From an optimization exercise on the open Yosys and OpenROAD flow, aimed at small area, a short achievable clock period and few clock cycles; shortcuts taken in it are not production practice. Where RTL was checked, it was by simulation tests only, not by an equivalence proof against the original. Some runs may be left out. An edit can pass the tests and still lose a function that they never use. No functional check of the RTL was part of run 2.

<file path="flow/constraint.sdc">
create_clock -name core_clock -period 10.0 [get_ports {clk}]
set_input_delay 2.0000 -clock core_clock [delete_from_list [all_inputs] [get_ports {clk}]]
set_output_delay 2.0000 -clock core_clock [all_outputs]
set_load 0.01 [all_outputs]
</file>
<file path="flow/design.v">
module ysyx_22051086_MULTIPLIER(
    input         clk,
    input         rst,
    input         mul_valid,
    input         flush,
    input         mulw,
    input         mul_signed,
    input [63:0]  multiplicand,
    input [63:0]  multiplier,
    output        mul_ready,
    output        out_valid,
    output [63:0] result_hi,
    output [63:0] result_lo
);
parameter IDLE = 2'b00;
parameter RUN = 2'b01;
parameter RUNW = 2'b10;
parameter WAIT = 2'b11;
reg [1:0] cur_state;
reg [1:0] next_state;
always @(posedge clk) 
	if (rst || flush)
		cur_state <= IDLE;
	else
		cur_state <= next_state;
always @(*)begin
    case(cur_state)
    IDLE:
    begin
        if(mul_valid && !mulw)    
            next_state = RUN;
        else if(mul_valid && mulw)
            next_state = RUNW;
        else
            next_state = IDLE;
    end
    RUN:
    begin
        if(counter == 6'b100000)   
            next_state = WAIT;
        else
            next_state = RUN;
    end
    RUNW:
    begin
        if(wcounter == 5'b10000)  
            next_state = WAIT;
        else
            next_state = RUNW;
    end
    WAIT:
    begin
        next_state = IDLE;
    end
    endcase
end
reg [5:0] counter;
reg [4:0] wcounter;
always @(posedge clk)begin
    if(cur_state == IDLE)
        counter <= 6'b0;
    else if(cur_state == RUN)
        counter <= counter + 1;
    else
        counter <= 6'b0;
end
always @(posedge clk)begin
    if(cur_state == IDLE)
        wcounter <= 5'b0;
    else if(cur_state == RUNW)
        wcounter <= wcounter + 1;
    else
        wcounter <= 5'b0;
end
reg         reg_mulw;
reg [131:0] reg_multiplicand;
reg [65:0] reg_multiplier;
reg [67:0] reg_multiplicand_w;
reg [33:0] reg_multiplier_w;
always @(posedge clk)begin
    if(cur_state == IDLE && mul_valid && !mulw && mul_signed)begin
        reg_multiplicand <= {{68{multiplicand[63]}},multiplicand};
        reg_multiplier <= {multiplier[63],multiplier,1'b0};
    end
    else if(cur_state == IDLE && mul_valid && !mulw && !mul_signed)begin
        reg_multiplicand <= {{68{1'b0}},multiplicand};
        reg_multiplier <= {1'b0,multiplier,1'b0};
    end
    else if(cur_state == IDLE && mul_valid && mulw && mul_signed)begin
        reg_multiplicand_w <= {{36{multiplicand[31]}},multiplicand[31:0]};
        reg_multiplier_w <= {multiplier[31],multiplier[31:0],1'b0};
    end
    else if(cur_state == IDLE && mul_valid && mulw && !mul_signed)begin
        reg_multiplicand_w <= {{36{1'b0}},multiplicand[31:0]};
        reg_multiplier_w <= {1'b0,multiplier[31:0],1'b0};
    end
    else if(cur_state == RUNW)begin
        reg_multiplier_w <= reg_multiplier_w >> 2;
        reg_multiplicand_w <= reg_multiplicand_w << 2;
    end
    else if(cur_state == RUN)begin
        reg_multiplier <= reg_multiplier >> 2;
        reg_multiplicand <= reg_multiplicand << 2;
    end
end
always @ (posedge clk) begin
    if(cur_state == IDLE && mul_valid)begin
        reg_mulw <= mulw;
    end
end
reg [67:0] res_w;
always @(posedge clk)begin
    if(cur_state == IDLE)
        res_w <= 68'b0;
    else if(cur_state == RUNW)
        res_w <= res_w + p_w + c_w;
end
wire [67:0] p_w = ~(~({68{sel_negative_w}} & ~reg_multiplicand_w) & ~({68{sel_double_negative_w}} & ~(reg_multiplicand_w << 1)) 
                & ~({68{sel_positive_w}} & reg_multiplicand_w ) & ~({68{sel_double_positive_w}} & (reg_multiplicand_w<< 1)));
wire [67:0] c_w = (sel_negative_w || sel_double_negative_w) ? {67'b0,1'b1}:0;
wire y_add_w,y_w,y_sub_w;
assign {y_add_w,y_w,y_sub_w} = reg_multiplier_w[2:0];
wire sel_negative_w =  y_add_w & (y_w & ~y_sub_w | ~y_w & y_sub_w);
wire sel_positive_w = ~y_add_w & (y_w & ~y_sub_w | ~y_w & y_sub_w);
wire sel_double_negative_w =  y_add_w & ~y_w & ~y_sub_w;
wire sel_double_positive_w = ~y_add_w &  y_w &  y_sub_w;
reg [131:0] res;
always @(posedge clk)begin
    if(cur_state == IDLE)
        res <= 132'b0;
    else if(cur_state == RUN)
        res <= res + p + c;
end
wire [131:0] p = ~(~({132{sel_negative}} & ~reg_multiplicand) & ~({132{sel_double_negative}} & ~(reg_multiplicand << 1)) 
                & ~({132{sel_positive}} & reg_multiplicand) & ~({132{sel_double_positive}} & (reg_multiplicand << 1)));
wire [131:0] c = (sel_negative || sel_double_negative) ? {131'b0,1'b1}:0;
wire y_add,y,y_sub;
assign {y_add,y,y_sub} = reg_multiplier[2:0];
wire sel_negative =  y_add & (y & ~y_sub | ~y & y_sub);
wire sel_positive = ~y_add & (y & ~y_sub | ~y & y_sub);
wire sel_double_negative =  y_add & ~y & ~y_sub;
wire sel_double_positive = ~y_add &  y &  y_sub;
assign result_hi = reg_mulw ? {{32{res_w[63]}},res_w[63:32]} : res[127:64];
assign result_lo = reg_mulw ? {{32{res_w[31]}},res_w[31:0]} : res[63:0];
assign out_valid = cur_state == WAIT;
assign mul_ready = cur_state == IDLE;
endmodule
module ysyx_22051086_DIVIDER(
    input         clk,
    input         rst,
    input [63:0]  dividend,
    input [63:0]  divisor,
    input         div_valid,
    input         divw,
    input         div_signed,
    input         flush,
    output        div_ready,
    output        out_valid,
    output [63:0] quotient,
    output [63:0] remainder 
);
parameter IDLE = 2'b00;
parameter RUN = 2'b01;
parameter RUNW = 2'b10;
parameter WAIT = 2'b11;
reg [1:0] cur_state;
reg [1:0] next_state;
always @(posedge clk) 
	if (rst || flush)
		cur_state <= IDLE;
	else
		cur_state <= next_state;
always @(*)begin
    case(cur_state)
    IDLE:
    begin
        if(div_valid && !divw)    
            next_state = RUN;
        else if(div_valid && divw)
            next_state = RUNW;
        else
            next_state = IDLE;
    end
    RUN:
    begin
        if(counter == 6'b111111)
            next_state = WAIT;
        else
            next_state = RUN;
    end
    RUNW:
    begin
        if(wcounter == 5'b11111)
            next_state = WAIT;
        else
            next_state = RUNW;
    end
    WAIT:
    begin
        next_state = IDLE;
    end
    endcase
end
reg [5:0] counter;
reg [4:0] wcounter;
always @(posedge clk)begin
    if(cur_state == IDLE)
        counter <= 6'b0;
    else if(cur_state == RUN)
        counter <= counter + 1;
end
always @(posedge clk)begin
    if(cur_state == IDLE)
        wcounter <= 5'b0;
    else if(cur_state == RUNW)
        wcounter <= wcounter + 1;
end
/*verilator lint_off UNUSED*/
wire [63:0] abs_dividend = dividend[63] ? ~dividend[63:0]+1:dividend[63:0] ;
wire [63:0] abs_divisor = divisor[63] ? ~divisor[63:0]+1:divisor[63:0];
reg [127:0]  reg_dividend;
reg [63:0]   reg_divisor;
wire [31:0] abs_dividend_w = dividend[31] ? ~dividend[31:0]+1:dividend[31:0] ;
wire [31:0] abs_divisor_w = divisor[31] ? ~divisor[31:0]+1:divisor[31:0];
reg [63:0]  reg_dividend_w;
reg [31:0]   reg_divisor_w;
reg          reg_divw;
reg          reg_div_signed;
reg [63:0]   reg_quotient;
always @(posedge clk)begin
    if(cur_state == IDLE && div_valid && !divw && !div_signed)begin
        reg_dividend <= {{64{1'b0}},dividend};
        reg_divisor <= divisor;
        reg_divw <= divw;
        reg_div_signed <= div_signed;
        reg_quotient <= 64'b0;
    end
    else if(cur_state == IDLE && div_valid && !divw && div_signed)begin
        reg_dividend <= {{64{1'b0}},abs_dividend};
        reg_divisor <= abs_divisor;
        reg_divw <= divw;
        reg_div_signed <= div_signed;
        reg_quotient <= 64'b0;
    end
    else if(cur_state == IDLE && div_valid && divw && !div_signed)begin
        reg_dividend_w <= {32'b0,dividend[31:0]};
        reg_divisor_w <= divisor[31:0];
        reg_divw <= divw;
        reg_div_signed <= div_signed;
        reg_quotient <= 64'b0;
    end
    else if(cur_state == IDLE && div_valid && divw && div_signed)begin
        reg_dividend_w <= {32'b0,abs_dividend_w};
        reg_divisor_w <= abs_divisor_w[31:0];
        reg_divw <= divw;
        reg_div_signed <= div_signed;
        reg_quotient <= 64'b0;
    end
    else if(cur_state == RUN && temp[64] == 1 )begin
        reg_quotient[63-counter] <= 0; 
        reg_dividend <= reg_dividend << 1;
    end
    else if(cur_state == RUN && temp[64] == 0 )begin
        reg_quotient[63-counter] <= 1;
        reg_dividend <= {temp[63:0],reg_dividend[62:0],1'b0};
    end
    else if(cur_state == RUNW && temp_w[32] == 1 )begin
        reg_quotient[31-wcounter] <= 0; 
        reg_dividend_w <= reg_dividend_w << 1;
    end
    else if(cur_state == RUNW && temp_w[32] == 0 )begin
        reg_quotient[31-wcounter] <= 1;
        reg_dividend_w <= {temp_w[31:0],reg_dividend_w[30:0],1'b0};
    end
end
reg res_minus_w;
reg res_minus;
always @(posedge clk)begin
    if(cur_state == IDLE && div_valid && divw )
        res_minus_w <= (dividend[31]!=divisor[31]);
    else if (cur_state == IDLE && div_valid && !divw )
        res_minus <= (dividend[63]!=divisor[63]);
end 
reg dividend_minus;
reg dividend_w_minus;
always @(posedge clk)begin
    if(cur_state == IDLE && div_valid && divw)
        dividend_w_minus <= dividend[31];
    else if(cur_state == IDLE && div_valid && !divw)
        dividend_minus <= dividend[63];
end
wire [64:0] A = reg_dividend[127:63];
wire [64:0] B = ~{1'b0, reg_divisor} + 1;
wire [64:0] temp = A + B;
wire [32:0] A_w = reg_dividend_w[63: 31];
wire [32:0] B_w = ~{1'b0, reg_divisor_w[31:0]}+1;
wire [32:0] temp_w = A_w + B_w;
wire [63:0] unsigned_quotient;
wire [63:0] signed_quotient;
wire [63:0] unsigned_remainder;
wire [63:0] signed_remainder;
assign unsigned_quotient = reg_divw ? {{32{reg_quotient[31]}},reg_quotient[31:0]} : reg_quotient;
assign signed_quotient = (reg_divw && res_minus_w) ? {{32{1'b1}}, ~reg_quotient[31:0]+1}
                       : (reg_divw && !res_minus_w) ? {{32{reg_quotient[31]}},reg_quotient[31:0]}
                       : (!reg_divw && res_minus) ?  ~reg_quotient+1
                       : reg_quotient;
assign unsigned_remainder = reg_divw ? {{32{reg_dividend_w[63]}},reg_dividend_w[63:32]} : reg_dividend[127:64] ;
assign signed_remainder = (reg_divw && dividend_w_minus) ? {{32{1'b1}}, ~reg_dividend_w[63:32]+1}
                       : (reg_divw && !dividend_w_minus) ? {{32{reg_dividend_w[63]}},reg_dividend_w[63:32]}
                       : (!reg_divw && dividend_minus) ?  ~reg_dividend[127:64] +1
                       : reg_dividend[127:64] ;
assign div_ready = cur_state == IDLE;
assign out_valid = cur_state == WAIT;
assign quotient = reg_div_signed ? signed_quotient : unsigned_quotient;
assign remainder = reg_div_signed ? signed_remainder : unsigned_remainder;
endmodule
module ysyx_22051086_ALU (
    input       ex_valid,
    input       clk,
    input       rst,
    input [4:0] aluop,
    input [63:0] alu_src1,
    input [63:0] alu_src2,
    output [63:0] alu_res,
    output        alu_busy 
);
/*verilator lint_off UNUSED*/
wire [63:0] add_sub_result; 
wire [63:0] and_result;
wire [63:0] or_result;
wire [63:0] xor_result;
wire [63:0] sll_result; 
wire [63:0] sr_result; 
wire [31:0] sllw_result; 
wire [63:0] srw_result;  
wire [63:0] slt_result;
wire [63:0] sltu_result;
/*verilator lint_off WIDTH*/
wire [63:0] adder_a   = alu_src1;
wire [63:0] adder_b   = (aluop==5'b10001||aluop==5'b01011||aluop==5'b01100) ? ~alu_src2 : alu_src2;
wire adder_cin = (aluop==5'b10001||aluop==5'b01011||aluop==5'b01100) ? 1'b1      : 1'b0;
wire adder_cout;
assign {adder_cout, add_sub_result} = adder_a + adder_b + adder_cin;
assign and_result = alu_src1 & alu_src2;
assign or_result  = alu_src1 | alu_src2;
assign xor_result = alu_src1 ^ alu_src2;
assign sll_result = alu_src1 << alu_src2;
assign sr_result = {{64{~aluop[0] & alu_src1[63]}},alu_src1[63:0]} >> alu_src2;
assign sllw_result = alu_src1[31:0] << alu_src2;
assign srw_result ={{32{~aluop[4] & alu_src1[31]}} ,alu_src1[31:0]} >> alu_src2;
assign sltu_result[63:1]=63'b0;
assign sltu_result[0]=~adder_cout;
assign slt_result[63:1]=63'b0;
assign slt_result[0]=(alu_src1[63] & ~alu_src2[63]) | ((alu_src1[63] ~^ alu_src2[63]) & add_sub_result[63]);
wire mul_valid = op_mul && !mul_doing && !mul_out_valid && ex_valid && !mul_has_sent;
reg mul_doing;
reg mul_has_sent;
always @ (posedge clk)begin
    if(rst)
        mul_has_sent <= 1'b0;
    else if(mul_valid)
        mul_has_sent <= 1'b1;
    else if(!mul_doing)
        mul_has_sent <= 1'b0;
end
always @(posedge clk)begin
    if(rst)begin
        mul_doing <= 1'b0;
    end
    else if(mul_out_valid)begin
        mul_doing <= 1'b0;
    end
    else if(mul_valid && mul_ready)begin
        mul_doing <= 1'b1;
    end
end
wire op_mul = (aluop == 5'b01000 || aluop ==5'b01101);
wire op_mulw = aluop == 5'b01000;
wire op_mul_signed = (aluop == 5'b01000 || aluop ==5'b01101);
wire mul_ready;
wire mul_out_valid;
wire [63:0] mul_res_hi;
wire [63:0] mul_res_lo;
ysyx_22051086_MULTIPLIER mymultiplier(clk,rst,mul_valid,flush,op_mulw,op_mul_signed,alu_src1,alu_src2,mul_ready,mul_out_valid,mul_res_hi,mul_res_lo);
wire div_valid = op_div && !div_doing && !div_out_valid && ex_valid && !div_has_sent;
wire div_ready;
wire div_out_valid;
reg div_doing;
reg div_has_sent;
always @ (posedge clk)begin
    if(rst)
        div_has_sent <= 1'b0;
    else if(div_valid)
        div_has_sent <= 1'b1;
    else if(!div_doing)
        div_has_sent <= 1'b0;
end
always @(posedge clk)begin
    if(rst)begin
        div_doing <= 1'b0;
    end
    else if(div_out_valid)begin
        div_doing <= 1'b0;
    end
    else if(div_valid && div_ready)begin
        div_doing <= 1'b1;
    end
end
wire op_divw = (aluop == 5'b01001 || aluop == 5'b01010 || aluop == 5'b10011 || aluop == 5'b10100); 
wire op_div_signed = (aluop == 5'b01001 || aluop == 5'b01010 || aluop == 5'b10110);
wire op_div = (aluop == 5'b01001 || aluop == 5'b01010 || aluop == 5'b10010 || aluop == 5'b10011 || aluop == 5'b10100  || aluop == 5'b10101 || aluop==5'b10110);
wire flush = 0;
wire [63:0] quotient;
wire [63:0] remainder;
ysyx_22051086_DIVIDER mydivider(
    .clk(clk),
    .rst(rst),
    .dividend(alu_src1),
    .divisor(alu_src2),
    .div_valid(div_valid),
    .divw(op_divw),
    .div_signed(op_div_signed),
    .flush(flush),
    .div_ready(div_ready),
    .out_valid(div_out_valid),
    .quotient(quotient),
    .remainder(remainder)
    );
assign alu_busy = op_div ? (div_doing || div_valid)
                : op_mul ? (mul_doing || mul_valid)
                : 0;
assign alu_res = (aluop == 5'b00001 || aluop ==5'b10001)? add_sub_result
               : (aluop == 5'b00010)? and_result
               : (aluop == 5'b00011)? or_result
               : (aluop == 5'b00100)? xor_result
               : (aluop == 5'b00101)? sll_result
               : (aluop == 5'b00110 || aluop == 5'b00111)? sr_result[63:0]
               : (aluop == 5'b01000 || aluop == 5'b01101)? mul_res_lo
               : (aluop == 5'b01001 || aluop == 5'b10010 || aluop == 5'b10011 || aluop == 5'b10110)? quotient
               : (aluop == 5'b01010 || aluop == 5'b10100 || aluop == 5'b10101)? remainder
               : (aluop == 5'b01011) ? slt_result
               : (aluop == 5'b01100) ? sltu_result
               : (aluop == 5'b01110)? {32'b0,sllw_result}
               : (aluop == 5'b01111 || aluop == 5'b10000)? srw_result
               :0;
endmodule
</file>
<file path="flow/run.sh">
#!/bin/bash
# synth_recipe.tcl (not shown) runs the flow's synth.tcl, then flattens the netlist and writes it again
# the make line also repeats each setting of config.mk as NAME=value (left out here)
make -C /OpenROAD-flow-scripts/flow DESIGN_CONFIG=/design/flow/config.mk WORK_HOME=/design/flow/orfs CLKGATE_MAP_FILE= SYNTH_SCRIPT=/design/flow/synth_recipe.tcl finish
</file>
<file path="flow/config.mk">
export PLATFORM = sky130hd
export DESIGN_NAME = ysyx_22051086_ALU
export DESIGN_NICKNAME = ysyx_22051086_ALU
export VERILOG_FILES = /design/flow/design.v
export SDC_FILE = /design/flow/constraint.sdc
export NUM_CORES = 4
export LEC_CHECK = 0
export CAP_MARGIN = 20
export CORE_MARGIN = 2
export CORE_UTILIZATION = 40
export SETUP_SLACK_MARGIN = 0.3
export SLEW_MARGIN = 20
</file>
==> flow_metrics.py, run 1 <==
metrics = {
    "synth": {
        "synth_top_flop_cell": "sky130_fd_sc_hd__edfxtp_1",
        "synth-xor-area-share_pct": 8.73,
        "synth.avg_cell_area_um2": 7.77,
        "synth-compound-area-share_pct": 26.8,
        "postSynthRegisterBits": 681,
        "share_of_the_synthesized_area_in_the_top_cell_type_pct": 18.4,
        "synth.mux.area_fraction_pct": 7.54,
        "synth_simple_gate_area_share_pct": 18.2,
        "yosys.area_share.adder_pct": 7.43,
        "yosys_warnings": 3,
        "synth_nets": 9495,
        "edff_count_synth": 426,
        "yosysSeqAreaShare_pct": 25.7,
        "synth.cell_area_um2": 69600,
        "yosys.cell_types.count": 103,
        "asyncSetResetFlopFracSynth_pct": 0,
        "netlist_top_cells_area": "sky130_fd_sc_hd__edfxtp_1 (18%), sky130_fd_sc_hd__dfxtp_1 (7.3%), sky130_fd_sc_hd__ha_1 (7.2%)",
        "post_synth_inst_count": 8951,
        "synth_largest_area_cell": "sky130_fd_sc_hd__edfxtp_1",
        "main_combinational_cell_family_by_area_after_synthesis": "compound AO/OA/AOI/OAI gates",
    },
    "drt": {
        "ant_nets": 0,
        "dr.first_iter.drc_count": 10900,
        "drc": 0,
        "route.detailed.vias_per_inst": 6.77,
        "drt_first_pass_iters": 9,
    },
    "cts": {
        "worst_skew_pair.late_latency_ns": 0.79,
        "clkSlewWorstSetupHoldPaths_ns": 0.06,
        "cts-htree-levels": 3,
        "clk_path_buf_depth": 3,
        "numCtsBuffers": 88,
        "number_of_clock_sinks_seen_by_cts": 681,
        "cts_tree": "yes",
        "cts_root_buffer": "sky130_fd_sc_hd__clkbuf_16",
    },
    "critical_path": {
        "r2r_setup_slack_ns": 3.49,
        "worstSetupEndpointType": "primary output",
        "start_kind": "primary input",
        "cp_data_arrival_time_ns": 7.85,
        "worst_ep_required_time_ns": 8.00,
        "critical_path_class": "primary input to primary output",
        "crit_path_max_fanout": 17,
    },
    "timing": {
        "final_critical_path_setup_slack_ns": 0.153,
        "grt_setup_unrepaired": "yes",
        "period_needed_ns": 9.85,
        "slew-limit-headroom_pct": 5.24,
        "period_share_pct": 98.5,
        "final.setup.tns_ns": 0,
        "worst_slew_pin_slew_ns": 1.42,
        "fin_worst_skew_ns": 0.0549,
        "maxSlewViolCount": 0,
        "finalSetupViolCount": 0,
        "timing_hold_violations_final": 0,
        "achievable-frequency_mhz": 102,
        "final.hold.worst_slack_ns": 0.453,
    },
    "grt": {
        "grt_pass1_vias": 72400,
        "grt_remaining_overflow": 0,
        "globalRouteMet3Util_pct": 17.3,
        "top_usage_layer": "met2",
        "grt_antenna_before_repair": 57,
        "grt_start_max_net_pins": 118,
        "global_route_wire_length_before_repair_mm": 587,
        "grt_util_met2_pct": 68.7,
        "groute.layer.met1.usage_pct": 57.9,
    },
    "placed_design": {
        "total_placed_cells_including_tap_cells": 11400,
        "postPlaceCellArea_um2": 76700,
        "final_wtd_congestion": 1.14,
        "dp_worst_setup_slack_ns": 0.0226,
        "number_of_port_buffers": 200,
        "dpl.hpwl_mm": 343,
    },
    "floorplan": {
        "dieHeight_um": 421,
        "dieArea_um2": 177000,
        "dieWidth_um": 421,
        "top_level_ports": 201,
    },
    "finish": {
        "layout-drive-gt1-share_pct": 12.1,
        "area_growth_pct": 14.8,
        "final.fill_count": 17200,
        "nets": 9691,
        "layoutNonFillerInstCount": 11600,
    },
    "outcome": {
        "run_status": "finished clean",
    },
    "flow_run": {
        "drv.max_cap_violation_count": 0,
    },
    "worst_hold_path": {
        "hp-class": "flop to flop",
    },
}
Testbench counts for the RTL of run 1, summed over its fixed seeds: cycles 364,971.
run 1: cell usage in the layout, fill, tap and decap left out, types with 260 or more instances in the layout:
cell type / Yosys / routed
sky130_fd_sc_hd__xor2_1: 262 / 260
sky130_fd_sc_hd__ha_1: 401 / 396
sky130_fd_sc_hd__xnor2_1: 431 / 430
sky130_fd_sc_hd__buf_4: 0 / 562
sky130_fd_sc_hd__nand2_1: 968 / 960
sky130_fd_sc_hd__edfxtp_1: 426 / 426
sky130_fd_sc_hd__o21ai_0: 984 / 975
sky130_fd_sc_hd__a21oi_1: 747 / 739
sky130_fd_sc_hd__nor2_1: 903 / 891
sky130_fd_sc_hd__inv_1: 333 / 327
run 1: final cells by class:
cell class	count	area [um^2]	area share (%)
multi-input cells	7255	48200	60.3
flip-flops and latches	681	17900	22.4
repair buffers	782	6640	8.31
well taps	2325	2910	3.64
clock buffers	123	2490	3.11
inverters	339	1280	1.60
clock inverters	40	417	0.522
diodes	25	62.6	0.0783
run 1: synthesized netlist by cell type, types with 76 or more instances:
master / n
sky130_fd_sc_hd__a31oi_1: 109
sky130_fd_sc_hd__xor2_1: 262
sky130_fd_sc_hd__a22oi_1: 111
sky130_fd_sc_hd__mux2i_1: 130
sky130_fd_sc_hd__inv_1: 333
sky130_fd_sc_hd__mux2_2: 91
sky130_fd_sc_hd__clkbuf_1: 547
sky130_fd_sc_hd__nor3_1: 189
sky130_fd_sc_hd__o211ai_1: 80
sky130_fd_sc_hd__nand4_1: 77
sky130_fd_sc_hd__edfxtp_1: 426
sky130_fd_sc_hd__a21oi_1: 747
sky130_fd_sc_hd__dfxtp_1: 255
sky130_fd_sc_hd__a211oi_1: 151
sky130_fd_sc_hd__xnor2_1: 431
sky130_fd_sc_hd__buf_1: 76
sky130_fd_sc_hd__nand3_1: 149
sky130_fd_sc_hd__o21ai_0: 984
sky130_fd_sc_hd__mux4_2: 126
sky130_fd_sc_hd__a21o_1: 161
sky130_fd_sc_hd__o31ai_1: 86
sky130_fd_sc_hd__nand2_1: 968
sky130_fd_sc_hd__nor2_1: 903
sky130_fd_sc_hd__ha_1: 401
run 1: registers in the layout, summed over array words and instances (netlist names), 2 cells and up, named ones only:
signal / flops
mydivider.counter: 6
mydivider.cur_state: 2
mydivider.reg_dividend: 128
mydivider.reg_dividend_w: 64
mydivider.reg_divisor: 64
mydivider.reg_divisor_w: 32
mydivider.wcounter: 5
mymultiplier.counter: 6
mymultiplier.cur_state: 2
mymultiplier.reg_multiplicand: 64
mymultiplier.reg_multiplicand_w: 32
mymultiplier.reg_multiplier: 66
mymultiplier.reg_multiplier_w: 34
mymultiplier.res: 64
mymultiplier.res_w: 32
mymultiplier.wcounter: 5
run 1: what timing repair did:
action / in CTS / in global routing
gates resized for setup: 9 / 19
endpoints found under the setup margin: 13 / 26
hold buffers: 0 / 0
pin swaps: 3 / 4
setup buffers: 1 / 8
run 1: critical path, stage by stage:
cell and delay, ns:
sky130_fd_sc_hd__buf_6 0.19, sky130_fd_sc_hd__buf_4 0.30, sky130_fd_sc_hd__nor2_2 0.71, sky130_fd_sc_hd__nand2_1 0.24, sky130_fd_sc_hd__a21oi_1 0.97, sky130_fd_sc_hd__o21ai_1 0.70, sky130_fd_sc_hd__a211oi_1 0.76, sky130_fd_sc_hd__o21ai_0 0.34
sky130_fd_sc_hd__o311a_1 0.32, sky130_fd_sc_hd__o21ai_0 0.12, sky130_fd_sc_hd__a31oi_1 0.12, sky130_fd_sc_hd__o2bb2ai_1 0.18, sky130_fd_sc_hd__o2111ai_1 0.19, sky130_fd_sc_hd__clkdlybuf4s50_1 0.62
run 1: metal layers:
layer	routed length (um)	share of wire, %
met5	230	0.053
met3	55100	13
met1	165000	38
met2	180000	41
met4	34100	7.8
run 1: final timing paths:
check,startpoint,end,depth (start not counted)
worst max-delay path,alu_src2[0],alu_res[44],14
worst min-delay path,mymultiplier.res_w[0]$_SDFFE_PN0P_,mymultiplier.res_w[0]$_SDFFE_PN0P_,2
worst max register to register,mydivider.reg_dividend[63]$_DFFE_PP_,flop,15
worst min register to register,mymultiplier.res_w[0]$_SDFFE_PN0P_,mymultiplier.res_w[0]$_SDFFE_PN0P_,2
run 1: cell families after synthesis:
kind of cell / count (synthesis)
buffers and inverters: 1015
AND/OR/NAND/NOR: 2796
adder cells (fa/ha/maj): 409
XOR/XNOR: 693
flip-flops: 681
multiplexers: 350
AO/OA/AOI/OAI: 3007
Fig. 1: run 1, placed cells, one color a class
Scale: 1.5 px per um.
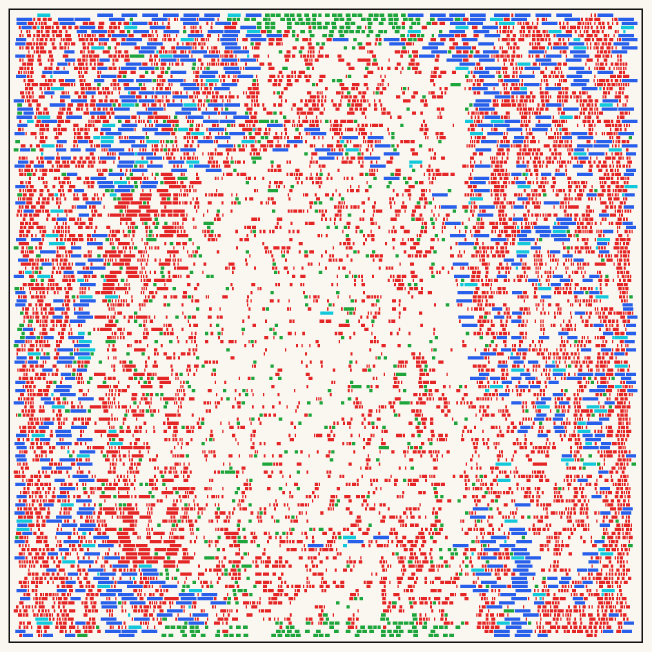
all other logic: marked red, cells 7,594, share of their area 64%. other buffers and delay cells: marked green, cells 782, share of their area 8.6%. clock drivers and dummy loads: marked cyan, cells 163, share of their area 3.8%. flip-flops: marked blue, cells 681, share of their area 23%.
Row Count: 153
post-route core utilization: 46.1%
Final Instance Area: 79,900 um^2
standard cell core area: 173,000 um^2

Fig. 2: run 1, placement density heat map
Scale: 1 px per um. The die is cut into 21 by 21 equal tiles; dark blue is low, red is high, 0 to 100% covered.
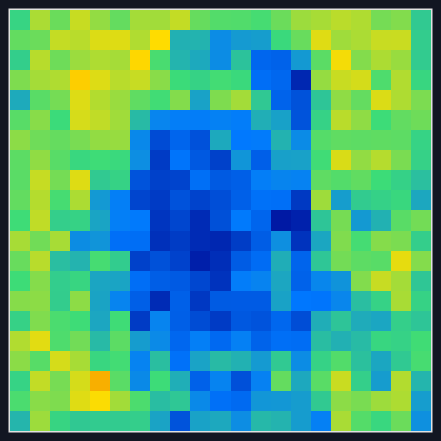
The densest ninth of the die: north-west. The mean over all tiles is 43%. The fullest tile reaches 80%. The emptiest ninth of the die: center. 0.70% of the tiles are over 75% full.
initial standard-cell utilization of the core: 40.2%

Fig. 3: run 1, hierarchy map of the flops
Scale: 1 px per um.
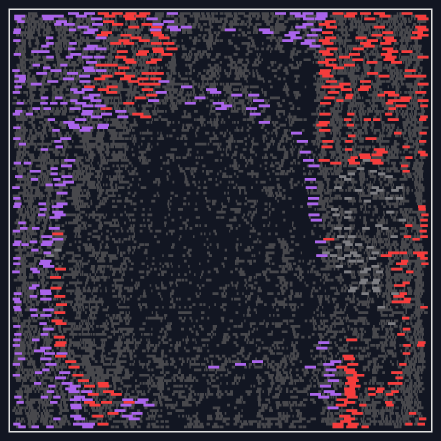
mymultiplier: marked purple, flops 306, where widely spread. mydivider: marked red, flops 307, where widely spread.
Another 68 sequential cells are not colored.

Fig. 4: run 1, wiring heat map
Scale: 1 px per um. The die is cut into 21 by 21 equal tiles; dark blue is low, red is high, scaled to the fullest tile. Values are wire area over tile area, all layers added.
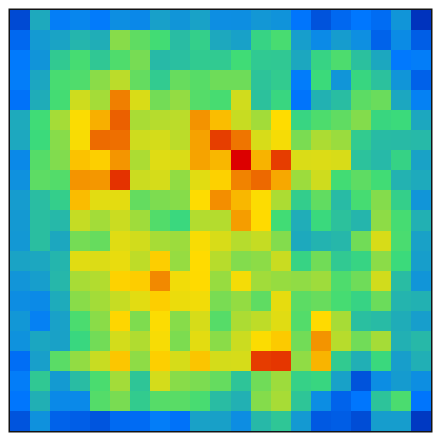
The emptiest ninth of the die: north-east. The densest ninth of the die: center. 54% of the tiles are over half the peak. The fullest tile reaches 0.84.
Wirelength per Cell: 37.6 um
Total Routing Usage GR: 46.9%
overall routed net length: 435 mm
number of vias after detailed routing: 78,300

--- run 2 (changed files replaced; the others as in run 1) ---
==> flow/design.v <==
module ysyx_22051086_MULTIPLIER(
    input  [63:0] acc,
    input  [63:0] mcand,
    input  [3:0]  mplier,
    input         mprev,
    output [63:0] acc_next
);
wire b0 = mprev, b1 = mplier[0], b2 = mplier[1], b3 = mplier[2], b4 = mplier[3];
wire one0 = b1 ^ b0;
wire two0 = (b2 & ~b1 & ~b0) | (~b2 & b1 & b0);
wire neg0 = b2;
wire one1 = b3 ^ b2;
wire two1 = (b4 & ~b3 & ~b2) | (~b4 & b3 & b2);
wire neg1 = b4;
wire [63:0] sel0 = ({64{one0}} & mcand) | ({64{two0}} & {mcand[62:0], 1'b0});
wire [61:0] sel1 = ({62{one1}} & mcand[61:0]) | ({62{two1}} & {mcand[60:0], 1'b0});
wire [63:0] y = sel0 ^ {64{neg0}};
wire [63:0] z = {sel1 ^ {62{neg1}}, neg1, neg1};
wire [63:0] s = acc ^ y ^ z;
wire [63:0] c = {(acc[62:0] & y[62:0]) | (acc[62:0] & z[62:0]) | (y[62:0] & z[62:0]), neg0};
assign acc_next = s + c + {63'b0, neg1};
endmodule
module ysyx_22051086_LZC64(
    input  [63:0] x,
    output [5:0]  lz,
    output        nz
);
wire [15:0] v0;
wire [31:0] z0;
genvar i;
generate
for (i = 0; i < 16; i = i + 1) begin : g0
    wire [3:0] q = x[4*i+3:4*i];
    assign v0[i] = |q;
    assign z0[2*i+1:2*i] = q[3] ? 2'd0 : q[2] ? 2'd1 : q[1] ? 2'd2 : 2'd3;
end
endgenerate
wire [7:0] v1;
wire [23:0] z1;
generate
for (i = 0; i < 8; i = i + 1) begin : g1
    assign v1[i] = v0[2*i+1] | v0[2*i];
    assign z1[3*i+2:3*i] = v0[2*i+1] ? {1'b0, z0[4*i+3:4*i+2]} : {1'b1, z0[4*i+1:4*i]};
end
endgenerate
wire [3:0] v2;
wire [15:0] z2;
generate
for (i = 0; i < 4; i = i + 1) begin : g2
    assign v2[i] = v1[2*i+1] | v1[2*i];
    assign z2[4*i+3:4*i] = v1[2*i+1] ? {1'b0, z1[6*i+5:6*i+3]} : {1'b1, z1[6*i+2:6*i]};
end
endgenerate
wire [1:0] v3;
wire [9:0] z3;
generate
for (i = 0; i < 2; i = i + 1) begin : g3
    assign v3[i] = v2[2*i+1] | v2[2*i];
    assign z3[5*i+4:5*i] = v2[2*i+1] ? {1'b0, z2[8*i+7:8*i+4]} : {1'b1, z2[8*i+3:8*i]};
end
endgenerate
assign nz = v3[1] | v3[0];
assign lz = v3[1] ? {1'b0, z3[9:5]} : {1'b1, z3[4:0]};
endmodule
module ysyx_22051086_DIVIDER(
    input  [63:0] rem,
    input  [63:0] dsor,
    output [63:0] rem_next,
    output        q1,
    output        q2
);
wire [65:0] t1 = {2'b0, rem} - {1'b0, dsor, 1'b0};
assign q1 = ~t1[65];
wire [63:0] r1 = q1 ? t1[63:0] : rem;
wire [64:0] t2 = {1'b0, r1} - {1'b0, dsor};
assign q2 = ~t2[64];
assign rem_next = q2 ? t2[63:0] : r1;
endmodule
module ysyx_22051086_ALU (
    input         ex_valid,
    input         clk,
    input         rst,
    input  [4:0]  aluop,
    input  [63:0] alu_src1,
    input  [63:0] alu_src2,
    output [63:0] alu_res,
    output        alu_busy
);
localparam S_IDLE  = 3'd0;
localparam S_MUL   = 3'd1;
localparam S_ALIGN = 3'd2;
localparam S_DIV   = 3'd3;
localparam S_FIX   = 3'd4;
localparam S_DONE  = 3'd5;
reg [2:0]  state;
reg [63:0] res;      
reg [63:0] opa;      
reg [63:0] opb;      
reg [4:0]  cnt;
reg        mprev;
reg        neg_q, neg_r, is_rem;
wire [63:0] a = alu_src1;
wire [63:0] b = alu_src2;
wire op_add  = aluop == 5'b00001;
wire op_sub  = aluop == 5'b10001;
wire op_and  = aluop == 5'b00010;
wire op_or   = aluop == 5'b00011;
wire op_xor  = aluop == 5'b00100;
wire op_sll  = aluop == 5'b00101;
wire op_sra  = aluop == 5'b00110;
wire op_srl  = aluop == 5'b00111;
wire op_slt  = aluop == 5'b01011;
wire op_sltu = aluop == 5'b01100;
wire op_sllw = aluop == 5'b01110;
wire op_sraw = aluop == 5'b01111;
wire op_srlw = aluop == 5'b10000;
wire op_mul  = aluop == 5'b01101;
wire op_mulw = aluop == 5'b01000;
wire op_divu = aluop == 5'b10010;
wire op_remu = aluop == 5'b10101;
wire op_div  = aluop == 5'b10110;
wire op_divuw= aluop == 5'b10011;
wire op_remuw= aluop == 5'b10100;
wire op_divw = aluop == 5'b01001;
wire op_remw = aluop == 5'b01010;
wire is_mul  = op_mul | op_mulw;
wire is_dw   = op_divuw | op_remuw | op_divw | op_remw;
wire is_dv   = op_divu | op_remu | op_div | is_dw;
wire d_sgn   = op_div | op_divw | op_remw;
wire d_rem   = op_remu | op_remuw | op_remw;
wire        subtract = op_sub | op_slt | op_sltu;
wire [64:0] sum = {1'b0, a} + {1'b0, b ^ {64{subtract}}} + {64'b0, subtract};
wire        lt_u = ~sum[64];
wire        lt_s = (a[63] & ~b[63]) | (~(a[63] ^ b[63]) & sum[63]);
wire        in_align = state == S_ALIGN;
wire        sh_left  = in_align | op_sll | op_sllw;
wire [63:0] sh_x     = in_align ? opb
                     : (op_srlw | op_sraw) ? {{32{op_sraw & a[31]}}, a[31:0]} : a;
wire        sh_fill  = ~in_align & (op_sra | op_sraw) & sh_x[63];
wire [5:0]  lz_r, lz_d;
wire        nz_r, nz_d;
wire [6:0]  sdiff    = {1'b0, lz_d} - {1'b0, lz_r};
wire [5:0]  sh_amt   = in_align ? {sdiff[5:1], 1'b0} : b[5:0];
reg  [63:0] sh_xr, sh_out;
integer k;
always @(*) begin
    for (k = 0; k < 64; k = k + 1) sh_xr[k] = sh_left ? sh_x[63-k] : sh_x[k];
end
wire [127:0] sh_wide = {{64{sh_fill}}, sh_xr} >> sh_amt;
always @(*) begin
    for (k = 0; k < 64; k = k + 1) sh_out[k] = sh_left ? sh_wide[63-k] : sh_wide[k];
end
wire [63:0] alu_val = (op_add | op_sub) ? sum[63:0]
                    : op_and ? (a & b)
                    : op_or  ? (a | b)
                    : op_xor ? (a ^ b)
                    : op_slt ? {63'b0, lt_s}
                    : op_sltu ? {63'b0, lt_u}
                    : sh_out;
wire [63:0] mul_next;
ysyx_22051086_MULTIPLIER u_mul(.acc(res), .mcand(opa), .mplier(opb[3:0]), .mprev(mprev),
                               .acc_next(mul_next));
wire mul_last = (&opb[63:3]) | ~(|opb[63:3]);
wire        sa = op_divw | op_remw ? a[31] : a[63];
wire        sb = op_divw | op_remw ? b[31] : b[63];
wire [63:0] ax = is_dw ? {{32{a[31]}}, a[31:0]} : a;
wire [63:0] bx = is_dw ? {{32{b[31]}}, b[31:0]} : b;
wire [63:0] am = (d_sgn & sa) ? -ax : ax;
wire [63:0] bm = (d_sgn & sb) ? -bx : bx;
wire [63:0] a_mag = is_dw ? {32'b0, am[31:0]} : am;
wire [63:0] b_mag = is_dw ? {32'b0, bm[31:0]} : bm;
ysyx_22051086_LZC64 u_lzr(.x(opa), .lz(lz_r), .nz(nz_r));
ysyx_22051086_LZC64 u_lzd(.x(opb), .lz(lz_d), .nz(nz_d));
wire [63:0] rem_next;
wire        q1, q2;
ysyx_22051086_DIVIDER u_div(.rem(opa), .dsor(opb), .rem_next(rem_next), .q1(q1), .q2(q2));
wire [63:0] fix_x = is_rem ? opa : res;
wire        fix_n = is_rem ? neg_r : neg_q;
wire [63:0] fix_v = fix_n ? -fix_x : fix_x;
always @(posedge clk) begin
    if (rst) begin
        state <= S_IDLE;
    end else begin
        case (state)
        S_IDLE: if (ex_valid) state <= is_mul ? S_MUL : is_dv ? S_ALIGN : S_DONE;
        S_MUL:  if (mul_last) state <= S_DONE;
        S_ALIGN: state <= (~nz_d | sdiff[6]) ? S_FIX : S_DIV;
        S_DIV:  if (cnt == 5'd0) state <= S_FIX;
        S_FIX:  state <= S_DONE;
        default: state <= S_IDLE;
        endcase
    end
end
always @(posedge clk) begin
    case (state)
    S_IDLE: begin
        res    <= is_mul ? 64'b0 : alu_val;
        opa    <= is_mul ? a : a_mag;
        opb    <= op_mulw ? {{32{b[31]}}, b[31:0]} : is_mul ? b : b_mag;
        mprev  <= 1'b0;
        neg_q  <= d_sgn & (sa ^ sb);
        neg_r  <= d_sgn & sa;
        is_rem <= d_rem;
    end
    S_MUL: begin
        res   <= mul_next;
        opa   <= {opa[59:0], 4'b0};
        opb   <= {{4{opb[63]}}, opb[63:4]};
        mprev <= opb[3];
    end
    S_ALIGN: begin
        res <= {64{~nz_d}};
        opb <= sh_out;
        cnt <= sdiff[5:1];
    end
    S_DIV: begin
        res <= {res[61:0], q1, q2};
        opa <= rem_next;
        opb <= {2'b0, opb[63:2]};
        cnt <= cnt - 5'd1;
    end
    S_FIX: begin
        res <= fix_v;
    end
    default: ;
    endcase
end
assign alu_res  = res;
assign alu_busy = state != S_DONE;
endmodule
Fig. 5: run 2, wiring heat map
Scale: 1 px per um. The die is cut into 36 by 36 equal tiles; dark blue is low, red is high, scaled to the fullest tile. Values are wire area over tile area, all layers added.
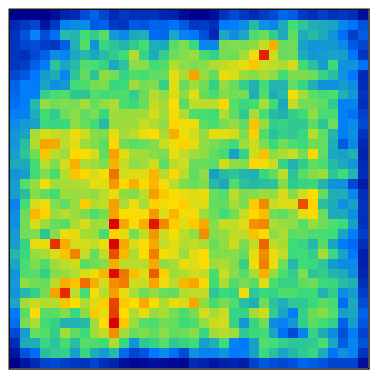
The fullest tile reaches 1.0. The emptiest ninth of the die: north-west. 0.80% of the tiles are nearly empty. The mean over all tiles is 0.51.

Fig. 6: run 2, placed cells, one color a class
Scale: 1.5 px per um.
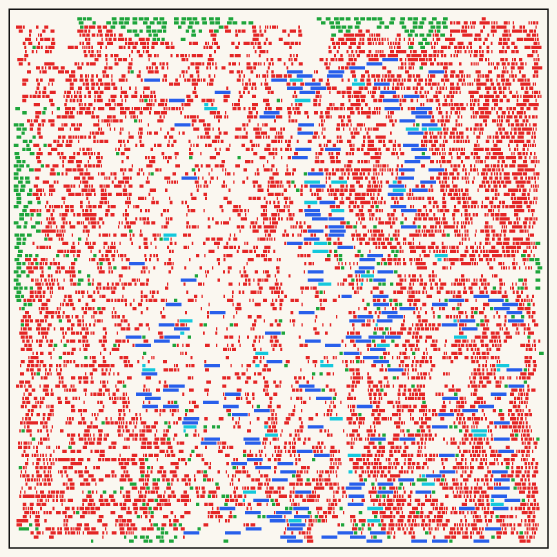
flip-flops: marked blue, cells 204, share of their area 11%. clock drivers and dummy loads: marked cyan, cells 56, share of their area 2.0%. all other logic: marked red, cells 6,144, share of their area 79%. other buffers and delay cells: marked green, cells 492, share of their area 7.9%.

Fig. 7: run 2, placement density heat map
Scale: 1 px per um. The die is cut into 36 by 36 equal tiles; dark blue is low, red is high, 0 to 100% covered.
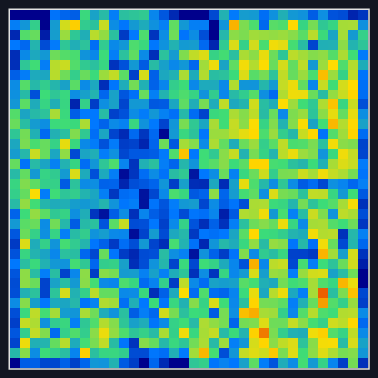
2.5% of the tiles are over 75% full. The emptiest ninth of the die: center. The fullest tile reaches 89%. 1.3% of the tiles are nearly empty. The mean over all tiles is 42%.

Fig. 8: run 2, signal wires on met1
Scale: 1.5 px per um.
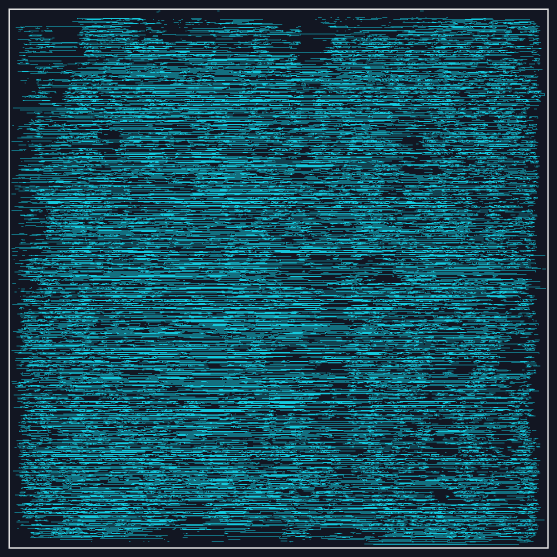
The wires run mostly horizontal. The layer holds 36% of the routed length. 7,000 nets have wire on it.
number of vias after detailed routing: 61,900
overall routed net length: 352 mm

==> flow_metrics.py, run 2 <==
metrics = {
    "outcome": {
        "run_status": "finished clean",
    },
    "synth": {
        "main_combinational_cell_family_by_area_after_synthesis": "compound AO/OA/AOI/OAI gates",
        "synth_largest_area_cell": "sky130_fd_sc_hd__edfxtp_1",
        "synth.cells.most_frequent": "sky130_fd_sc_hd__a21oi_1 (777), sky130_fd_sc_hd__nor2_1 (580), sky130_fd_sc_hd__nand2_1 (561), sky130_fd_sc_hd__o21ai_0 (508), sky130_fd_sc_hd__xnor2_1 (423)",
        "share_of_the_synthesized_area_in_the_top_cell_type_pct": 12.0,
        "synth_nets": 7479,
        "synth-compound-area-share_pct": 34.2,
        "netlist_top_cells_area": "sky130_fd_sc_hd__edfxtp_1 (12%), sky130_fd_sc_hd__ha_1 (9.8%), sky130_fd_sc_hd__a21oi_1 (7.8%)",
        "edff_count_synth": 201,
        "synth.mux.area_fraction_pct": 7.41,
        "synth.most_common_cell": "sky130_fd_sc_hd__a21oi_1",
        "synth_top_flop_cell": "sky130_fd_sc_hd__edfxtp_1",
        "yosysSeqAreaShare_pct": 12.1,
        "post_synth_inst_count": 6882,
        "synth_simple_gate_area_share_pct": 17.3,
        "synth.avg_cell_area_um2": 7.29,
        "asyncSetResetFlopFracSynth_pct": 0,
        "synth.cell_area_um2": 50200,
        "yosys.area_share.adder_pct": 12.5,
        "yosys.cell_types.count": 129,
    },
    "drt": {
        "ant_nets": 0,
        "route.detailed.vias_per_inst": 7.23,
        "wl_per_cell_um": 41.1,
        "dr.first_iter.drc_count": 11400,
        "drt_first_pass_iters": 9,
    },
    "critical_path": {
        "start_kind": "flop",
        "critical_path_class": "flop to flop",
        "worst_ep_required_time_ns": 10.40,
        "rr_worst_depth": 27,
        "cp_data_arrival_time_ns": 9.70,
        "crit_path_max_fanout": 33,
        "worstSetupEndpointType": "flop",
        "setup.worst_path.start": "opb[27]$_DFFE_PP_",
        "r2r-start": "opb[27]$_DFFE_PP_",
        "r2r_setup_slack_ns": 0.69,
        "rr_endpoint": "opa[44]$_DFFE_PP_",
    },
    "finish": {
        "layoutNonFillerInstCount": 8564,
        "biggestRegsByFlops": "opa (64), opb (64), res (64)",
        "area_growth_pct": 10.8,
        "mostFrequentLayoutCell": "sky130_fd_sc_hd__a21oi_1",
        "seqCellArea_um2": 6100,
        "multi_input_gate_area_in_the_final_layout_um2": 41000,
        "layout-drive-gt1-share_pct": 8.58,
        "nets": 7469,
        "layout.cells.most_common_list": "sky130_fd_sc_hd__a21oi_1 (773), sky130_fd_sc_hd__nor2_1 (570), sky130_fd_sc_hd__nand2_1 (558)",
        "final.fill_count": 12900,
    },
    "worst_hold_path": {
        "min_from": "cnt[0]$_DFFE_PP_",
        "hp-class": "flop to flop",
        "worst_hold_path.num_cells": 1,
        "worst_hold_path.endpoint": "cnt[0]$_DFFE_PP_",
    },
    "placed_design": {
        "final_wtd_congestion": 1.18,
        "total_placed_cells_including_tap_cells": 8474,
        "number_of_port_buffers": 200,
        "dpl.hpwl_mm": 281,
    },
    "timing": {
        "fin_worst_skew_ns": 0.0543,
        "finalSetupViolCount": 0,
        "achievable-frequency_mhz": 107,
        "period_share_pct": 93.1,
        "period_needed_ns": 9.31,
        "final.hold.worst_slack_ns": 0.650,
        "timing_hold_violations_final": 0,
        "final.setup.tns_ns": 0,
        "maxSlewViolCount": 0,
        "slew-limit-headroom_pct": 8.98,
    },
    "cts": {
        "numCtsBuffers": 30,
        "cts_root_buffer": "sky130_fd_sc_hd__clkbuf_16",
        "cts_hold_buf": 0,
        "clk_path_buf_depth": 3,
        "clkSlewWorstSetupHoldPaths_ns": 0.07,
        "postCtsResizedCells": 0,
        "cts_tree": "yes",
        "worst_skew_pair.late_latency_ns": 0.69,
    },
    "grt": {
        "grt_antenna_before_repair": 45,
        "track_usage_pct": 52.6,
        "global_route_wire_length_before_repair_mm": 468,
        "grt_start_max_net_pins": 86,
        "grt_remaining_overflow": 0,
        "grt_pass1_vias": 55000,
    },
    "floorplan": {
        "placeableCoreArea_um2": 124000,
        "dieHeight_um": 358,
        "rows": 129,
        "dieArea_um2": 128000,
        "top_level_ports": 201,
        "dieWidth_um": 358,
        "initial_standard_cell_utilization_of_the_core_pct": 40.4,
    },
    "flow_run": {
        "drv.max_cap_violation_count": 0,
    },
}
[run 2: cell types whose count changed after synthesis, sizes merged, moves of 56 or more]
cell	delta
clkbuf	-165
o21ai	-444
nand2	-410
dfxtp	-252
mux4	-123
a221oi	+81
xor2	-133
edfxtp	-225
fa	+61
a22oi	-56
nor2	-323
nor3	-60
mux2i	+126
[run 2: final cells by class]
type	count	share of cell area, %
clock inverter	25	0.594
sequential	204	11.0
multi-input combinational	5850	73.7
timing repair buffer	492	7.57
antenna	31	0.139
tap	1637	3.68
inverter	294	2.00
clock buffer	31	1.36
[run 2: worst max path at each step]
stage / slack [ns] / end
floorplan: 2.87 / res[0]$_DFFE_PP_
global placement: 1.04 / res[63]$_DFFE_PP_
detailed placement: 0.98 / res[63]$_DFFE_PP_
CTS: 1.01 / opa[44]$_DFFE_PP_
global route: 0.39 / opa[44]$_DFFE_PP_
finish: 0.69 / opa[44]$_DFFE_PP_
[run 2: layer usage]
metal / global-route usage [%] / vias up / share of wire [%]
met5: 0 / - / 0.044
met4: 43.1 / 24 / 11
met3: 22.4 / 1362 / 15
met2: 72.0 / 5406 / 38
met1: 63.4 / 29500 / 36
li1: - / 25700 / -
[run 2: metrics by stage]
stage | setup slack, ns | instance area, um^2 | utilization (%)
after floorplan | 2.87 | 50200 | -
after global placement | 1.04 | 54400 | 43.8
after detailed placement | 0.981 | 54400 | 43.8
after CTS | 1.01 | 55500 | 44.7
after global routing | 0.393 | 55600 | 44.8
final | 0.693 | 55600 | 44.8
[run 2: cell families after synthesis]
| logic type | after synthesis |
|---|---|
| AO/OA/AOI/OAI | 2641 |
| XOR/XNOR | 553 |
| adder cells (fa/ha/maj) | 461 |
| buffers and inverters | 828 |
| flip-flops | 204 |
| multiplexers | 351 |
| AND/OR/NAND/NOR | 1844 |
[run 2: critical path, stage by stage (launching register included)]
cell and delay [ns]:
sky130_fd_sc_hd__edfxtp_1 0.59, sky130_fd_sc_hd__inv_1 0.23, sky130_fd_sc_hd__ha_1 0.44, sky130_fd_sc_hd__nand4_1 0.21, sky130_fd_sc_hd__nor4_1 0.62, sky130_fd_sc_hd__nand4_1 0.16, sky130_fd_sc_hd__o211a_1 0.25, sky130_fd_sc_hd__a31oi_1 0.43
sky130_fd_sc_hd__o311a_1 0.28, sky130_fd_sc_hd__o311ai_1 0.13, sky130_fd_sc_hd__o2bb2ai_1 0.25, sky130_fd_sc_hd__o22ai_4 0.63, sky130_fd_sc_hd__mux2_2 0.43, sky130_fd_sc_hd__ha_1 0.33, sky130_fd_sc_hd__or4_1 0.51, sky130_fd_sc_hd__o211ai_1 0.12
sky130_fd_sc_hd__nor2_1 0.11, sky130_fd_sc_hd__a31oi_1 0.44, sky130_fd_sc_hd__o21ba_2 0.30, sky130_fd_sc_hd__o31a_1 0.24, sky130_fd_sc_hd__o21ai_1 0.15, sky130_fd_sc_hd__a21oi_1 0.50, sky130_fd_sc_hd__o21a_2 0.84, sky130_fd_sc_hd__buf_4 0.34
sky130_fd_sc_hd__nor2_1 0.08, sky130_fd_sc_hd__a21oi_1 0.13, sky130_fd_sc_hd__a21o_1 0.14, sky130_fd_sc_hd__o21ai_0 0.08
==> run 3: a larger rewrite; changed files in full <==
==> flow/design.v <==
module ysyx_22051086_BOOTH_DEC(
    input  [2:0] bits,       
    output [2:0] dec         
);
assign dec[0] = bits[1] ^ bits[0];
assign dec[1] = (bits[2] & ~bits[1] & ~bits[0]) | (~bits[2] & bits[1] & bits[0]);
assign dec[2] = bits[2];
endmodule
module ysyx_22051086_MULTIPLIER(
    input  [63:0] mcand,
    input  [2:0]  dec0,
    input  [2:0]  dec1,
    output [63:0] pp0,
    output [63:0] pp1
);
wire [63:0] sel0 = ({64{dec0[0]}} & mcand) | ({64{dec0[1]}} & {mcand[62:0], 1'b0});
wire [61:0] sel1 = ({62{dec1[0]}} & mcand[61:0]) | ({62{dec1[1]}} & {mcand[60:0], 1'b0});
assign pp0 = sel0 ^ {64{dec0[2]}};
assign pp1 = {sel1 ^ {62{dec1[2]}}, dec1[2], dec1[2]};
endmodule
module ysyx_22051086_LZC64(
    input  [63:0] x,
    output [5:0]  lz,
    output        nz
);
wire [15:0] v0;
wire [31:0] z0;
genvar i;
generate
for (i = 0; i < 16; i = i + 1) begin : g0
    wire [3:0] q = x[4*i+3:4*i];
    assign v0[i] = |q;
    assign z0[2*i+1:2*i] = q[3] ? 2'd0 : q[2] ? 2'd1 : q[1] ? 2'd2 : 2'd3;
end
endgenerate
wire [7:0] v1;
wire [23:0] z1;
generate
for (i = 0; i < 8; i = i + 1) begin : g1
    assign v1[i] = v0[2*i+1] | v0[2*i];
    assign z1[3*i+2:3*i] = v0[2*i+1] ? {1'b0, z0[4*i+3:4*i+2]} : {1'b1, z0[4*i+1:4*i]};
end
endgenerate
wire [3:0] v2;
wire [15:0] z2;
generate
for (i = 0; i < 4; i = i + 1) begin : g2
    assign v2[i] = v1[2*i+1] | v1[2*i];
    assign z2[4*i+3:4*i] = v1[2*i+1] ? {1'b0, z1[6*i+5:6*i+3]} : {1'b1, z1[6*i+2:6*i]};
end
endgenerate
wire [1:0] v3;
wire [9:0] z3;
generate
for (i = 0; i < 2; i = i + 1) begin : g3
    assign v3[i] = v2[2*i+1] | v2[2*i];
    assign z3[5*i+4:5*i] = v2[2*i+1] ? {1'b0, z2[8*i+7:8*i+4]} : {1'b1, z2[8*i+3:8*i]};
end
endgenerate
assign nz = v3[1] | v3[0];
assign lz = v3[1] ? {1'b0, z3[9:5]} : {1'b1, z3[4:0]};
endmodule
module ysyx_22051086_ALU (
    input         ex_valid,
    input         clk,
    input         rst,
    input  [4:0]  aluop,
    input  [63:0] alu_src1,
    input  [63:0] alu_src2,
    output [63:0] alu_res,
    output        alu_busy
);
reg st_idle, st_exec, st_mul, st_nega, st_negb, st_lz, st_align, st_div, st_corr, st_fix;
reg        done;
reg [63:0] res;      
reg [63:0] opa;      
reg        rsign;    
reg [63:0] opb;      
reg [5:0]  cnt;
reg [2:0]  bd0, bd1;     
reg f_sum, f_sub, f_and, f_or, f_xor, f_sh, f_sll, f_sra, f_slt, f_sltu;
reg neg_q, neg_r, is_rem, neg_b;
wire [63:0] a = alu_src1;
wire [63:0] b = alu_src2;
wire i_mul  = aluop == 5'b01101 || aluop == 5'b01000;
wire i_mulw = aluop == 5'b01000;
wire i_dw   = aluop == 5'b10011 || aluop == 5'b10100 || aluop == 5'b01001 || aluop == 5'b01010;
wire i_div  = i_dw || aluop == 5'b10010 || aluop == 5'b10101 || aluop == 5'b10110;
wire i_sgn  = aluop == 5'b10110 || aluop == 5'b01001 || aluop == 5'b01010;
wire i_rem  = aluop == 5'b10101 || aluop == 5'b10100 || aluop == 5'b01010;
wire i_srw  = aluop == 5'b01111 || aluop == 5'b10000;
wire [63:0] a_ext = {{32{~aluop[4] & a[31]}}, a[31:0]};
wire [63:0] b_ext = {{32{~aluop[4] & b[31]}}, b[31:0]};
wire [63:0] a_w = {{32{a[31]}}, a[31:0]};
wire [63:0] b_w = {{32{b[31]}}, b[31:0]};
wire        sa = i_sgn & (i_dw ? a[31] : a[63]);
wire        sb = i_sgn & (i_dw ? b[31] : b[63]);
wire [63:0] ma = i_mulw ? a_w : a;
wire [63:0] mb = i_mulw ? b_w : b;
wire [15:0] ea, eb;
wire [15:0] ga, gb;
genvar gi;
generate
for (gi = 0; gi < 15; gi = gi + 1) begin : g_run
    assign ea[gi] = (&ma[4*gi+4:4*gi]) | ~(|ma[4*gi+4:4*gi]);
    assign eb[gi] = (&mb[4*gi+4:4*gi]) | ~(|mb[4*gi+4:4*gi]);
    assign ga[gi] = &ea[15:gi];
    assign gb[gi] = &eb[15:gi];
end
endgenerate
assign ea[15] = 1'b1;
assign eb[15] = 1'b1;
assign ga[15] = 1'b1;
assign gb[15] = 1'b1;
wire swap = |(ga & ~gb);
wire [3:0] mpl_lo = swap ? a[3:0] : b[3:0];
wire [2:0] bd0_in, bd1_in;
ysyx_22051086_BOOTH_DEC u_bdi0(.bits({mpl_lo[1:0], 1'b0}), .dec(bd0_in));
ysyx_22051086_BOOTH_DEC u_bdi1(.bits(mpl_lo[3:1]), .dec(bd1_in));
wire [63:0] pp0, pp1;
ysyx_22051086_MULTIPLIER u_mul(.mcand(opa), .dec0(bd0), .dec1(bd1), .pp0(pp0), .pp1(pp1));
reg p_opa, p_res, q_opbr, q_opa, q_invr, c0r;
wire q_opb = q_opbr | (st_corr & rsign);
wire q_inv = q_invr | (st_div & ~rsign);
wire [64:0] p  = ({65{p_opa}} & {rsign, opa}) | ({65{p_res}} & {1'b0, res});
wire [64:0] q1 = (({65{q_opb}} & {1'b0, opb}) | ({65{q_opa}} & {1'b0, opa})
                | {1'b0, pp0}) ^ {65{q_inv}};
wire [64:0] q2 = {1'b0, pp1};
wire        c0 = bd0[2] | c0r | (st_div & ~rsign);
wire        c1 = bd1[2];
wire [64:0] cs_s = p ^ q1 ^ q2;
wire [64:0] cs_c = (p & q1) | (p & q2) | (q1 & q2);
wire [64:0] sum  = cs_s + {cs_c[63:0], c0} + {64'b0, c1};
wire lt_u = sum[64];
wire lt_s = (opa[63] & ~opb[63]) | (~(opa[63] ^ opb[63]) & sum[63]);
wire [5:0]  lz_r, lz_d;
wire        nz_r, nz_d;
ysyx_22051086_LZC64 u_lzr(.x(opa), .lz(lz_r), .nz(nz_r));
ysyx_22051086_LZC64 u_lzd(.x(opb), .lz(lz_d), .nz(nz_d));
wire        d_small = lz_d < lz_r;           
wire [5:0]  s_cnt   = lz_d - lz_r;
wire [63:0] rx = st_align ? opb : opa;
wire [5:0]  ramt = st_align ? (6'd0 - cnt) : f_sll ? (6'd0 - opb[5:0]) : opb[5:0];
wire [63:0] r1 = ramt[0] ? {rx[0],     rx[63:1]}  : rx;
wire [63:0] r2 = ramt[1] ? {r1[1:0],   r1[63:2]}  : r1;
wire [63:0] r3 = ramt[2] ? {r2[3:0],   r2[63:4]}  : r2;
wire [63:0] r4 = ramt[3] ? {r3[7:0],   r3[63:8]}  : r3;
wire [63:0] r5 = ramt[4] ? {r4[15:0],  r4[63:16]} : r4;
wire [63:0] r6 = ramt[5] ? {r5[31:0],  r5[63:32]} : r5;
wire        sh_fill = f_sra & opa[63];
reg  [63:0] sh_out;
integer k;
always @(*) begin
    for (k = 0; k < 64; k = k + 1)
        sh_out[k] = f_sll ? (opb[5:0] > k ? 1'b0 : r6[k])
                          : (opb[5:0] > 63 - k ? sh_fill : r6[k]);
end
wire [63:0] alu_val = f_sum ? sum[63:0]
                    : f_and ? cs_c[63:0]
                    : f_or  ? (cs_s[63:0] | cs_c[63:0])
                    : f_xor ? cs_s[63:0]
                    : f_slt ? {63'b0, lt_s}
                    : f_sltu ? {63'b0, lt_u}
                    : sh_out;
wire mul_last = (&opb[63:3]) | ~(|opb[63:3]);
wire q_bit    = ~sum[64];
wire cnt_z    = cnt == 6'd0;
wire start    = st_idle & ex_valid & ~done;
wire al_triv  = ~nz_d | d_small;
wire div_end  = st_div & cnt_z;
wire go_corr  = (div_end | (st_lz & al_triv)) & is_rem;
wire go_fix   = ((div_end | (st_lz & al_triv)) & ~is_rem & neg_q) | (st_corr & neg_r);
wire finish   = (st_exec) | (st_mul & mul_last) | st_fix
              | ((div_end | (st_lz & al_triv)) & ~is_rem & ~neg_q)
              | (st_corr & ~neg_r);
wire ns_exec  = start & ~i_mul & ~i_div;
wire ns_mul   = (start & i_mul) | (st_mul & ~mul_last);
wire ns_nega  = start & i_div & sa;
wire ns_negb  = (start & i_div & ~sa & sb) | (st_nega & neg_b);
wire ns_lz    = (start & i_div & ~sa & ~sb) | (st_nega & ~neg_b) | st_negb;
wire ns_align = st_lz & ~al_triv & (s_cnt != 6'd0);
wire ns_div   = st_align | (st_lz & ~al_triv & (s_cnt == 6'd0)) | (st_div & ~cnt_z);
wire ns_corr  = go_corr;
wire ns_fix   = go_fix;
wire is_rem_n = start ? i_rem : is_rem;
wire f_sub_n  = aluop == 5'b10001 || aluop == 5'b01011 || aluop == 5'b01100;
wire q_inv_n  = (ns_exec & f_sub_n) | ns_nega | ns_negb | (ns_fix & is_rem_n);
always @(posedge clk) begin
    if (rst) begin
        st_idle <= 1'b1;
        {st_exec, st_mul, st_nega, st_negb, st_lz, st_align, st_div, st_corr, st_fix} <= 9'b0;
        {p_opa, p_res, q_opbr, q_opa, q_invr, c0r} <= 6'b0;
        done <= 1'b0;
    end else begin
        done     <= finish;
        st_idle  <= finish | (st_idle & ~start);
        st_exec  <= ns_exec;
        st_mul   <= ns_mul;
        st_nega  <= ns_nega;
        st_negb  <= ns_negb;
        st_lz    <= ns_lz;
        st_align <= ns_align;
        st_div   <= ns_div;
        st_corr  <= ns_corr;
        st_fix   <= ns_fix;
        p_opa    <= ns_exec | ns_div | ns_corr;
        p_res    <= ns_mul | (ns_fix & ~is_rem_n);
        q_opbr   <= ns_exec | ns_div | ns_negb;
        q_opa    <= ns_nega | (ns_fix & is_rem_n);
        q_invr   <= q_inv_n;
        c0r      <= q_inv_n | (ns_fix & ~is_rem_n);
    end
end
always @(posedge clk) begin
    if (start) begin
        res    <= 64'b0;
        rsign  <= 1'b0;
        bd0    <= i_mul ? bd0_in : 3'b0;
        bd1    <= i_mul ? bd1_in : 3'b0;
        neg_q  <= sa ^ sb;
        neg_r  <= sa;
        neg_b  <= sb;
        is_rem <= i_rem;
        f_sum  <= aluop == 5'b00001 || aluop == 5'b10001;
        f_sub  <= f_sub_n;
        f_and  <= aluop == 5'b00010;
        f_or   <= aluop == 5'b00011;
        f_xor  <= aluop == 5'b00100;
        f_slt  <= aluop == 5'b01011;
        f_sltu <= aluop == 5'b01100;
        f_sll  <= aluop == 5'b00101 || aluop == 5'b01110;
        f_sra  <= aluop == 5'b00110 || aluop == 5'b01111;
        if (i_mul) begin
            opa <= swap ? b : a;
            opb <= swap ? ma : mb;
        end else if (i_dw) begin
            opa <= a_ext;
            opb <= b_ext;
        end else begin
            opa <= i_srw ? a_ext : a;
            opb <= b;
        end
    end
    if (st_exec) res <= alu_val;
    if (st_mul) begin
        res <= sum[63:0];
        opa <= {opa[59:0], 4'b0};
        opb <= {{4{opb[63]}}, opb[63:4]};
        bd0 <= bd0_nx;
        bd1 <= bd1_nx;
    end
    if (st_nega) opa <= sum[63:0];
    if (st_negb) opb <= sum[63:0];
    if (st_lz) begin
        res <= {64{~nz_d ^ neg_q}};
        cnt <= s_cnt;
    end
    if (st_align) opb <= r6;
    if (st_div) begin
        res   <= {res[62:0], q_bit ^ neg_q};
        opa   <= sum[63:0];
        rsign <= sum[64];
        if (~cnt_z) opb <= {1'b0, opb[63:1]};
        cnt   <= cnt - 6'd1;
    end
    if (st_corr) begin
        res <= sum[63:0];
        opa <= sum[63:0];
    end
    if (st_fix) res <= sum[63:0];
end
wire [2:0] bd0_nx, bd1_nx;
ysyx_22051086_BOOTH_DEC u_bdn0(.bits(opb[5:3]), .dec(bd0_nx));
ysyx_22051086_BOOTH_DEC u_bdn1(.bits(opb[7:5]), .dec(bd1_nx));
assign alu_res  = res;
assign alu_busy = ~done;
endmodule
==> flow/config.mk <==
export PLATFORM = sky130hd
export DESIGN_NAME = ysyx_22051086_ALU
export DESIGN_NICKNAME = ysyx_22051086_ALU
export VERILOG_FILES = /design/flow/design.v
export SDC_FILE = /design/flow/constraint.sdc
export NUM_CORES = 4
export LEC_CHECK = 0
export CAP_MARGIN = 20
export CORE_MARGIN = 2
export CORE_UTILIZATION = 30
export SETUP_SLACK_MARGIN = 5
export SLEW_MARGIN = 20
export TNS_END_PERCENT = 5
Fig. 9: run 3, signal wires on met1
Scale: 1.5 px per um.
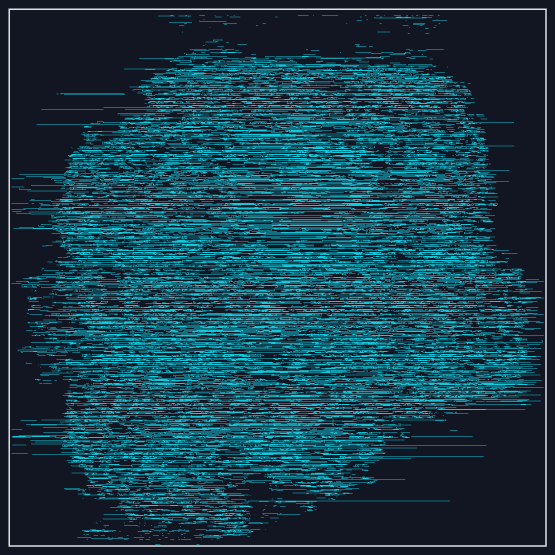
The layer holds 36% of the routed length. The layer carries 91.2 mm of wire. The longest straight run is 135 um. The wires run mostly horizontal. 4,981 nets have wire on it.

Fig. 10: run 3, wiring heat map
Scale: 1 px per um. The die is cut into 36 by 36 equal tiles; dark blue is low, red is high, scaled to the fullest tile. Values are wire area over tile area, all layers added.
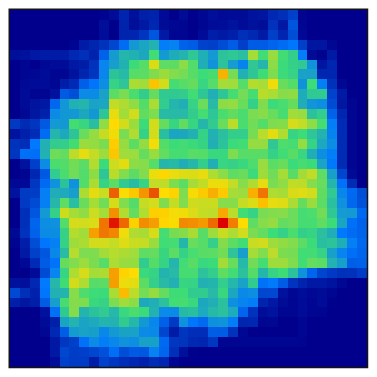
20% of the tiles are nearly empty. The emptiest ninth of the die: south-east. The densest ninth of the die: center. The fullest tile reaches 1.1. 34% of the tiles are over half the peak. The mean over all tiles is 0.38.
number of vias after detailed routing: 47,400
Total Routing Usage GR: 38.4%

Fig. 11: run 3, placement density heat map
Scale: 1 px per um. The die is cut into 36 by 36 equal tiles; dark blue is low, red is high, 0 to 100% covered.
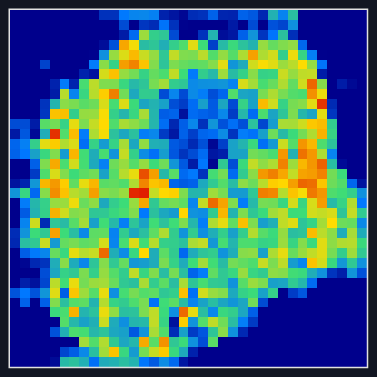
The mean over all tiles is 36%. The densest ninth of the die: east. The fullest tile reaches 97%.

Fig. 12: run 3, placed cells, one color a class
Scale: 1.5 px per um.
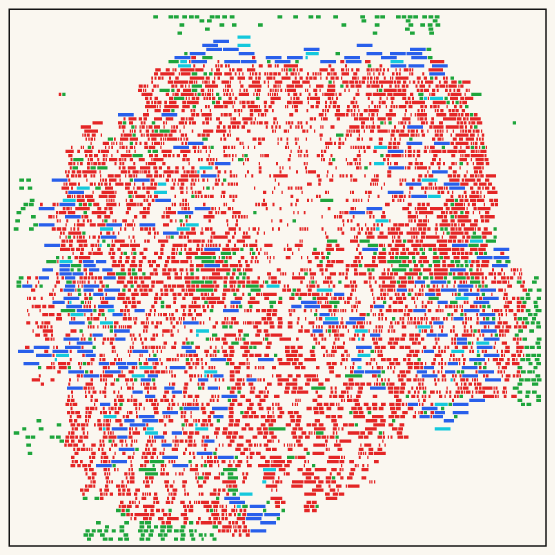
clock drivers and dummy loads: marked cyan, cells 66, share of their area 2.8%. flip-flops: marked blue, cells 234, share of their area 14%. other buffers and delay cells: marked green, cells 549, share of their area 12%. all other logic: marked red, cells 4,262, share of their area 71%.

==> flow_metrics.py, run 3 <==
metrics = {
    "timing": {
        "final.hold.worst_slack_ns": 0.474,
        "slew-limit-headroom_pct": 14.6,
        "maxSlewViolCount": 0,
        "finalSetupViolCount": 0,
        "period_needed_ns": 5.58,
    },
    "finish": {
        "mostFrequentLayoutCell": "sky130_fd_sc_hd__a21oi_1",
        "multi_input_gate_area_in_the_final_layout_um2": 31500,
        "fin_util_pct": 38.2,
        "nets": 5366,
        "area_growth_pct": 26.5,
        "layout-drive-gt1-share_pct": 20.1,
        "layout.cells.most_common_list": "sky130_fd_sc_hd__a21oi_1 (504), sky130_fd_sc_hd__nor2_1 (395), sky130_fd_sc_hd__nand2_1 (384)",
        "biggestRegsByFlops": "opa (64), opb (64), res (64)",
        "final.fill_count": 12800,
    },
    "grt": {
        "global_route_wire_length_before_repair_mm": 348,
        "grt_antenna_before_repair": 13,
        "grt_pass1_vias": 42600,
    },
    "cts": {
        "cts_hold_buf": 0,
        "clkSlewWorstSetupHoldPaths_ns": 0.06,
        "clk_path_buf_depth": 3,
        "cts_tree": "yes",
        "cts_root_buffer": "sky130_fd_sc_hd__clkbuf_16",
        "numCtsBuffers": 36,
    },
    "critical_path": {
        "critPathTopFamily": "simple AND/OR/NAND/NOR gates",
        "crit_top_cell": "sky130_fd_sc_hd__buf_4",
        "crit_path_max_fanout": 28,
        "start_kind": "flop",
        "critical_path_class": "flop to flop",
        "cp_data_arrival_time_ns": 5.95,
        "worstSetupEndpointType": "flop",
        "cp_num_buf_inv": 2,
        "timing.critical_path.cells": "nor4_1 > nand4_1 > nand4b_2 > o21ai_0 > a211oi_4 > buf_4 > nor2_2 > buf_4 > nand2_1 > a221oi_1 > o211ai_1 > and3_1",
    },
    "synth": {
        "share_of_the_synthesized_area_in_the_top_cell_type_pct": 12.2,
        "edff_count_synth": 152,
        "yosys.cell_types.count": 94,
        "synth_nets": 5291,
        "synth.cells.most_frequent": "sky130_fd_sc_hd__a21oi_1 (547), sky130_fd_sc_hd__nor2_1 (412), sky130_fd_sc_hd__clkbuf_1 (406), sky130_fd_sc_hd__nand2_1 (399), sky130_fd_sc_hd__mux2i_1 (396)",
        "asyncSetResetFlopFracSynth_pct": 0,
        "post_synth_inst_count": 5008,
        "synth_largest_area_cell": "sky130_fd_sc_hd__edfxtp_1",
        "synth.cell_area_um2": 37300,
    },
    "floorplan": {
        "dieHeight_um": 357,
        "top_level_ports": 201,
        "rows": 129,
        "initial_standard_cell_utilization_of_the_core_pct": 30.2,
    },
    "drt": {
        "dr.first_iter.drc_count": 9530,
        "wl_per_cell_um": 38.0,
        "route.met3.wl_mm": 39.0,
        "metal2_wl_mm": 98.1,
        "drt_first_pass_iters": 12,
        "ant_nets": 0,
        "route.detailed.vias_per_inst": 7.02,
    },
    "placed_design": {
        "dpl.hpwl_mm": 182,
        "final_wtd_congestion": 1.08,
    },
    "outcome": {
        "run_status": "finished clean",
    },
    "worst_hold_path": {
        "hp-class": "flop to flop",
    },
}
Testbench counts for the RTL of run 3, summed over its fixed seeds: cycles 110,120.
run 3: changes by cell type in the layout (fill, tap and decap cells not counted), moves of 62 or more:
| cell | previous run | this run |
|---|---|---|
| sky130_fd_sc_hd__nor2_1 | 570 | 395 |
| sky130_fd_sc_hd__o21ai_0 | 505 | 329 |
| sky130_fd_sc_hd__nand2_1 | 558 | 384 |
| sky130_fd_sc_hd__xnor2_1 | 423 | 120 |
| sky130_fd_sc_hd__mux2i_1 | 248 | 371 |
| sky130_fd_sc_hd__a22oi_1 | 53 | 190 |
| sky130_fd_sc_hd__a21o_1 | 200 | 71 |
| sky130_fd_sc_hd__dfxtp_1 | 2 | 72 |
| sky130_fd_sc_hd__inv_1 | 286 | 179 |
| sky130_fd_sc_hd__o31ai_1 | 78 | 16 |
| sky130_fd_sc_hd__a221oi_1 | 135 | 44 |
| sky130_fd_sc_hd__nor2b_1 | 96 | 28 |
| sky130_fd_sc_hd__a21oi_1 | 773 | 504 |
| sky130_fd_sc_hd__ha_1 | 392 | 36 |
run 3: cell families (layout without fill, tap and decap cells):
kind of cell	count (synthesis)	after routing	synth area share [%]
AOI/OAI and AO/OA	1818	1819	31.3
and+or+nand+nor	1295	1297	16.1
buffers and inverters	707	807	7.41
muxes	535	535	15.9
xor gates and xnor gates	272	272	6.42
DFF	234	234	16.6
adders and majority gates	147	147	6.25
other	0	9	0
run 3: metrics by stage:
stage               instance area [um^2]  cells
floorplan                          37400   5008
global placement                   40700   6472
detailed placement                 40700   6473
CTS                                45400   6696
global route                       47200   6749
finish                             47200   6757
run 3: area by class of cell:
cell class / instances / area share (%)
inverters: 192 / 1.53
clock buffers: 46 / 2.19
clock inverters: 20 / 0.466
flip-flops and latches: 234 / 13.2
multi-input cells: 4070 / 66.8
well taps: 1637 / 4.34
diodes: 9 / 0.0477
repair buffers: 549 / 11.5
run 3: path summary, 6_finish.rpt:
kind | cells past startpoint | start | end
worst max-delay path | 12 | opb[52]$_DFF_P_ | res[19]$_DFFE_PP_
worst min-delay path | 1 | st_idle$_SDFF_PP1_ | st_idle$_SDFF_PP1_
worst max register to register | 12 | opb[52]$_DFF_P_ | res[19]$_DFFE_PP_
worst min register to register | 1 | st_idle$_SDFF_PP1_ | st_idle$_SDFF_PP1_
run 3: what timing repair did:
item	in CTS	in global routing
gates cloned	11	6
endpoints found under the setup margin	243	275
gates resized for setup	453	229
buffers inserted	146	43
pin swaps	77	89
run 3: per-layer routing:
layer | vias up | track usage (%)
met4 | 14 | 30.4
met5 | - | 0.815
met3 | 1260 | 14.6
li1 | 18900 | -
met1 | 22700 | 47.4
met2 | 4561 | 53.0
==> run 4: changes to the inputs <==
--- a/flow/design.v
+++ b/flow/design.v
@@ -82,2 +82,3 @@
 reg neg_q, neg_r, is_rem, neg_b;
+reg bz;          
 wire [63:0] a = alu_src1;
@@ -167,4 +168,5 @@
 wire cnt_z    = cnt == 6'd0;
-wire start    = st_idle & ex_valid & ~done;
-wire al_triv  = ~nz_d | d_small;
+wire cap      = st_idle & ~done;        
+wire start    = cap & ex_valid;
+wire al_triv  = bz | d_small;
 wire div_end  = st_div & cnt_z;
@@ -184,3 +186,3 @@
 wire ns_fix   = go_fix;
-wire is_rem_n = start ? i_rem : is_rem;
+wire is_rem_n = cap ? i_rem : is_rem;
 wire f_sub_n  = aluop == 5'b10001 || aluop == 5'b01011 || aluop == 5'b01100;
@@ -206,3 +208,3 @@
         p_opa    <= ns_exec | ns_div | ns_corr;
-        p_res    <= ns_mul | (ns_fix & ~is_rem_n);
+        p_res    <= (st_mul & ~mul_last) | (ns_fix & ~is_rem_n);    
         q_opbr   <= ns_exec | ns_div | ns_negb;
@@ -214,4 +216,3 @@
 always @(posedge clk) begin
-    if (start) begin
-        res    <= 64'b0;
+    if (cap) begin
         rsign  <= 1'b0;
@@ -222,2 +223,3 @@
         neg_b  <= sb;
+        bz     <= i_dw ? ~(|b[31:0]) : ~(|b);
         is_rem <= i_rem;
@@ -254,3 +256,3 @@
     if (st_lz) begin
-        res <= {64{~nz_d ^ neg_q}};
+        res <= {64{bz ^ neg_q}};
         cnt <= s_cnt;
--- a/flow/config.mk
+++ b/flow/config.mk
@@ -7,3 +7,3 @@
 export LEC_CHECK = 0
-export CAP_MARGIN = 20
+export CAP_MARGIN = 35
 export CORE_MARGIN = 2
@@ -11,3 +11,3 @@
 export SETUP_SLACK_MARGIN = 5
-export SLEW_MARGIN = 20
+export SLEW_MARGIN = 35
 export TNS_END_PERCENT = 5
Fig. 13: run 4, wiring heat map
Scale: 1 px per um. The die is cut into 36 by 36 equal tiles; dark blue is low, red is high, scaled to the fullest tile. Values are wire area over tile area, all layers added.
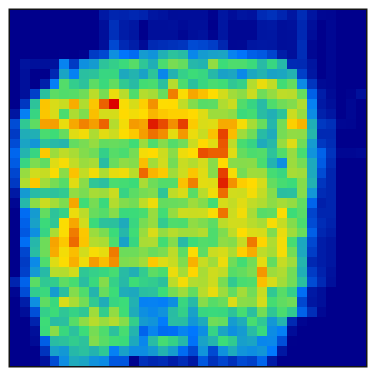
The emptiest ninth of the die: north-east. The fullest tile reaches 0.93. The mean over all tiles is 0.35. The densest ninth of the die: center. 19% of the tiles are nearly empty.

Fig. 14: run 4, placement density heat map
Scale: 1 px per um. The die is cut into 36 by 36 equal tiles; dark blue is low, red is high, 0 to 100% covered.
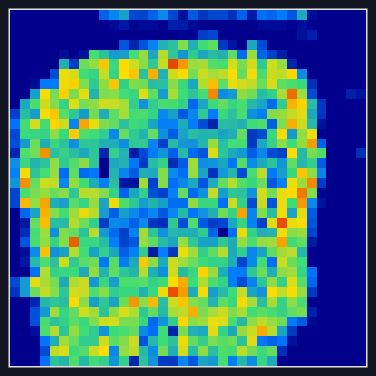
24% of the tiles are nearly empty. 3.9% of the tiles are over 75% full. The fullest tile reaches 92%.
initial standard-cell utilization of the core: 30.1%
post-route core utilization: 36.7%
standard cell core area: 123,000 um^2

==> flow_metrics.py, run 4 <==
metrics = {
    "drt": {
        "vias": 45900,
        "metal2_wl_mm": 103,
        "maxUsedRoutingLayer": "met5",
        "route.met3.wl_mm": 29.0,
        "route.detailed.vias_per_inst": 6.89,
        "drt_first_pass_iters": 9,
        "ant_nets": 0,
        "wl_per_cell_um": 36.8,
        "drt_wl_total_mm": 245,
        "met1_wire_length_mm": 86.3,
        "dr.first_iter.drc_count": 7302,
        "drc": 0,
    },
    "critical_path": {
        "start_kind": "flop",
        "timing.critical_path.cells": "buf_6 > buf_12 > a22oi_2 > xnor2_1 > a221oi_4 > xnor2_2 > fa_1 > inv_1 > ha_4 > nand2_2 > or4_4 > buf_4 > buf_4 > a211oi_4 > o31ai_4 > buf_4 > xnor2_2 > o221ai_1 > nand2_1 > o21ai_0 > a41oi_1",
        "cp_num_buf_inv": 6,
        "critPathTopFamily": "compound AO/OA/AOI/OAI gates",
        "crit_top_cell": "sky130_fd_sc_hd__buf_4",
        "crit_path_max_fanout": 10,
        "critical_path_class": "flop to flop",
        "worst_ep_required_time_ns": 10.44,
        "cp_slowest_stage_delay_ns": 0.65,
        "cp_data_arrival_time_ns": 6.11,
        "critical_path.slowest_cell": "sky130_fd_sc_hd__xnor2_2",
        "worstSetupEndpointType": "flop",
    },
    "grt": {
        "grt_start_max_net_pins": 101,
        "grt_antenna_before_repair": 9,
        "track_usage_pct": 37.1,
        "global_route_wire_length_before_repair_mm": 336,
        "grt_pass1_vias": 41900,
        "grt_remaining_overflow": 0,
    },
    "synth": {
        "postSynthRegisterBits": 235,
        "yosys_warnings": 1,
        "synth.avg_cell_area_um2": 7.47,
        "post_synth_inst_count": 4975,
        "edff_count_synth": 153,
        "asyncSetResetFlopFracSynth_pct": 0,
        "yosysSeqAreaShare_pct": 16.8,
        "yosys.cell_types.count": 92,
        "synth_nets": 5258,
        "synth_largest_area_cell": "sky130_fd_sc_hd__edfxtp_1",
        "synth.cells.most_frequent": "sky130_fd_sc_hd__a21oi_1 (533), sky130_fd_sc_hd__nand2_1 (500), sky130_fd_sc_hd__clkbuf_1 (390), sky130_fd_sc_hd__nor2_1 (339), sky130_fd_sc_hd__mux2i_1 (319)",
        "share_of_the_synthesized_area_in_the_top_cell_type_pct": 12.4,
        "synth.cell_area_um2": 37100,
        "synth_top_flop_cell": "sky130_fd_sc_hd__edfxtp_1",
        "netlist_top_cells_area": "sky130_fd_sc_hd__edfxtp_1 (12%), sky130_fd_sc_hd__mux2i_1 (8.6%), sky130_fd_sc_hd__a21oi_1 (7.2%)",
        "synth.most_common_cell": "sky130_fd_sc_hd__a21oi_1",
    },
    "timing": {
        "period_share_pct": 56.6,
        "finalSetupViolCount": 0,
        "grt_setup_unrepaired": "yes",
        "fin_worst_skew_ns": 0.0538,
        "period_needed_ns": 5.66,
        "maxSlewViolCount": 0,
        "final.setup.tns_ns": 0,
        "timing_hold_violations_final": 0,
        "slew-limit-headroom_pct": 29.0,
        "achievable-frequency_mhz": 177,
        "worst_slew_pin_slew_ns": 1.05,
    },
    "finish": {
        "biggestRegsByFlops": "opa (64), opb (64), res (64)",
        "final_area_um2": 45200,
        "layout.cells.most_common_list": "sky130_fd_sc_hd__a21oi_1 (512), sky130_fd_sc_hd__nand2_1 (491), sky130_fd_sc_hd__nor2_1 (326)",
        "nets": 5274,
        "mostFrequentLayoutCell": "sky130_fd_sc_hd__a21oi_1",
        "layout-drive-gt1-share_pct": 16.5,
        "area_growth_pct": 21.8,
    },
    "placed_design": {
        "final_wtd_congestion": 1.11,
        "dpl.hpwl_mm": 181,
        "postPlaceCellArea_um2": 40700,
        "number_of_port_buffers": 200,
    },
    "cts": {
        "cts_hold_buf": 0,
        "cts-htree-levels": 2,
        "numCtsBuffers": 36,
        "cts_root_buffer": "sky130_fd_sc_hd__clkbuf_16",
        "clk_path_buf_depth": 3,
        "cts_tree": "yes",
        "number_of_clock_sinks_seen_by_cts": 235,
        "clkSlewWorstSetupHoldPaths_ns": 0.06,
        "worst_skew_pair.late_latency_ns": 0.64,
    },
    "outcome": {
        "run_status": "finished clean",
    },
    "floorplan": {
        "dieWidth_um": 356,
        "top_level_ports": 201,
        "rows": 129,
        "dieHeight_um": 356,
        "dieArea_um2": 127000,
    },
    "worst_hold_path": {
        "hp-class": "flop to flop",
    },
    "flow_run": {
        "drv.max_cap_violation_count": 0,
    },
}
Testbench counts for the RTL of run 4, summed over its fixed seeds: cycles 110,120.
Fig. 15: run 4, placed cells, one color a class
Scale: 1.5 px per um.
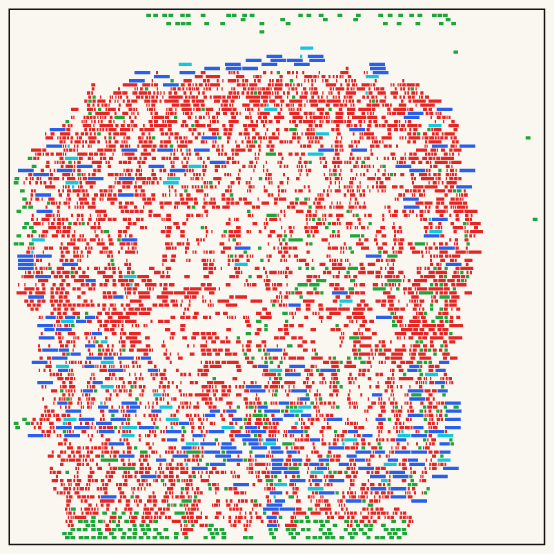
other buffers and delay cells: marked green, cells 499, share of their area 11%. clock drivers and dummy loads: marked cyan, cells 65, share of their area 2.8%. all other logic: marked red, cells 4,219, share of their area 72%. flip-flops: marked blue, cells 235, share of their area 14%.

Fig. 16: run 4, signal wires on met1
Scale: 1.5 px per um.
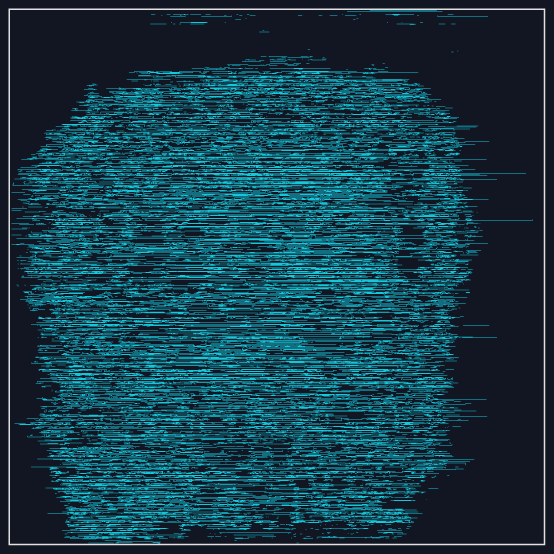
The layer holds 35% of the routed length. The longest straight run is 120 um. 4,932 nets have wire on it. The layer carries 86.3 mm of wire. The wires run mostly horizontal.

[run 4: cell count changes in the layout (fill, tap and decap cells not counted), sizes merged, moves of 40 or more]
cell,previous run,this run
o21ai,365,325
mux2i,396,320
a221oi,107,147
buf,338,296
nor2,413,341
nand2,402,501
mux2,104,64
[run 4: layer usage]
metal	track usage (%)	up-vias
met5	0	-
met4	30.3	6
met3	10.3	1024
met2	56.1	3795
met1	43.8	22300
li1	-	18800
[run 4: cells by family (layout without fill, tap and decap cells)]
| kind of cell | after synthesis | after routing | synth area share, % |
|---|---|---|---|
| compound gates | 1903 | 1904 | 34.0 |
| xor+xnor | 275 | 275 | 6.48 |
| fa+ha+maj | 147 | 147 | 6.29 |
| buf+inv | 730 | 771 | 7.85 |
| flops | 235 | 235 | 16.8 |
| mux | 429 | 429 | 13.3 |
| other cells | 0 | 7 | 0 |
| simple gates | 1256 | 1257 | 15.2 |
[run 4: path summary, 6_finish.rpt]
kind                                    startpoint            endpoint  slack, ns  depth (start not counted)
worst max-delay path              bd0[0]$_DFFE_PP_   res[40]$_DFFE_PP_       4.34                         21
worst min-delay path            st_idle$_SDFF_PP1_  st_idle$_SDFF_PP1_       0.46                          1
worst max register to register    bd0[0]$_DFFE_PP_   res[40]$_DFFE_PP_       4.34                         21
worst min register to register  st_idle$_SDFF_PP1_  st_idle$_SDFF_PP1_       0.46                          1
[run 4: final cells by class]
class	instances	area, um^2
fillers	12800	78100
clock inverters	21	239
clock buffers	44	951
well taps	1637	2050
flip-flops and latches	235	6260
diodes	7	17.5
inverters	207	778
repair buffers	499	4660
multi-input cells	4012	30300
[run 4: through the flow]
stage	hold WS, ns	setup slack, ns	std cells
floorplan	0.435	4.95	4975
global placement	0.449	2.05	6442
detailed placement	0.451	2.45	6445
CTS	0.466	4.53	6625
global route	0.482	4.25	6655
finish	0.465	4.34	6662
[run 4: what timing repair did]
action | in CTS | in global routing
cloned | 5 | 1
setup endpoints to repair | 210 | 208
resized for setup | 322 | 89
buffers inserted | 110 | 27
pin swaps | 64 | 38
[run 4: worst reg2reg max path: stages (launching register included)]
cell and delay, ns:
sky130_fd_sc_hd__edfxtp_1 0.43, sky130_fd_sc_hd__buf_6 0.16, sky130_fd_sc_hd__buf_12 0.14, sky130_fd_sc_hd__a22oi_2 0.17
sky130_fd_sc_hd__xnor2_1 0.13, sky130_fd_sc_hd__a221oi_4 0.39, sky130_fd_sc_hd__xnor2_2 0.12, sky130_fd_sc_hd__fa_1 0.54
sky130_fd_sc_hd__inv_1 0.08, sky130_fd_sc_hd__ha_4 0.30, sky130_fd_sc_hd__nand2_2 0.09, sky130_fd_sc_hd__or4_4 0.60
sky130_fd_sc_hd__buf_4 0.18, sky130_fd_sc_hd__buf_4 0.15, sky130_fd_sc_hd__a211oi_4 0.36, sky130_fd_sc_hd__o31ai_4 0.16
sky130_fd_sc_hd__buf_4 0.21, sky130_fd_sc_hd__xnor2_2 0.65, sky130_fd_sc_hd__o221ai_1 0.23, sky130_fd_sc_hd__nand2_1 0.12
sky130_fd_sc_hd__o21ai_0 0.08, sky130_fd_sc_hd__a41oi_1 0.19
==> run 5: changes to the inputs <==
--- a/flow/design.v
+++ b/flow/design.v
@@ -79,2 +79,3 @@
 reg [5:0]  cnt;
+reg [5:0]  rot;      
 reg [2:0]  bd0, bd1;     
@@ -92,2 +93,4 @@
 wire i_srw  = aluop == 5'b01111 || aluop == 5'b10000;
+wire i_sll  = aluop == 5'b00101 || aluop == 5'b01110;
+wire i_sh   = i_sll || i_srw || aluop == 5'b00110 || aluop == 5'b00111;
 wire [63:0] a_ext = {{32{~aluop[4] & a[31]}}, a[31:0]};
@@ -142,4 +145,4 @@
 wire [5:0]  s_cnt   = lz_d - lz_r;
-wire [63:0] rx = st_align ? opb : opa;
-wire [5:0]  ramt = st_align ? (6'd0 - cnt) : f_sll ? (6'd0 - opb[5:0]) : opb[5:0];
+wire [63:0] rx = opb;
+wire [5:0]  ramt = rot;
 wire [63:0] r1 = ramt[0] ? {rx[0],     rx[63:1]}  : rx;
@@ -150,3 +153,3 @@
 wire [63:0] r6 = ramt[5] ? {r5[31:0],  r5[63:32]} : r5;
-wire        sh_fill = f_sra & opa[63];
+wire        sh_fill = f_sra & opb[63];
 reg  [63:0] sh_out;
@@ -155,4 +158,4 @@
     for (k = 0; k < 64; k = k + 1)
-        sh_out[k] = f_sll ? (opb[5:0] > k ? 1'b0 : r6[k])
-                          : (opb[5:0] > 63 - k ? sh_fill : r6[k]);
+        sh_out[k] = f_sll ? (opa[5:0] > k ? 1'b0 : r6[k])
+                          : (opa[5:0] > 63 - k ? sh_fill : r6[k]);
 end
@@ -241,4 +244,5 @@
         end else begin
-            opa <= i_srw ? a_ext : a;
-            opb <= b;
+            opa <= i_sh ? b : a;
+            opb <= i_sh ? (i_srw ? a_ext : a) : b;
+            rot <= i_sll ? 6'd0 - b[5:0] : b[5:0];
         end
@@ -258,2 +262,3 @@
         cnt <= s_cnt;
+        rot <= lz_r - lz_d;
     end
Fig. 17: run 5, wiring heat map
Scale: 1 px per um. The die is cut into 36 by 36 equal tiles; dark blue is low, red is high, scaled to the fullest tile. Values are wire area over tile area, all layers added.
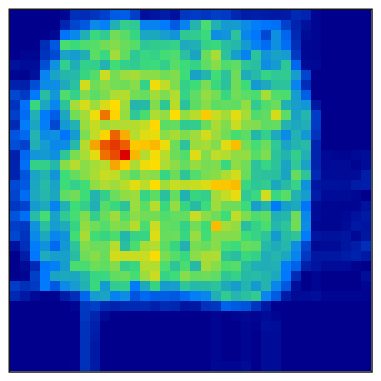
27% of the tiles are over half the peak. The fullest tile reaches 1.2. The emptiest ninth of the die: south-east. The mean over all tiles is 0.34. The densest ninth of the die: center. 28% of the tiles are nearly empty.

Fig. 18: run 5, signal wires on met1
Scale: 1 px per um.
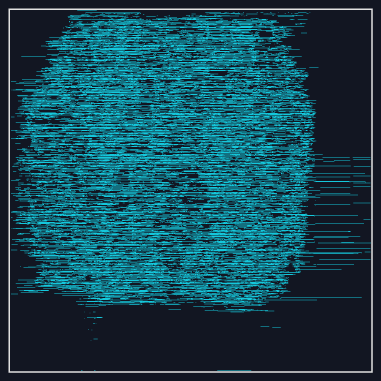
The wires run mostly horizontal. The layer holds 36% of the routed length. The layer carries 84.1 mm of wire. The longest straight run is 89.7 um.
overall routed net length: 237 mm
number of vias after detailed routing: 46,800

Fig. 19: run 5, placed cells, one color a class
Scale: 1.5 px per um.
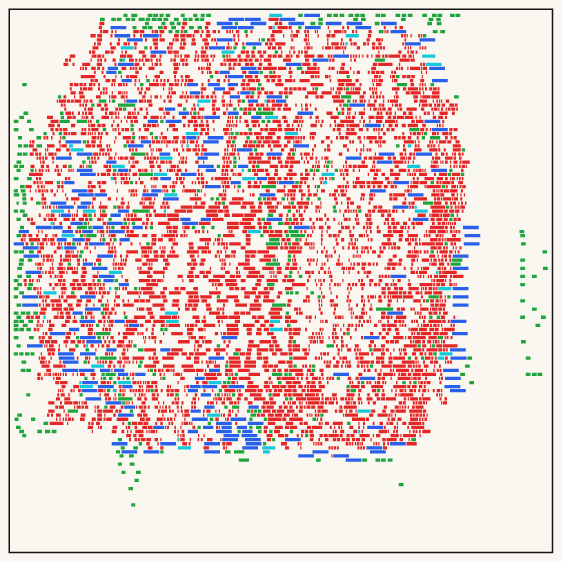
all other logic: marked red, cells 4,200, share of their area 72%. other buffers and delay cells: marked green, cells 514, share of their area 11%. clock drivers and dummy loads: marked cyan, cells 64, share of their area 2.5%. flip-flops: marked blue, cells 241, share of their area 14%.

Fig. 20: run 5, placement density heat map
Scale: 1 px per um. The die is cut into 36 by 36 equal tiles; dark blue is low, red is high, 0 to 100% covered.
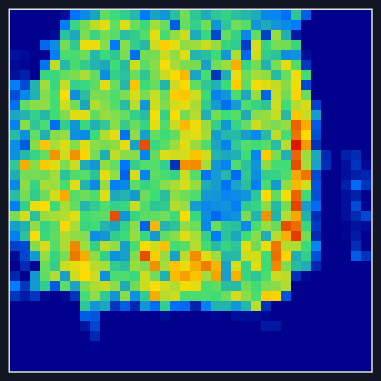
5.7% of the tiles are over 75% full. The fullest tile reaches 98%. The emptiest ninth of the die: south-east.
post-route core utilization: 37.0%
standard cell core area: 127,000 um^2

==> flow_metrics.py, run 5 <==
metrics = {
    "drt": {
        "wl_per_cell_um": 35.4,
        "drc": 0,
        "drt_first_pass_iters": 9,
        "ant_nets": 0,
        "dr.first_iter.drc_count": 8711,
        "route.detailed.vias_per_inst": 6.99,
    },
    "placed_design": {
        "final_wtd_congestion": 1.12,
        "number_of_port_buffers": 200,
        "dpl.hpwl_mm": 166,
    },
    "critical_path": {
        "crit_path_max_fanout": 8,
        "critical_path.slowest_cell": "sky130_fd_sc_hd__xnor2_1",
        "setup.worst_path.start": "bd0[0]$_DFFE_PP_",
        "worst_ep_required_time_ns": 10.51,
        "worstSetupEndpointType": "flop",
        "timing.critical_path.cells": "buf_8 > buf_8 > buf_16 > a22oi_2 > xnor2_1 > a221oi_2 > xnor2_1 > fa_2 > inv_2 > ha_4 > nand2_1 > nor2_2 > o2111a_2 > o31a_1 > a211oi_2 > o31a_1 > xnor2_1 > a221oi_1 > o21ai_1",
        "crit_top_cell": "sky130_fd_sc_hd__xnor2_1",
        "critPathTopFamily": "compound AO/OA/AOI/OAI gates",
        "critical_path_class": "flop to flop",
        "cp_data_arrival_time_ns": 5.83,
        "cp_num_buf_inv": 4,
    },
    "synth": {
        "yosysSeqAreaShare_pct": 16.8,
        "share_of_the_synthesized_area_in_the_top_cell_type_pct": 12.5,
        "synth.cells.most_frequent": "sky130_fd_sc_hd__a21oi_1 (514), sky130_fd_sc_hd__nand2_1 (434), sky130_fd_sc_hd__clkbuf_1 (412), sky130_fd_sc_hd__o21ai_0 (379), sky130_fd_sc_hd__nor2_1 (365)",
        "netlist_top_cells_area": "sky130_fd_sc_hd__edfxtp_1 (12%), sky130_fd_sc_hd__mux4_2 (7.2%), sky130_fd_sc_hd__a21oi_1 (6.7%)",
        "synth_largest_area_cell": "sky130_fd_sc_hd__edfxtp_1",
        "synth_top_flop_cell": "sky130_fd_sc_hd__edfxtp_1",
        "asyncSetResetFlopFracSynth_pct": 0,
        "edff_count_synth": 159,
        "synth_nets": 5255,
        "post_synth_inst_count": 4968,
        "synth.cell_area_um2": 38300,
        "yosys.cell_types.count": 101,
        "yosys_warnings": 1,
        "synth.avg_cell_area_um2": 7.71,
    },
    "cts": {
        "cts-htree-levels": 2,
        "clkSlewWorstSetupHoldPaths_ns": 0.06,
        "number_of_clock_sinks_seen_by_cts": 241,
        "worst_skew_pair.late_latency_ns": 0.61,
        "clk_path_buf_depth": 3,
        "cts_tree": "yes",
        "numCtsBuffers": 35,
        "cts_root_buffer": "sky130_fd_sc_hd__clkbuf_16",
    },
    "grt": {
        "grt_pass1_vias": 42900,
        "grt_remaining_overflow": 0,
        "global_route_wire_length_before_repair_mm": 328,
        "grt_start_max_net_pins": 81,
    },
    "floorplan": {
        "rows": 131,
        "top_level_ports": 201,
        "dieWidth_um": 361,
        "initial_standard_cell_utilization_of_the_core_pct": 30.1,
        "dieArea_um2": 130000,
    },
    "timing": {
        "maxSlewViolCount": 0,
        "period_needed_ns": 5.32,
        "final_critical_path_setup_slack_ns": 4.68,
        "finalSetupViolCount": 0,
        "fin_worst_skew_ns": 0.0469,
        "period_share_pct": 53.2,
        "achievable-frequency_mhz": 188,
        "worst_slew_pin_slew_ns": 1.09,
        "timing_hold_violations_final": 0,
    },
    "finish": {
        "nets": 5279,
        "layout.cells.most_common_list": "sky130_fd_sc_hd__a21oi_1 (501), sky130_fd_sc_hd__nand2_1 (423), sky130_fd_sc_hd__o21ai_0 (352)",
        "biggestRegsByFlops": "opa (64), opb (64), res (64)",
    },
    "outcome": {
        "run_status": "finished clean",
    },
    "worst_hold_path": {
        "hp-class": "flop to flop",
    },
}
Testbench counts for the RTL of run 5, summed over its fixed seeds: cycles 110,120.
run 5: timing repair:
action	4_1_cts	5_1_grt
setup buffers	139	21
resized for setup	429	135
pin swaps	109	41
gates cloned	15	0
setup endpoints to repair	208	195
run 5: worst paths after layout:
check | to | cells after the start
setup / recovery | opb[48]$_DFF_P_ | 19
hold / removal | st_idle$_SDFF_PP1_ | 1
setup reg to reg | opb[48]$_DFF_P_ | 19
hold reg to reg | st_idle$_SDFF_PP1_ | 1
run 5: worst register-to-register path, stage by stage (launching register included):
cell,delay [ns]
sky130_fd_sc_hd__edfxtp_1,0.41
sky130_fd_sc_hd__buf_8,0.18
sky130_fd_sc_hd__buf_8,0.15
sky130_fd_sc_hd__buf_16,0.16
sky130_fd_sc_hd__a22oi_2,0.19
sky130_fd_sc_hd__xnor2_1,0.10
sky130_fd_sc_hd__a221oi_2,0.40
sky130_fd_sc_hd__xnor2_1,0.18
sky130_fd_sc_hd__fa_2,0.60
sky130_fd_sc_hd__inv_2,0.05
sky130_fd_sc_hd__ha_4,0.29
sky130_fd_sc_hd__nand2_1,0.07
sky130_fd_sc_hd__nor2_2,0.11
sky130_fd_sc_hd__o2111a_2,0.32
sky130_fd_sc_hd__o31a_1,0.38
sky130_fd_sc_hd__a211oi_2,0.15
sky130_fd_sc_hd__o31a_1,0.36
sky130_fd_sc_hd__xnor2_1,0.72
sky130_fd_sc_hd__a221oi_1,0.23
sky130_fd_sc_hd__o21ai_1,0.18
run 5: cell type report:
cell class / instances / area (um^2)
Antenna cell: 13 / 32.5
Multi-Input combinational cell: 3990 / 31600
Timing Repair Buffer: 514 / 4940
Inverter: 210 / 792
Fill cell: 12900 / 80000
Clock buffer: 47 / 983
Tap cell: 1662 / 2080
Clock inverter: 17 / 130
Sequential cell: 241 / 6450
run 5: kinds of logic after synthesis:
kind of cell / after synthesis / share of synthesized area [%]
fa+ha+maj: 151 / 6.25
mux: 487 / 17.1
xor+xnor: 269 / 6.19
simple gates: 1250 / 15.1
flops: 241 / 16.8
compound gates: 1831 / 30.8
buf+inv: 739 / 7.78
run 5: per-stage QoR:
stage | hold slack (ns) | instances | cell area [um^2] | utilization [%]
CTS | 0.493 | 6658 | 46100 | 36.3
finish | 0.491 | 6694 | 47000 | 37.0
global route | 0.508 | 6683 | 47000 | 37.0
floorplan | 0.435 | 4968 | 38300 | -
global placement | 0.469 | 6439 | 41400 | 32.6
detailed placement | 0.481 | 6440 | 41500 | 32.7
run 5: layer usage:
layer / global-route usage, % / wire, um / up-vias
met5: 1.70 / 420 / -
li1: - / - / 18700
met2: 47.6 / 92700 / 4338
met4: 20.9 / 18600 / 36
met1: 42.7 / 84100 / 22700
met3: 16.6 / 41100 / 1058
==> run 6: changes to the inputs <==
--- a/flow/config.mk
+++ b/flow/config.mk
@@ -9,3 +9,3 @@
 export CORE_MARGIN = 2
-export CORE_UTILIZATION = 30
+export CORE_UTILIZATION = 40
 export SETUP_SLACK_MARGIN = 5
Fig. 21: run 6, wiring heat map
Scale: 1 px per um. The die is cut into 31 by 31 equal tiles; dark blue is low, red is high, scaled to the fullest tile. Values are wire area over tile area, all layers added.
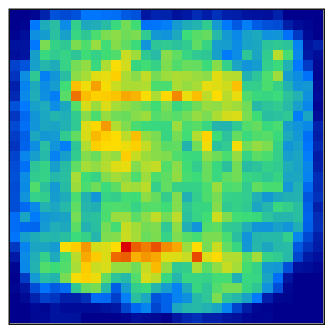
The emptiest ninth of the die: south-east. 37% of the tiles are over half the peak. 6.8% of the tiles are nearly empty. The mean over all tiles is 0.45. The densest ninth of the die: center. The fullest tile reaches 1.1.
number of vias after detailed routing: 46,100
overall routed net length: 236 mm
Total Routing Usage GR: 45.7%
Wirelength per Cell: 37.4 um

Fig. 22: run 6, placement density heat map
Scale: 1 px per um. The die is cut into 31 by 31 equal tiles; dark blue is low, red is high, 0 to 100% covered.
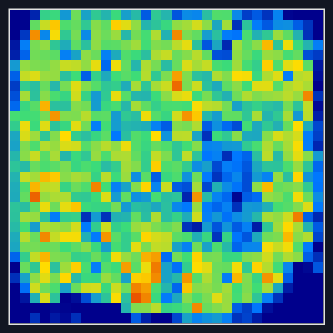
The mean over all tiles is 46%. 6.5% of the tiles are nearly empty. 5.5% of the tiles are over 75% full. The emptiest ninth of the die: south-east.

==> flow_metrics.py, run 6 <==
metrics = {
    "grt": {
        "global_route_wire_length_before_repair_mm": 322,
        "grt_start_max_net_pins": 93,
        "grt_remaining_overflow": 0,
        "grt_pass1_vias": 41600,
    },
    "floorplan": {
        "dieWidth_um": 313,
        "initial_standard_cell_utilization_of_the_core_pct": 40.4,
        "placeableCoreArea_um2": 94900,
        "dieArea_um2": 98200,
    },
    "synth": {
        "synth_top_flop_cell": "sky130_fd_sc_hd__edfxtp_1",
        "edff_count_synth": 159,
        "asyncSetResetFlopFracSynth_pct": 0,
        "yosysSeqAreaShare_pct": 16.8,
        "post_synth_inst_count": 4968,
        "yosys_warnings": 1,
        "synth.avg_cell_area_um2": 7.71,
        "synth_nets": 5255,
        "netlist_top_cells_area": "sky130_fd_sc_hd__edfxtp_1 (12%), sky130_fd_sc_hd__mux4_2 (7.2%), sky130_fd_sc_hd__a21oi_1 (6.7%)",
        "share_of_the_synthesized_area_in_the_top_cell_type_pct": 12.5,
        "synth.cell_area_um2": 38300,
        "synth_largest_area_cell": "sky130_fd_sc_hd__edfxtp_1",
    },
    "critical_path": {
        "rr_endpoint": "res[34]$_DFFE_PP_",
        "worst_ep_required_time_ns": 10.34,
        "timing.critical_path.cells": "buf_6 > buf_12 > a22oi_2 > xnor2_2 > a221oi_4 > xor2_2 > fa_2 > fa_2 > a211oi_2 > o21bai_2 > o2111a_2 > nor4_4 > buf_6 > o21a_1 > o21ai_4 > xnor2_1 > nand2_1 > o211ai_1 > a22oi_1",
        "worstSetupEndpointType": "flop",
        "cp_data_arrival_time_ns": 5.73,
        "rr_worst_depth": 19,
        "critical_path.slowest_cell": "sky130_fd_sc_hd__xnor2_1",
    },
    "finish": {
        "biggestRegsByFlops": "opa (64), opb (64), res (64)",
        "final.fill_count": 9220,
        "fin_util_pct": 48.8,
        "nets": 5268,
        "final_area_um2": 46300,
    },
    "drt": {
        "drt_first_pass_iters": 10,
        "route.detailed.vias_per_inst": 7.32,
        "dr.first_iter.drc_count": 8028,
        "ant_nets": 0,
    },
    "cts": {
        "worst_skew_pair.late_latency_ns": 0.65,
        "clk_path_buf_depth": 3,
        "cts_root_buffer": "sky130_fd_sc_hd__clkbuf_16",
        "cts_tree": "yes",
    },
    "placed_design": {
        "number_of_port_buffers": 200,
        "dpl.hpwl_mm": 170,
        "total_placed_cells_including_tap_cells": 6047,
        "final_wtd_congestion": 1.05,
    },
    "outcome": {
        "run_status": "finished clean",
    },
    "timing": {
        "maxSlewViolCount": 0,
        "timing_hold_violations_final": 0,
        "finalSetupViolCount": 0,
        "worst_slew_pin_slew_ns": 1.13,
        "fin_worst_skew_ns": 0.0485,
        "final_critical_path_setup_slack_ns": 4.61,
    },
    "worst_hold_path": {
        "hp-class": "flop to flop",
    },
}
Fig. 23: run 6, signal wires on met1
Scale: 1.5 px per um.
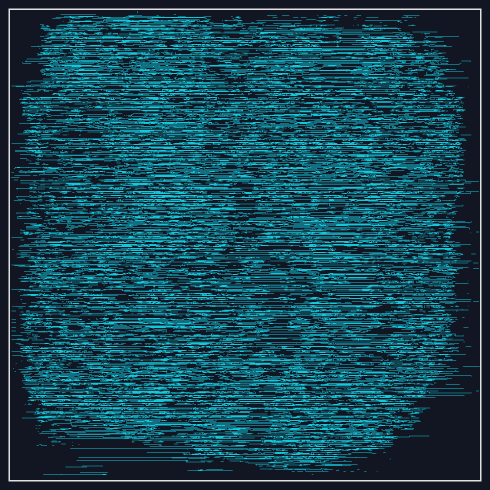
The layer holds 36% of the routed length. 4,910 nets have wire on it. The longest straight run is 88.8 um. The wires run mostly horizontal.
GR Util met1: 57.9%

Fig. 24: run 6, placed cells, one color a class
Scale: 2 px per um.
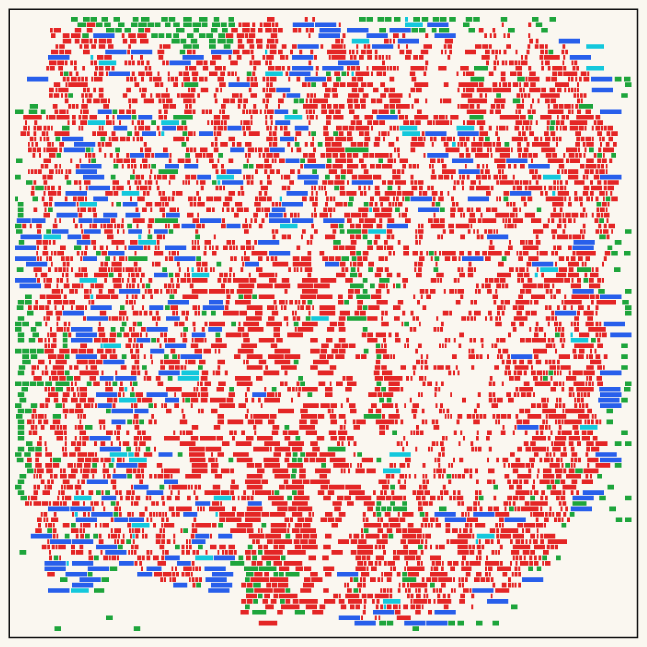
other buffers and delay cells: marked green, cells 499, share of their area 11%. flip-flops: marked blue, cells 241, share of their area 14%. clock drivers and dummy loads: marked cyan, cells 67, share of their area 2.6%. all other logic: marked red, cells 4,202, share of their area 72%.

[run 6: cell types whose count changed in the layout (fill, tap and decap cells not counted), sizes merged, moves of 2 or more]
cell,change
clkbuf,+5
dlymetal6s2s,+18
diode,+4
clkdlybuf4s15,-2
dlygate4sd2,-23
clkdlybuf4s50,+7
bufbuf,-3
buf,-15
[run 6: worst max path at each step]
stage                                start                end  slack [ns]
after floorplan           opa[1]$_DFFE_PP_  res[54]$_DFFE_PP_        5.00
after global placement        alu_src1[31]  opa[14]$_DFFE_PP_        2.52
after detailed placement      alu_src1[31]  opa[14]$_DFFE_PP_        2.87
after CTS                   opb[5]$_DFF_P_     c0r$_SDFF_PP0_        4.63
after global routing      bd0[0]$_DFFE_PP_  opa[52]$_DFFE_PP_        4.54
final                     bd0[0]$_DFFE_PP_  res[34]$_DFFE_PP_        4.61
[run 6: repair_timing]
item                       in CTS  in global routing
resized for setup             285                217
setup endpoints to repair     208                199
cloned                          7                  4
setup buffers                  96                 53
hold buffers                    0                  0
pin swaps                      47                 57
[run 6: per-stage QoR]
step           hold WS, ns
2_1_floorplan        0.435
3_3_place_gp         0.465
3_5_place_dp         0.475
4_1_cts              0.488
5_1_grt              0.518
6_report             0.485
[run 6: critical path: cells and delay by family, from the launching register on]
family | cells | cell delay (ns)
AO/OA/AOI/OAI | 9 | 1.83
XOR/XNOR | 3 | 1.13
adder cells (fa/ha/maj) | 2 | 0.89
buffers and inverters | 3 | 0.48
flip-flops | 1 | 0.43
AND/OR/NAND/NOR | 2 | 0.35
[run 6: cell type report]
cell class / instances / area, um^2 / share of cell area (%)
Multi-Input combinational cell: 3992 / 31600 / 68.1
Clock buffer: 49 / 1010 / 2.19
Sequential cell: 241 / 6450 / 13.9
Clock inverter: 18 / 143 / 0.308
Timing Repair Buffer: 499 / 4750 / 10.3
Tap cell: 1265 / 1580 / 3.42
Antenna cell: 17 / 42.5 / 0.0918
Inverter: 210 / 792 / 1.71
[run 6: cells by family after synthesis]
family,synth area share (%)
AO/OA/AOI/OAI,30.8
AND/OR/NAND/NOR,15.1
buffers and inverters,7.78
multiplexers,17.1
XOR/XNOR,6.19
flip-flops,16.8
adder cells (fa/ha/maj),6.25
[run 6: per-layer routing]
| metal | share of wire [%] | track usage [%] | up-vias |
|---|---|---|---|
| li1 | - | - | 18700 |
| met1 | 36 | 57.9 | 22300 |
| met2 | 40 | 64.3 | 4052 |
| met3 | 16 | 20.0 | 932 |
| met4 | 7.4 | 25.6 | 28 |
| met5 | 0.24 | 1.31 | - |
==> run 7: changes to the inputs <==
--- a/flow/config.mk
+++ b/flow/config.mk
@@ -9,5 +9,4 @@
 export CORE_MARGIN = 2
-export CORE_UTILIZATION = 40
+export CORE_UTILIZATION = 30
 export SETUP_SLACK_MARGIN = 5
 export SLEW_MARGIN = 35
-export TNS_END_PERCENT = 5
Fig. 25: run 7, placed cells, one color a class
Scale: 1.5 px per um.
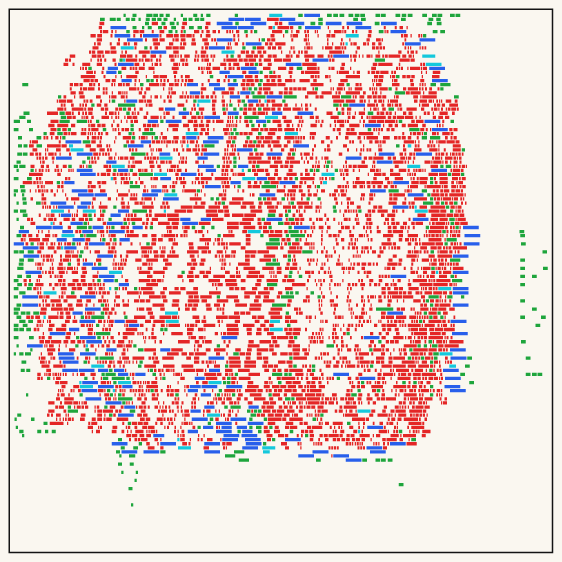
all other logic: marked red, cells 4,200, share of their area 72%. flip-flops: marked blue, cells 241, share of their area 14%. other buffers and delay cells: marked green, cells 583, share of their area 12%. clock drivers and dummy loads: marked cyan, cells 64, share of their area 2.4%.
Final Instance Area: 48,800 um^2
Row Count: 131
post-route core utilization: 38.4%
sequential share of cell area: 13.2%

Fig. 26: run 7, wiring heat map
Scale: 1 px per um. The die is cut into 36 by 36 equal tiles; dark blue is low, red is high, scaled to the fullest tile. Values are wire area over tile area, all layers added.
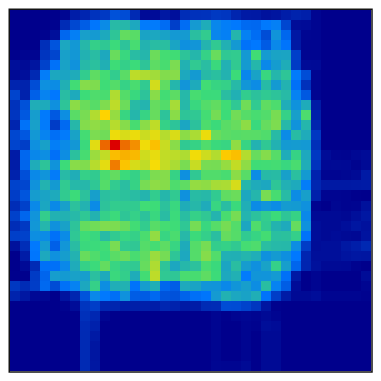
28% of the tiles are nearly empty. The densest ninth of the die: center. The fullest tile reaches 1.4.
Wirelength per Cell: 35.7 um
number of vias after detailed routing: 47,700

==> flow_metrics.py, run 7 <==
metrics = {
    "floorplan": {
        "placeableCoreArea_um2": 127000,
        "dieHeight_um": 361,
        "dieWidth_um": 361,
        "dieArea_um2": 130000,
        "top_level_ports": 201,
    },
    "synth": {
        "synth.cells.most_frequent": "sky130_fd_sc_hd__a21oi_1 (514), sky130_fd_sc_hd__nand2_1 (434), sky130_fd_sc_hd__clkbuf_1 (412), sky130_fd_sc_hd__o21ai_0 (379), sky130_fd_sc_hd__nor2_1 (365)",
        "main_combinational_cell_family_by_area_after_synthesis": "compound AO/OA/AOI/OAI gates",
        "yosys.cell_types.count": 101,
        "share_of_the_synthesized_area_in_the_top_cell_type_pct": 12.5,
        "postSynthRegisterBits": 241,
        "synth.cell_area_um2": 38300,
        "synth-xor-area-share_pct": 6.19,
        "edff_count_synth": 159,
        "yosys.area_share.adder_pct": 6.25,
        "yosys_warnings": 1,
        "netlist_top_cells_area": "sky130_fd_sc_hd__edfxtp_1 (12%), sky130_fd_sc_hd__mux4_2 (7.2%), sky130_fd_sc_hd__a21oi_1 (6.7%)",
        "synth_largest_area_cell": "sky130_fd_sc_hd__edfxtp_1",
        "synth-compound-area-share_pct": 30.8,
        "post_synth_inst_count": 4968,
        "synth_simple_gate_area_share_pct": 15.1,
        "asyncSetResetFlopFracSynth_pct": 0,
        "synth.avg_cell_area_um2": 7.71,
        "synth_nets": 5255,
        "yosysSeqAreaShare_pct": 16.8,
        "synth.most_common_cell": "sky130_fd_sc_hd__a21oi_1",
        "synth.mux.area_fraction_pct": 17.1,
        "synth_top_flop_cell": "sky130_fd_sc_hd__edfxtp_1",
    },
    "drt": {
        "dr.first_iter.drc_count": 9228,
        "route.detailed.vias_per_inst": 7.04,
        "drt_first_pass_iters": 8,
        "ant_nets": 0,
        "drc": 0,
    },
    "timing": {
        "finalSetupViolCount": 0,
        "period_share_pct": 53.2,
        "grt_setup_unrepaired": "yes",
        "fin_worst_skew_ns": 0.0451,
        "slew-limit-headroom_pct": 27.0,
        "period_needed_ns": 5.32,
        "maxSlewViolCount": 0,
        "timing_hold_violations_final": 0,
        "final.hold.worst_slack_ns": 0.491,
        "worst_slew_pin_slew_ns": 1.09,
        "final.setup.tns_ns": 0,
        "achievable-frequency_mhz": 188,
    },
    "critical_path": {
        "worst_ep_required_time_ns": 10.43,
        "cp_slowest_stage_delay_ns": 0.60,
        "timing.critical_path.cells": "buf_12 > buf_16 > a22oi_2 > xnor2_1 > a221oi_2 > xnor2_1 > fa_1 > inv_2 > ha_4 > nand4_1 > nor2_2 > o2111a_2 > o31a_1 > a211oi_2 > o31a_1 > o31ai_4 > buf_4 > xnor2_2 > a21oi_1 > o32ai_1",
        "critical_path_class": "flop to flop",
        "start_kind": "flop",
        "cp_data_arrival_time_ns": 5.75,
        "worstSetupEndpointType": "flop",
        "crit_path_max_fanout": 8,
        "critical_path.slowest_cell": "sky130_fd_sc_hd__fa_1",
    },
    "grt": {
        "grt_remaining_overflow": 0,
        "grt_antenna_before_repair": 20,
        "grt_start_max_net_pins": 81,
        "global_route_wire_length_before_repair_mm": 329,
        "grt_pass1_vias": 43100,
        "track_usage_pct": 34.6,
    },
    "placed_design": {
        "dpl.hpwl_mm": 166,
        "final_wtd_congestion": 1.12,
        "number_of_port_buffers": 200,
    },
    "finish": {
        "nets": 5348,
        "area_growth_pct": 27.5,
        "layout-drive-gt1-share_pct": 25.4,
        "layout.cells.most_common_list": "sky130_fd_sc_hd__a21oi_1 (478), sky130_fd_sc_hd__nand2_1 (418), sky130_fd_sc_hd__nor2_1 (340)",
        "biggestRegsByFlops": "opa (64), opb (64), res (64)",
        "mostFrequentLayoutCell": "sky130_fd_sc_hd__a21oi_1",
    },
    "cts": {
        "clkSlewWorstSetupHoldPaths_ns": 0.07,
        "worst_skew_pair.late_latency_ns": 0.61,
        "number_of_clock_sinks_seen_by_cts": 241,
        "numCtsBuffers": 35,
        "cts_root_buffer": "sky130_fd_sc_hd__clkbuf_16",
        "cts-htree-levels": 2,
        "cts_tree": "yes",
        "cts_hold_buf": 0,
        "clk_path_buf_depth": 3,
    },
    "outcome": {
        "run_status": "finished clean",
    },
    "flow_run": {
        "drv.max_cap_violation_count": 0,
    },
    "worst_hold_path": {
        "hp-class": "flop to flop",
    },
}
Fig. 27: run 7, signal wires on met1
Scale: 1 px per um.
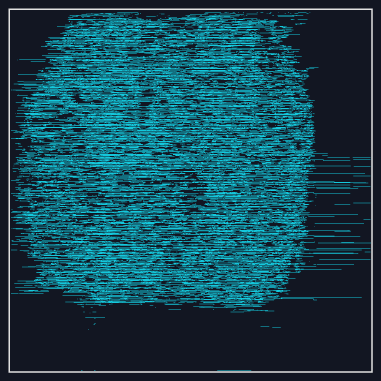
The layer holds 35% of the routed length. The layer carries 84.2 mm of wire. 5,014 nets have wire on it. The longest straight run is 81.0 um.
overall routed net length: 242 mm
GR Util met1: 43.1%

Fig. 28: run 7, placement density heat map
Scale: 1 px per um. The die is cut into 36 by 36 equal tiles; dark blue is low, red is high, 0 to 100% covered.
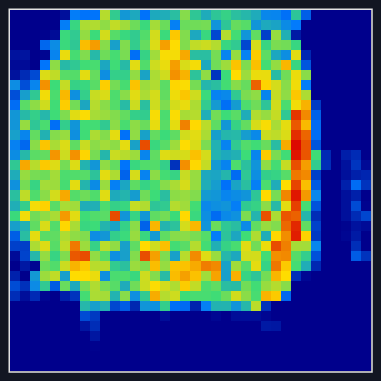
The mean over all tiles is 36%. The fullest tile reaches 99%. The emptiest ninth of the die: south-east. 30% of the tiles are nearly empty. 8.3% of the tiles are over 75% full.
initial standard-cell utilization of the core: 30.1%

-- run 7: cell types whose count changed in the layout (fill, tap and decap cells not counted), moves of 13 or more --
cell,previous run,this run
sky130_fd_sc_hd__a221oi_2,28,52
sky130_fd_sc_hd__clkbuf_2,1,25
sky130_fd_sc_hd__a21oi_2,16,32
sky130_fd_sc_hd__or4_4,3,16
sky130_fd_sc_hd__a21oi_1,496,478
sky130_fd_sc_hd__or4_1,20,7
sky130_fd_sc_hd__o21ai_0,359,334
sky130_fd_sc_hd__clkdlybuf4s50_1,157,105
sky130_fd_sc_hd__a221oi_1,63,45
sky130_fd_sc_hd__buf_4,252,303
sky130_fd_sc_hd__dlygate4sd2_1,22,49
sky130_fd_sc_hd__xnor2_2,49,35
sky130_fd_sc_hd__mux2i_1,228,214
-- run 7: metal layers --
metal	part of all wire, %	GRT usage (%)	routed length [um]	vias to the layer above
met1	35	43.1	84200	22900
met3	18	16.9	42600	1240
li1	-	-	-	18900
met2	39	47.6	93600	4577
met5	0.37	0.629	888	-
met4	8.5	20.6	20500	36
-- run 7: final timing paths --
kind	startpoint	end	slack, ns	cells past startpoint
max	bd0[0]$_DFFE_PP_	res[0]$_DFFE_PP_	4.68	20
max reg2reg	bd0[0]$_DFFE_PP_	res[0]$_DFFE_PP_	4.68	20
min reg2reg	st_idle$_SDFF_PP1_	st_idle$_SDFF_PP1_	0.49	1
min	st_idle$_SDFF_PP1_	st_idle$_SDFF_PP1_	0.49	1
-- run 7: repair_timing --
| action | CTS | global route |
|---|---|---|
| cloned | 15 | 6 |
| endpoints found under the setup margin | 208 | 188 |
| resized for setup | 536 | 387 |
| pin swaps | 128 | 109 |
| buffers inserted | 154 | 70 |
-- run 7: cells by family (layout without fill, tap and decap cells) --
logic type | count (synthesis) | in the layout
AO/OA/AOI/OAI | 1831 | 1833
AND/OR/NAND/NOR | 1250 | 1250
buffers and inverters | 739 | 857
multiplexers | 487 | 487
XOR/XNOR | 269 | 269
flip-flops | 241 | 241
adder cells (fa/ha/maj) | 151 | 151
other | 0 | 16
-- run 7: area by class of cell --
| type | instances | area [um^2] |
|---|---|---|
| repair buffers | 583 | 5610 |
| flip-flops and latches | 241 | 6450 |
| multi-input cells | 3990 | 32700 |
| inverters | 210 | 792 |
| diodes | 16 | 40.0 |
| clock buffers | 47 | 983 |
| well taps | 1662 | 2080 |
| clock inverters | 17 | 130 |
| fillers | 12700 | 78200 |
-- run 7: through the flow --
step	cells	instance area (um^2)	worst slack, ns
finish	6766	48800	4.68
detailed placement	6440	41500	2.78
global route	6751	48800	4.62
global placement	6439	41400	2.77
CTS	6673	46500	4.85
floorplan	4968	38300	5.00
-- run 7: critical path, delay by kind of cell, from the launching register on --
family / cells / cell delay, ns
flops: 1 / 0.43
simple gates: 2 / 0.30
fa+ha+maj: 2 / 0.90
compound gates: 9 / 2.55
buf+inv: 4 / 0.59
xor+xnor: 3 / 0.38
==> run 8: changes to the inputs <==
--- a/flow/config.mk
+++ b/flow/config.mk
@@ -10,3 +10,5 @@
 export CORE_UTILIZATION = 30
+export PLACE_DENSITY = 0.75
 export SETUP_SLACK_MARGIN = 5
 export SLEW_MARGIN = 35
+export TNS_END_PERCENT = 5
Fig. 29: run 8, wiring heat map
Scale: 1 px per um. The die is cut into 36 by 36 equal tiles; dark blue is low, red is high, scaled to the fullest tile. Values are wire area over tile area, all layers added.
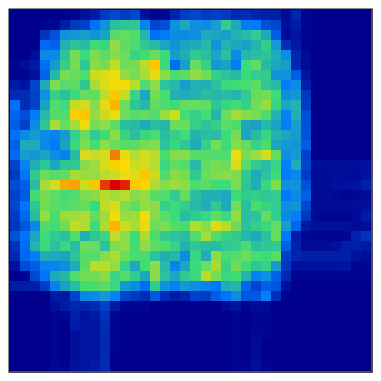
29% of the tiles are nearly empty. The emptiest ninth of the die: south-east. The mean over all tiles is 0.35. The fullest tile reaches 1.3. 25% of the tiles are over half the peak.

Fig. 30: run 8, placement density heat map
Scale: 1 px per um. The die is cut into 36 by 36 equal tiles; dark blue is low, red is high, 0 to 100% covered.
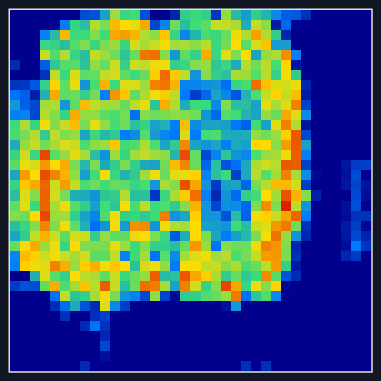
9.6% of the tiles are over 75% full. The fullest tile reaches 97%. 33% of the tiles are nearly empty.

==> flow_metrics.py, run 8 <==
metrics = {
    "outcome": {
        "run_status": "finished clean",
    },
    "floorplan": {
        "rows": 131,
        "dieHeight_um": 361,
        "top_level_ports": 201,
    },
    "critical_path": {
        "cp_num_buf_inv": 4,
        "critical_path.slowest_cell": "sky130_fd_sc_hd__dfxtp_2",
        "cp_slowest_stage_delay_ns": 0.78,
        "worst_ep_required_time_ns": 10.44,
        "r2r-start": "p_opa$_SDFF_PP0_",
        "rr_endpoint": "res[54]$_DFFE_PP_",
        "start_kind": "flop",
    },
    "finish": {
        "biggestRegsByFlops": "opa (64), opb (64), res (64)",
        "mostFrequentLayoutCell": "sky130_fd_sc_hd__a21oi_1",
        "layout-drive-gt1-share_pct": 21.2,
        "seqCellArea_um2": 6440,
        "area_growth_pct": 23.7,
        "nets": 5279,
    },
    "drt": {
        "drt_wl_total_mm": 237,
        "drc": 0,
        "vias": 47300,
        "drt_first_pass_iters": 9,
        "wl_per_cell_um": 35.3,
        "maxUsedRoutingLayer": "met5",
    },
    "synth": {
        "synth_nets": 5255,
        "synth.cells.most_frequent": "sky130_fd_sc_hd__a21oi_1 (514), sky130_fd_sc_hd__nand2_1 (434), sky130_fd_sc_hd__clkbuf_1 (412), sky130_fd_sc_hd__o21ai_0 (379), sky130_fd_sc_hd__nor2_1 (365)",
        "yosys.cell_types.count": 101,
        "synth.avg_cell_area_um2": 7.71,
        "edff_count_synth": 159,
        "yosys_warnings": 1,
        "asyncSetResetFlopFracSynth_pct": 0,
        "netlist_top_cells_area": "sky130_fd_sc_hd__edfxtp_1 (12%), sky130_fd_sc_hd__mux4_2 (7.2%), sky130_fd_sc_hd__a21oi_1 (6.7%)",
    },
    "placed_design": {
        "number_of_port_buffers": 200,
        "final_wtd_congestion": 1.13,
    },
    "cts": {
        "number_of_clock_sinks_seen_by_cts": 241,
        "worst_skew_pair.late_latency_ns": 0.63,
        "clkSlewWorstSetupHoldPaths_ns": 0.06,
        "cts-htree-levels": 2,
        "clk_path_buf_depth": 3,
        "cts_root_buffer": "sky130_fd_sc_hd__clkbuf_16",
        "numCtsBuffers": 36,
    },
    "timing": {
        "grt_setup_unrepaired": "yes",
        "period_share_pct": 54.6,
        "fin_worst_skew_ns": 0.0361,
        "finalSetupViolCount": 0,
    },
    "grt": {
        "grt_antenna_before_repair": 26,
        "grt_remaining_overflow": 0,
        "track_usage_pct": 34.2,
    },
    "flow_run": {
        "drv.max_cap_violation_count": 0,
    },
    "worst_hold_path": {
        "hp-class": "flop to flop",
        "worst_hold_path.num_cells": 1,
        "worst_hold_path.endpoint": "st_idle$_SDFF_PP1_",
    },
}
Fig. 31: run 8, placed cells, one color a class
Scale: 1.5 px per um.
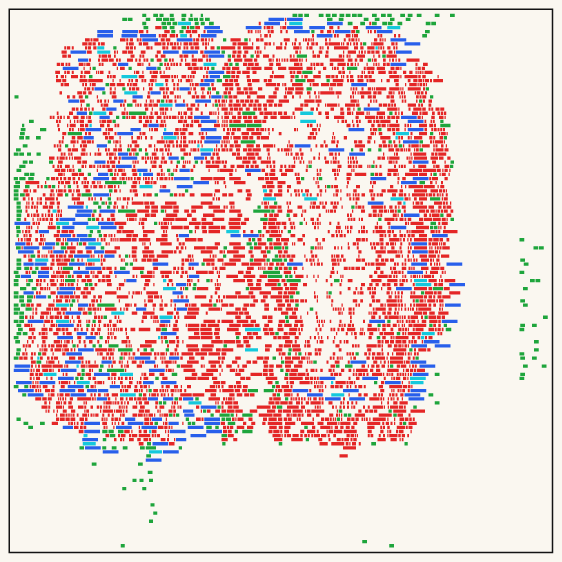
flip-flops: marked blue, cells 241, share of their area 14%. clock drivers and dummy loads: marked cyan, cells 66, share of their area 2.8%. all other logic: marked red, cells 4,199, share of their area 72%. other buffers and delay cells: marked green, cells 514, share of their area 11%.
sequential share of cell area: 13.6%
post-route core utilization: 37.3%
Final Instance Area: 47,400 um^2

Fig. 32: run 8, signal wires on met1
Scale: 1 px per um.
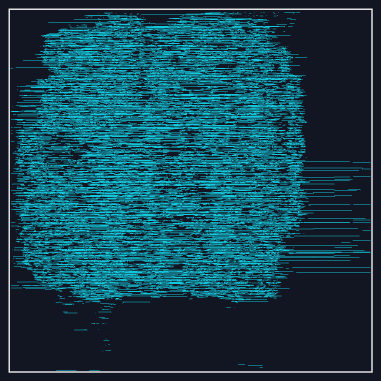
The wires run mostly horizontal. The layer holds 34% of the routed length. 4,921 nets have wire on it. The layer carries 81.3 mm of wire.

## run 8: cell families (layout without fill, tap and decap cells)
kind of cell | after synthesis | in the layout | share of synthesized area, %
compound gates | 1831 | 1832 | 30.8
xor+xnor | 269 | 269 | 6.19
fa+ha+maj | 151 | 151 | 6.25
buf+inv | 739 | 790 | 7.78
flops | 241 | 241 | 16.8
mux | 487 | 487 | 17.1
other cells | 0 | 18 | 0
simple gates | 1250 | 1250 | 15.1
## run 8: per-layer routing
layer | track usage (%) | vias to the layer above
met5 | 2.33 | -
met4 | 20.9 | 22
met3 | 18.2 | 1295
met2 | 47.2 | 4769
met1 | 41.1 | 22500
li1 | - | 18800
## run 8: area by class of cell
| cell class | count | area share (%) |
|---|---|---|
| Sequential cell | 241 | 13.6 |
| Timing Repair Buffer | 514 | 10.6 |
| Tap cell | 1662 | 4.39 |
| Multi-Input combinational cell | 3989 | 67.0 |
| Antenna cell | 18 | 0.0951 |
| Clock buffer | 43 | 2.09 |
| Inverter | 210 | 1.68 |
| Clock inverter | 23 | 0.618 |
## run 8: per-stage QoR
stage	utilization, %	hold WS, ns	setup WS (ns)	std cells
global placement	32.6	0.469	2.84	6444
detailed placement	32.7	0.475	2.91	6447
global route	37.2	0.530	4.47	6682
finish	37.3	0.503	4.54	6700
floorplan	-	0.435	5.00	4968
CTS	36.4	0.489	4.73	6641
## run 8: how the worst max path moves through the flow
stage	start	endpoint	slack (ns)	cells after the start
3_5_place_dp	alu_src2[8]	opb[55]$_DFF_P_	2.91	13
2_1_floorplan	opa[1]$_DFFE_PP_	res[54]$_DFFE_PP_	5.00	19
6_report	p_opa$_SDFF_PP0_	res[54]$_DFFE_PP_	4.54	17
5_1_grt	bd0[1]$_DFFE_PP_	res[54]$_DFFE_PP_	4.47	20
4_1_cts	bd0[1]$_DFFE_PP_	opa[53]$_DFFE_PP_	4.73	19
3_3_place_gp	aluop[3]	opa[10]$_DFFE_PP_	2.84	13
## run 8: timing repair
item,CTS,global route
setup endpoints to repair,204,190
gates resized for setup,432,140
pin swaps,104,64
gates cloned,13,1
buffers inserted,115,40

==> re-timing with driven ports <==
In the flow no input, the clock included, has a driving cell. The finished layouts below were timed again as built, in two steps.
Step 1 assumes that a clkbuf_16 drives the clock port and a buf_2 every other input.
Step 2 adds t to the input delays and takes it off the output delays; t is the mean of the earliest and latest rising clock arrival at the registers after step 1. Input paths then give back, and output paths get back, about the clock's delay inside the block.
Three values: ideal, step 1, step 2; two values: the first two.
| run | t (ns) | setup slack, ns | worst hold slack (ns) |
|---|---|---|---|
| run 1 | 0.849 | 0.153 / 0.111 / 0.111 | 0.453 / 0.453 / 0.453 |
| run 2 | 0.732 | 0.693 / 0.693 / 0.443 | 0.650 / 0.650 / 0.650 |
| run 3 | 0.700 | 4.420 / 4.420 / 3.911 | 0.474 / 0.474 / 0.474 |
| run 4 | 0.691 | 4.338 / 4.338 / 3.891 | 0.465 / 0.465 / 0.465 |
| run 5 | 0.664 | 4.683 / 4.683 / 4.080 | 0.491 / 0.491 / 0.491 |
| run 6 | 0.698 | 4.614 / 4.614 / 4.070 | 0.485 / 0.485 / 0.485 |
| run 7 | 0.661 | 4.682 / 4.682 / 4.365 | 0.491 / 0.491 / 0.491 |
| run 8 | 0.682 | 4.542 / 4.542 / 4.065 | 0.503 / 0.503 / 0.503 |
After both steps every run listed still meets setup and hold. For run 5, which loses most, drivers alone change the setup slack by 0.000 ns; drivers and shift together by -0.603 ns.
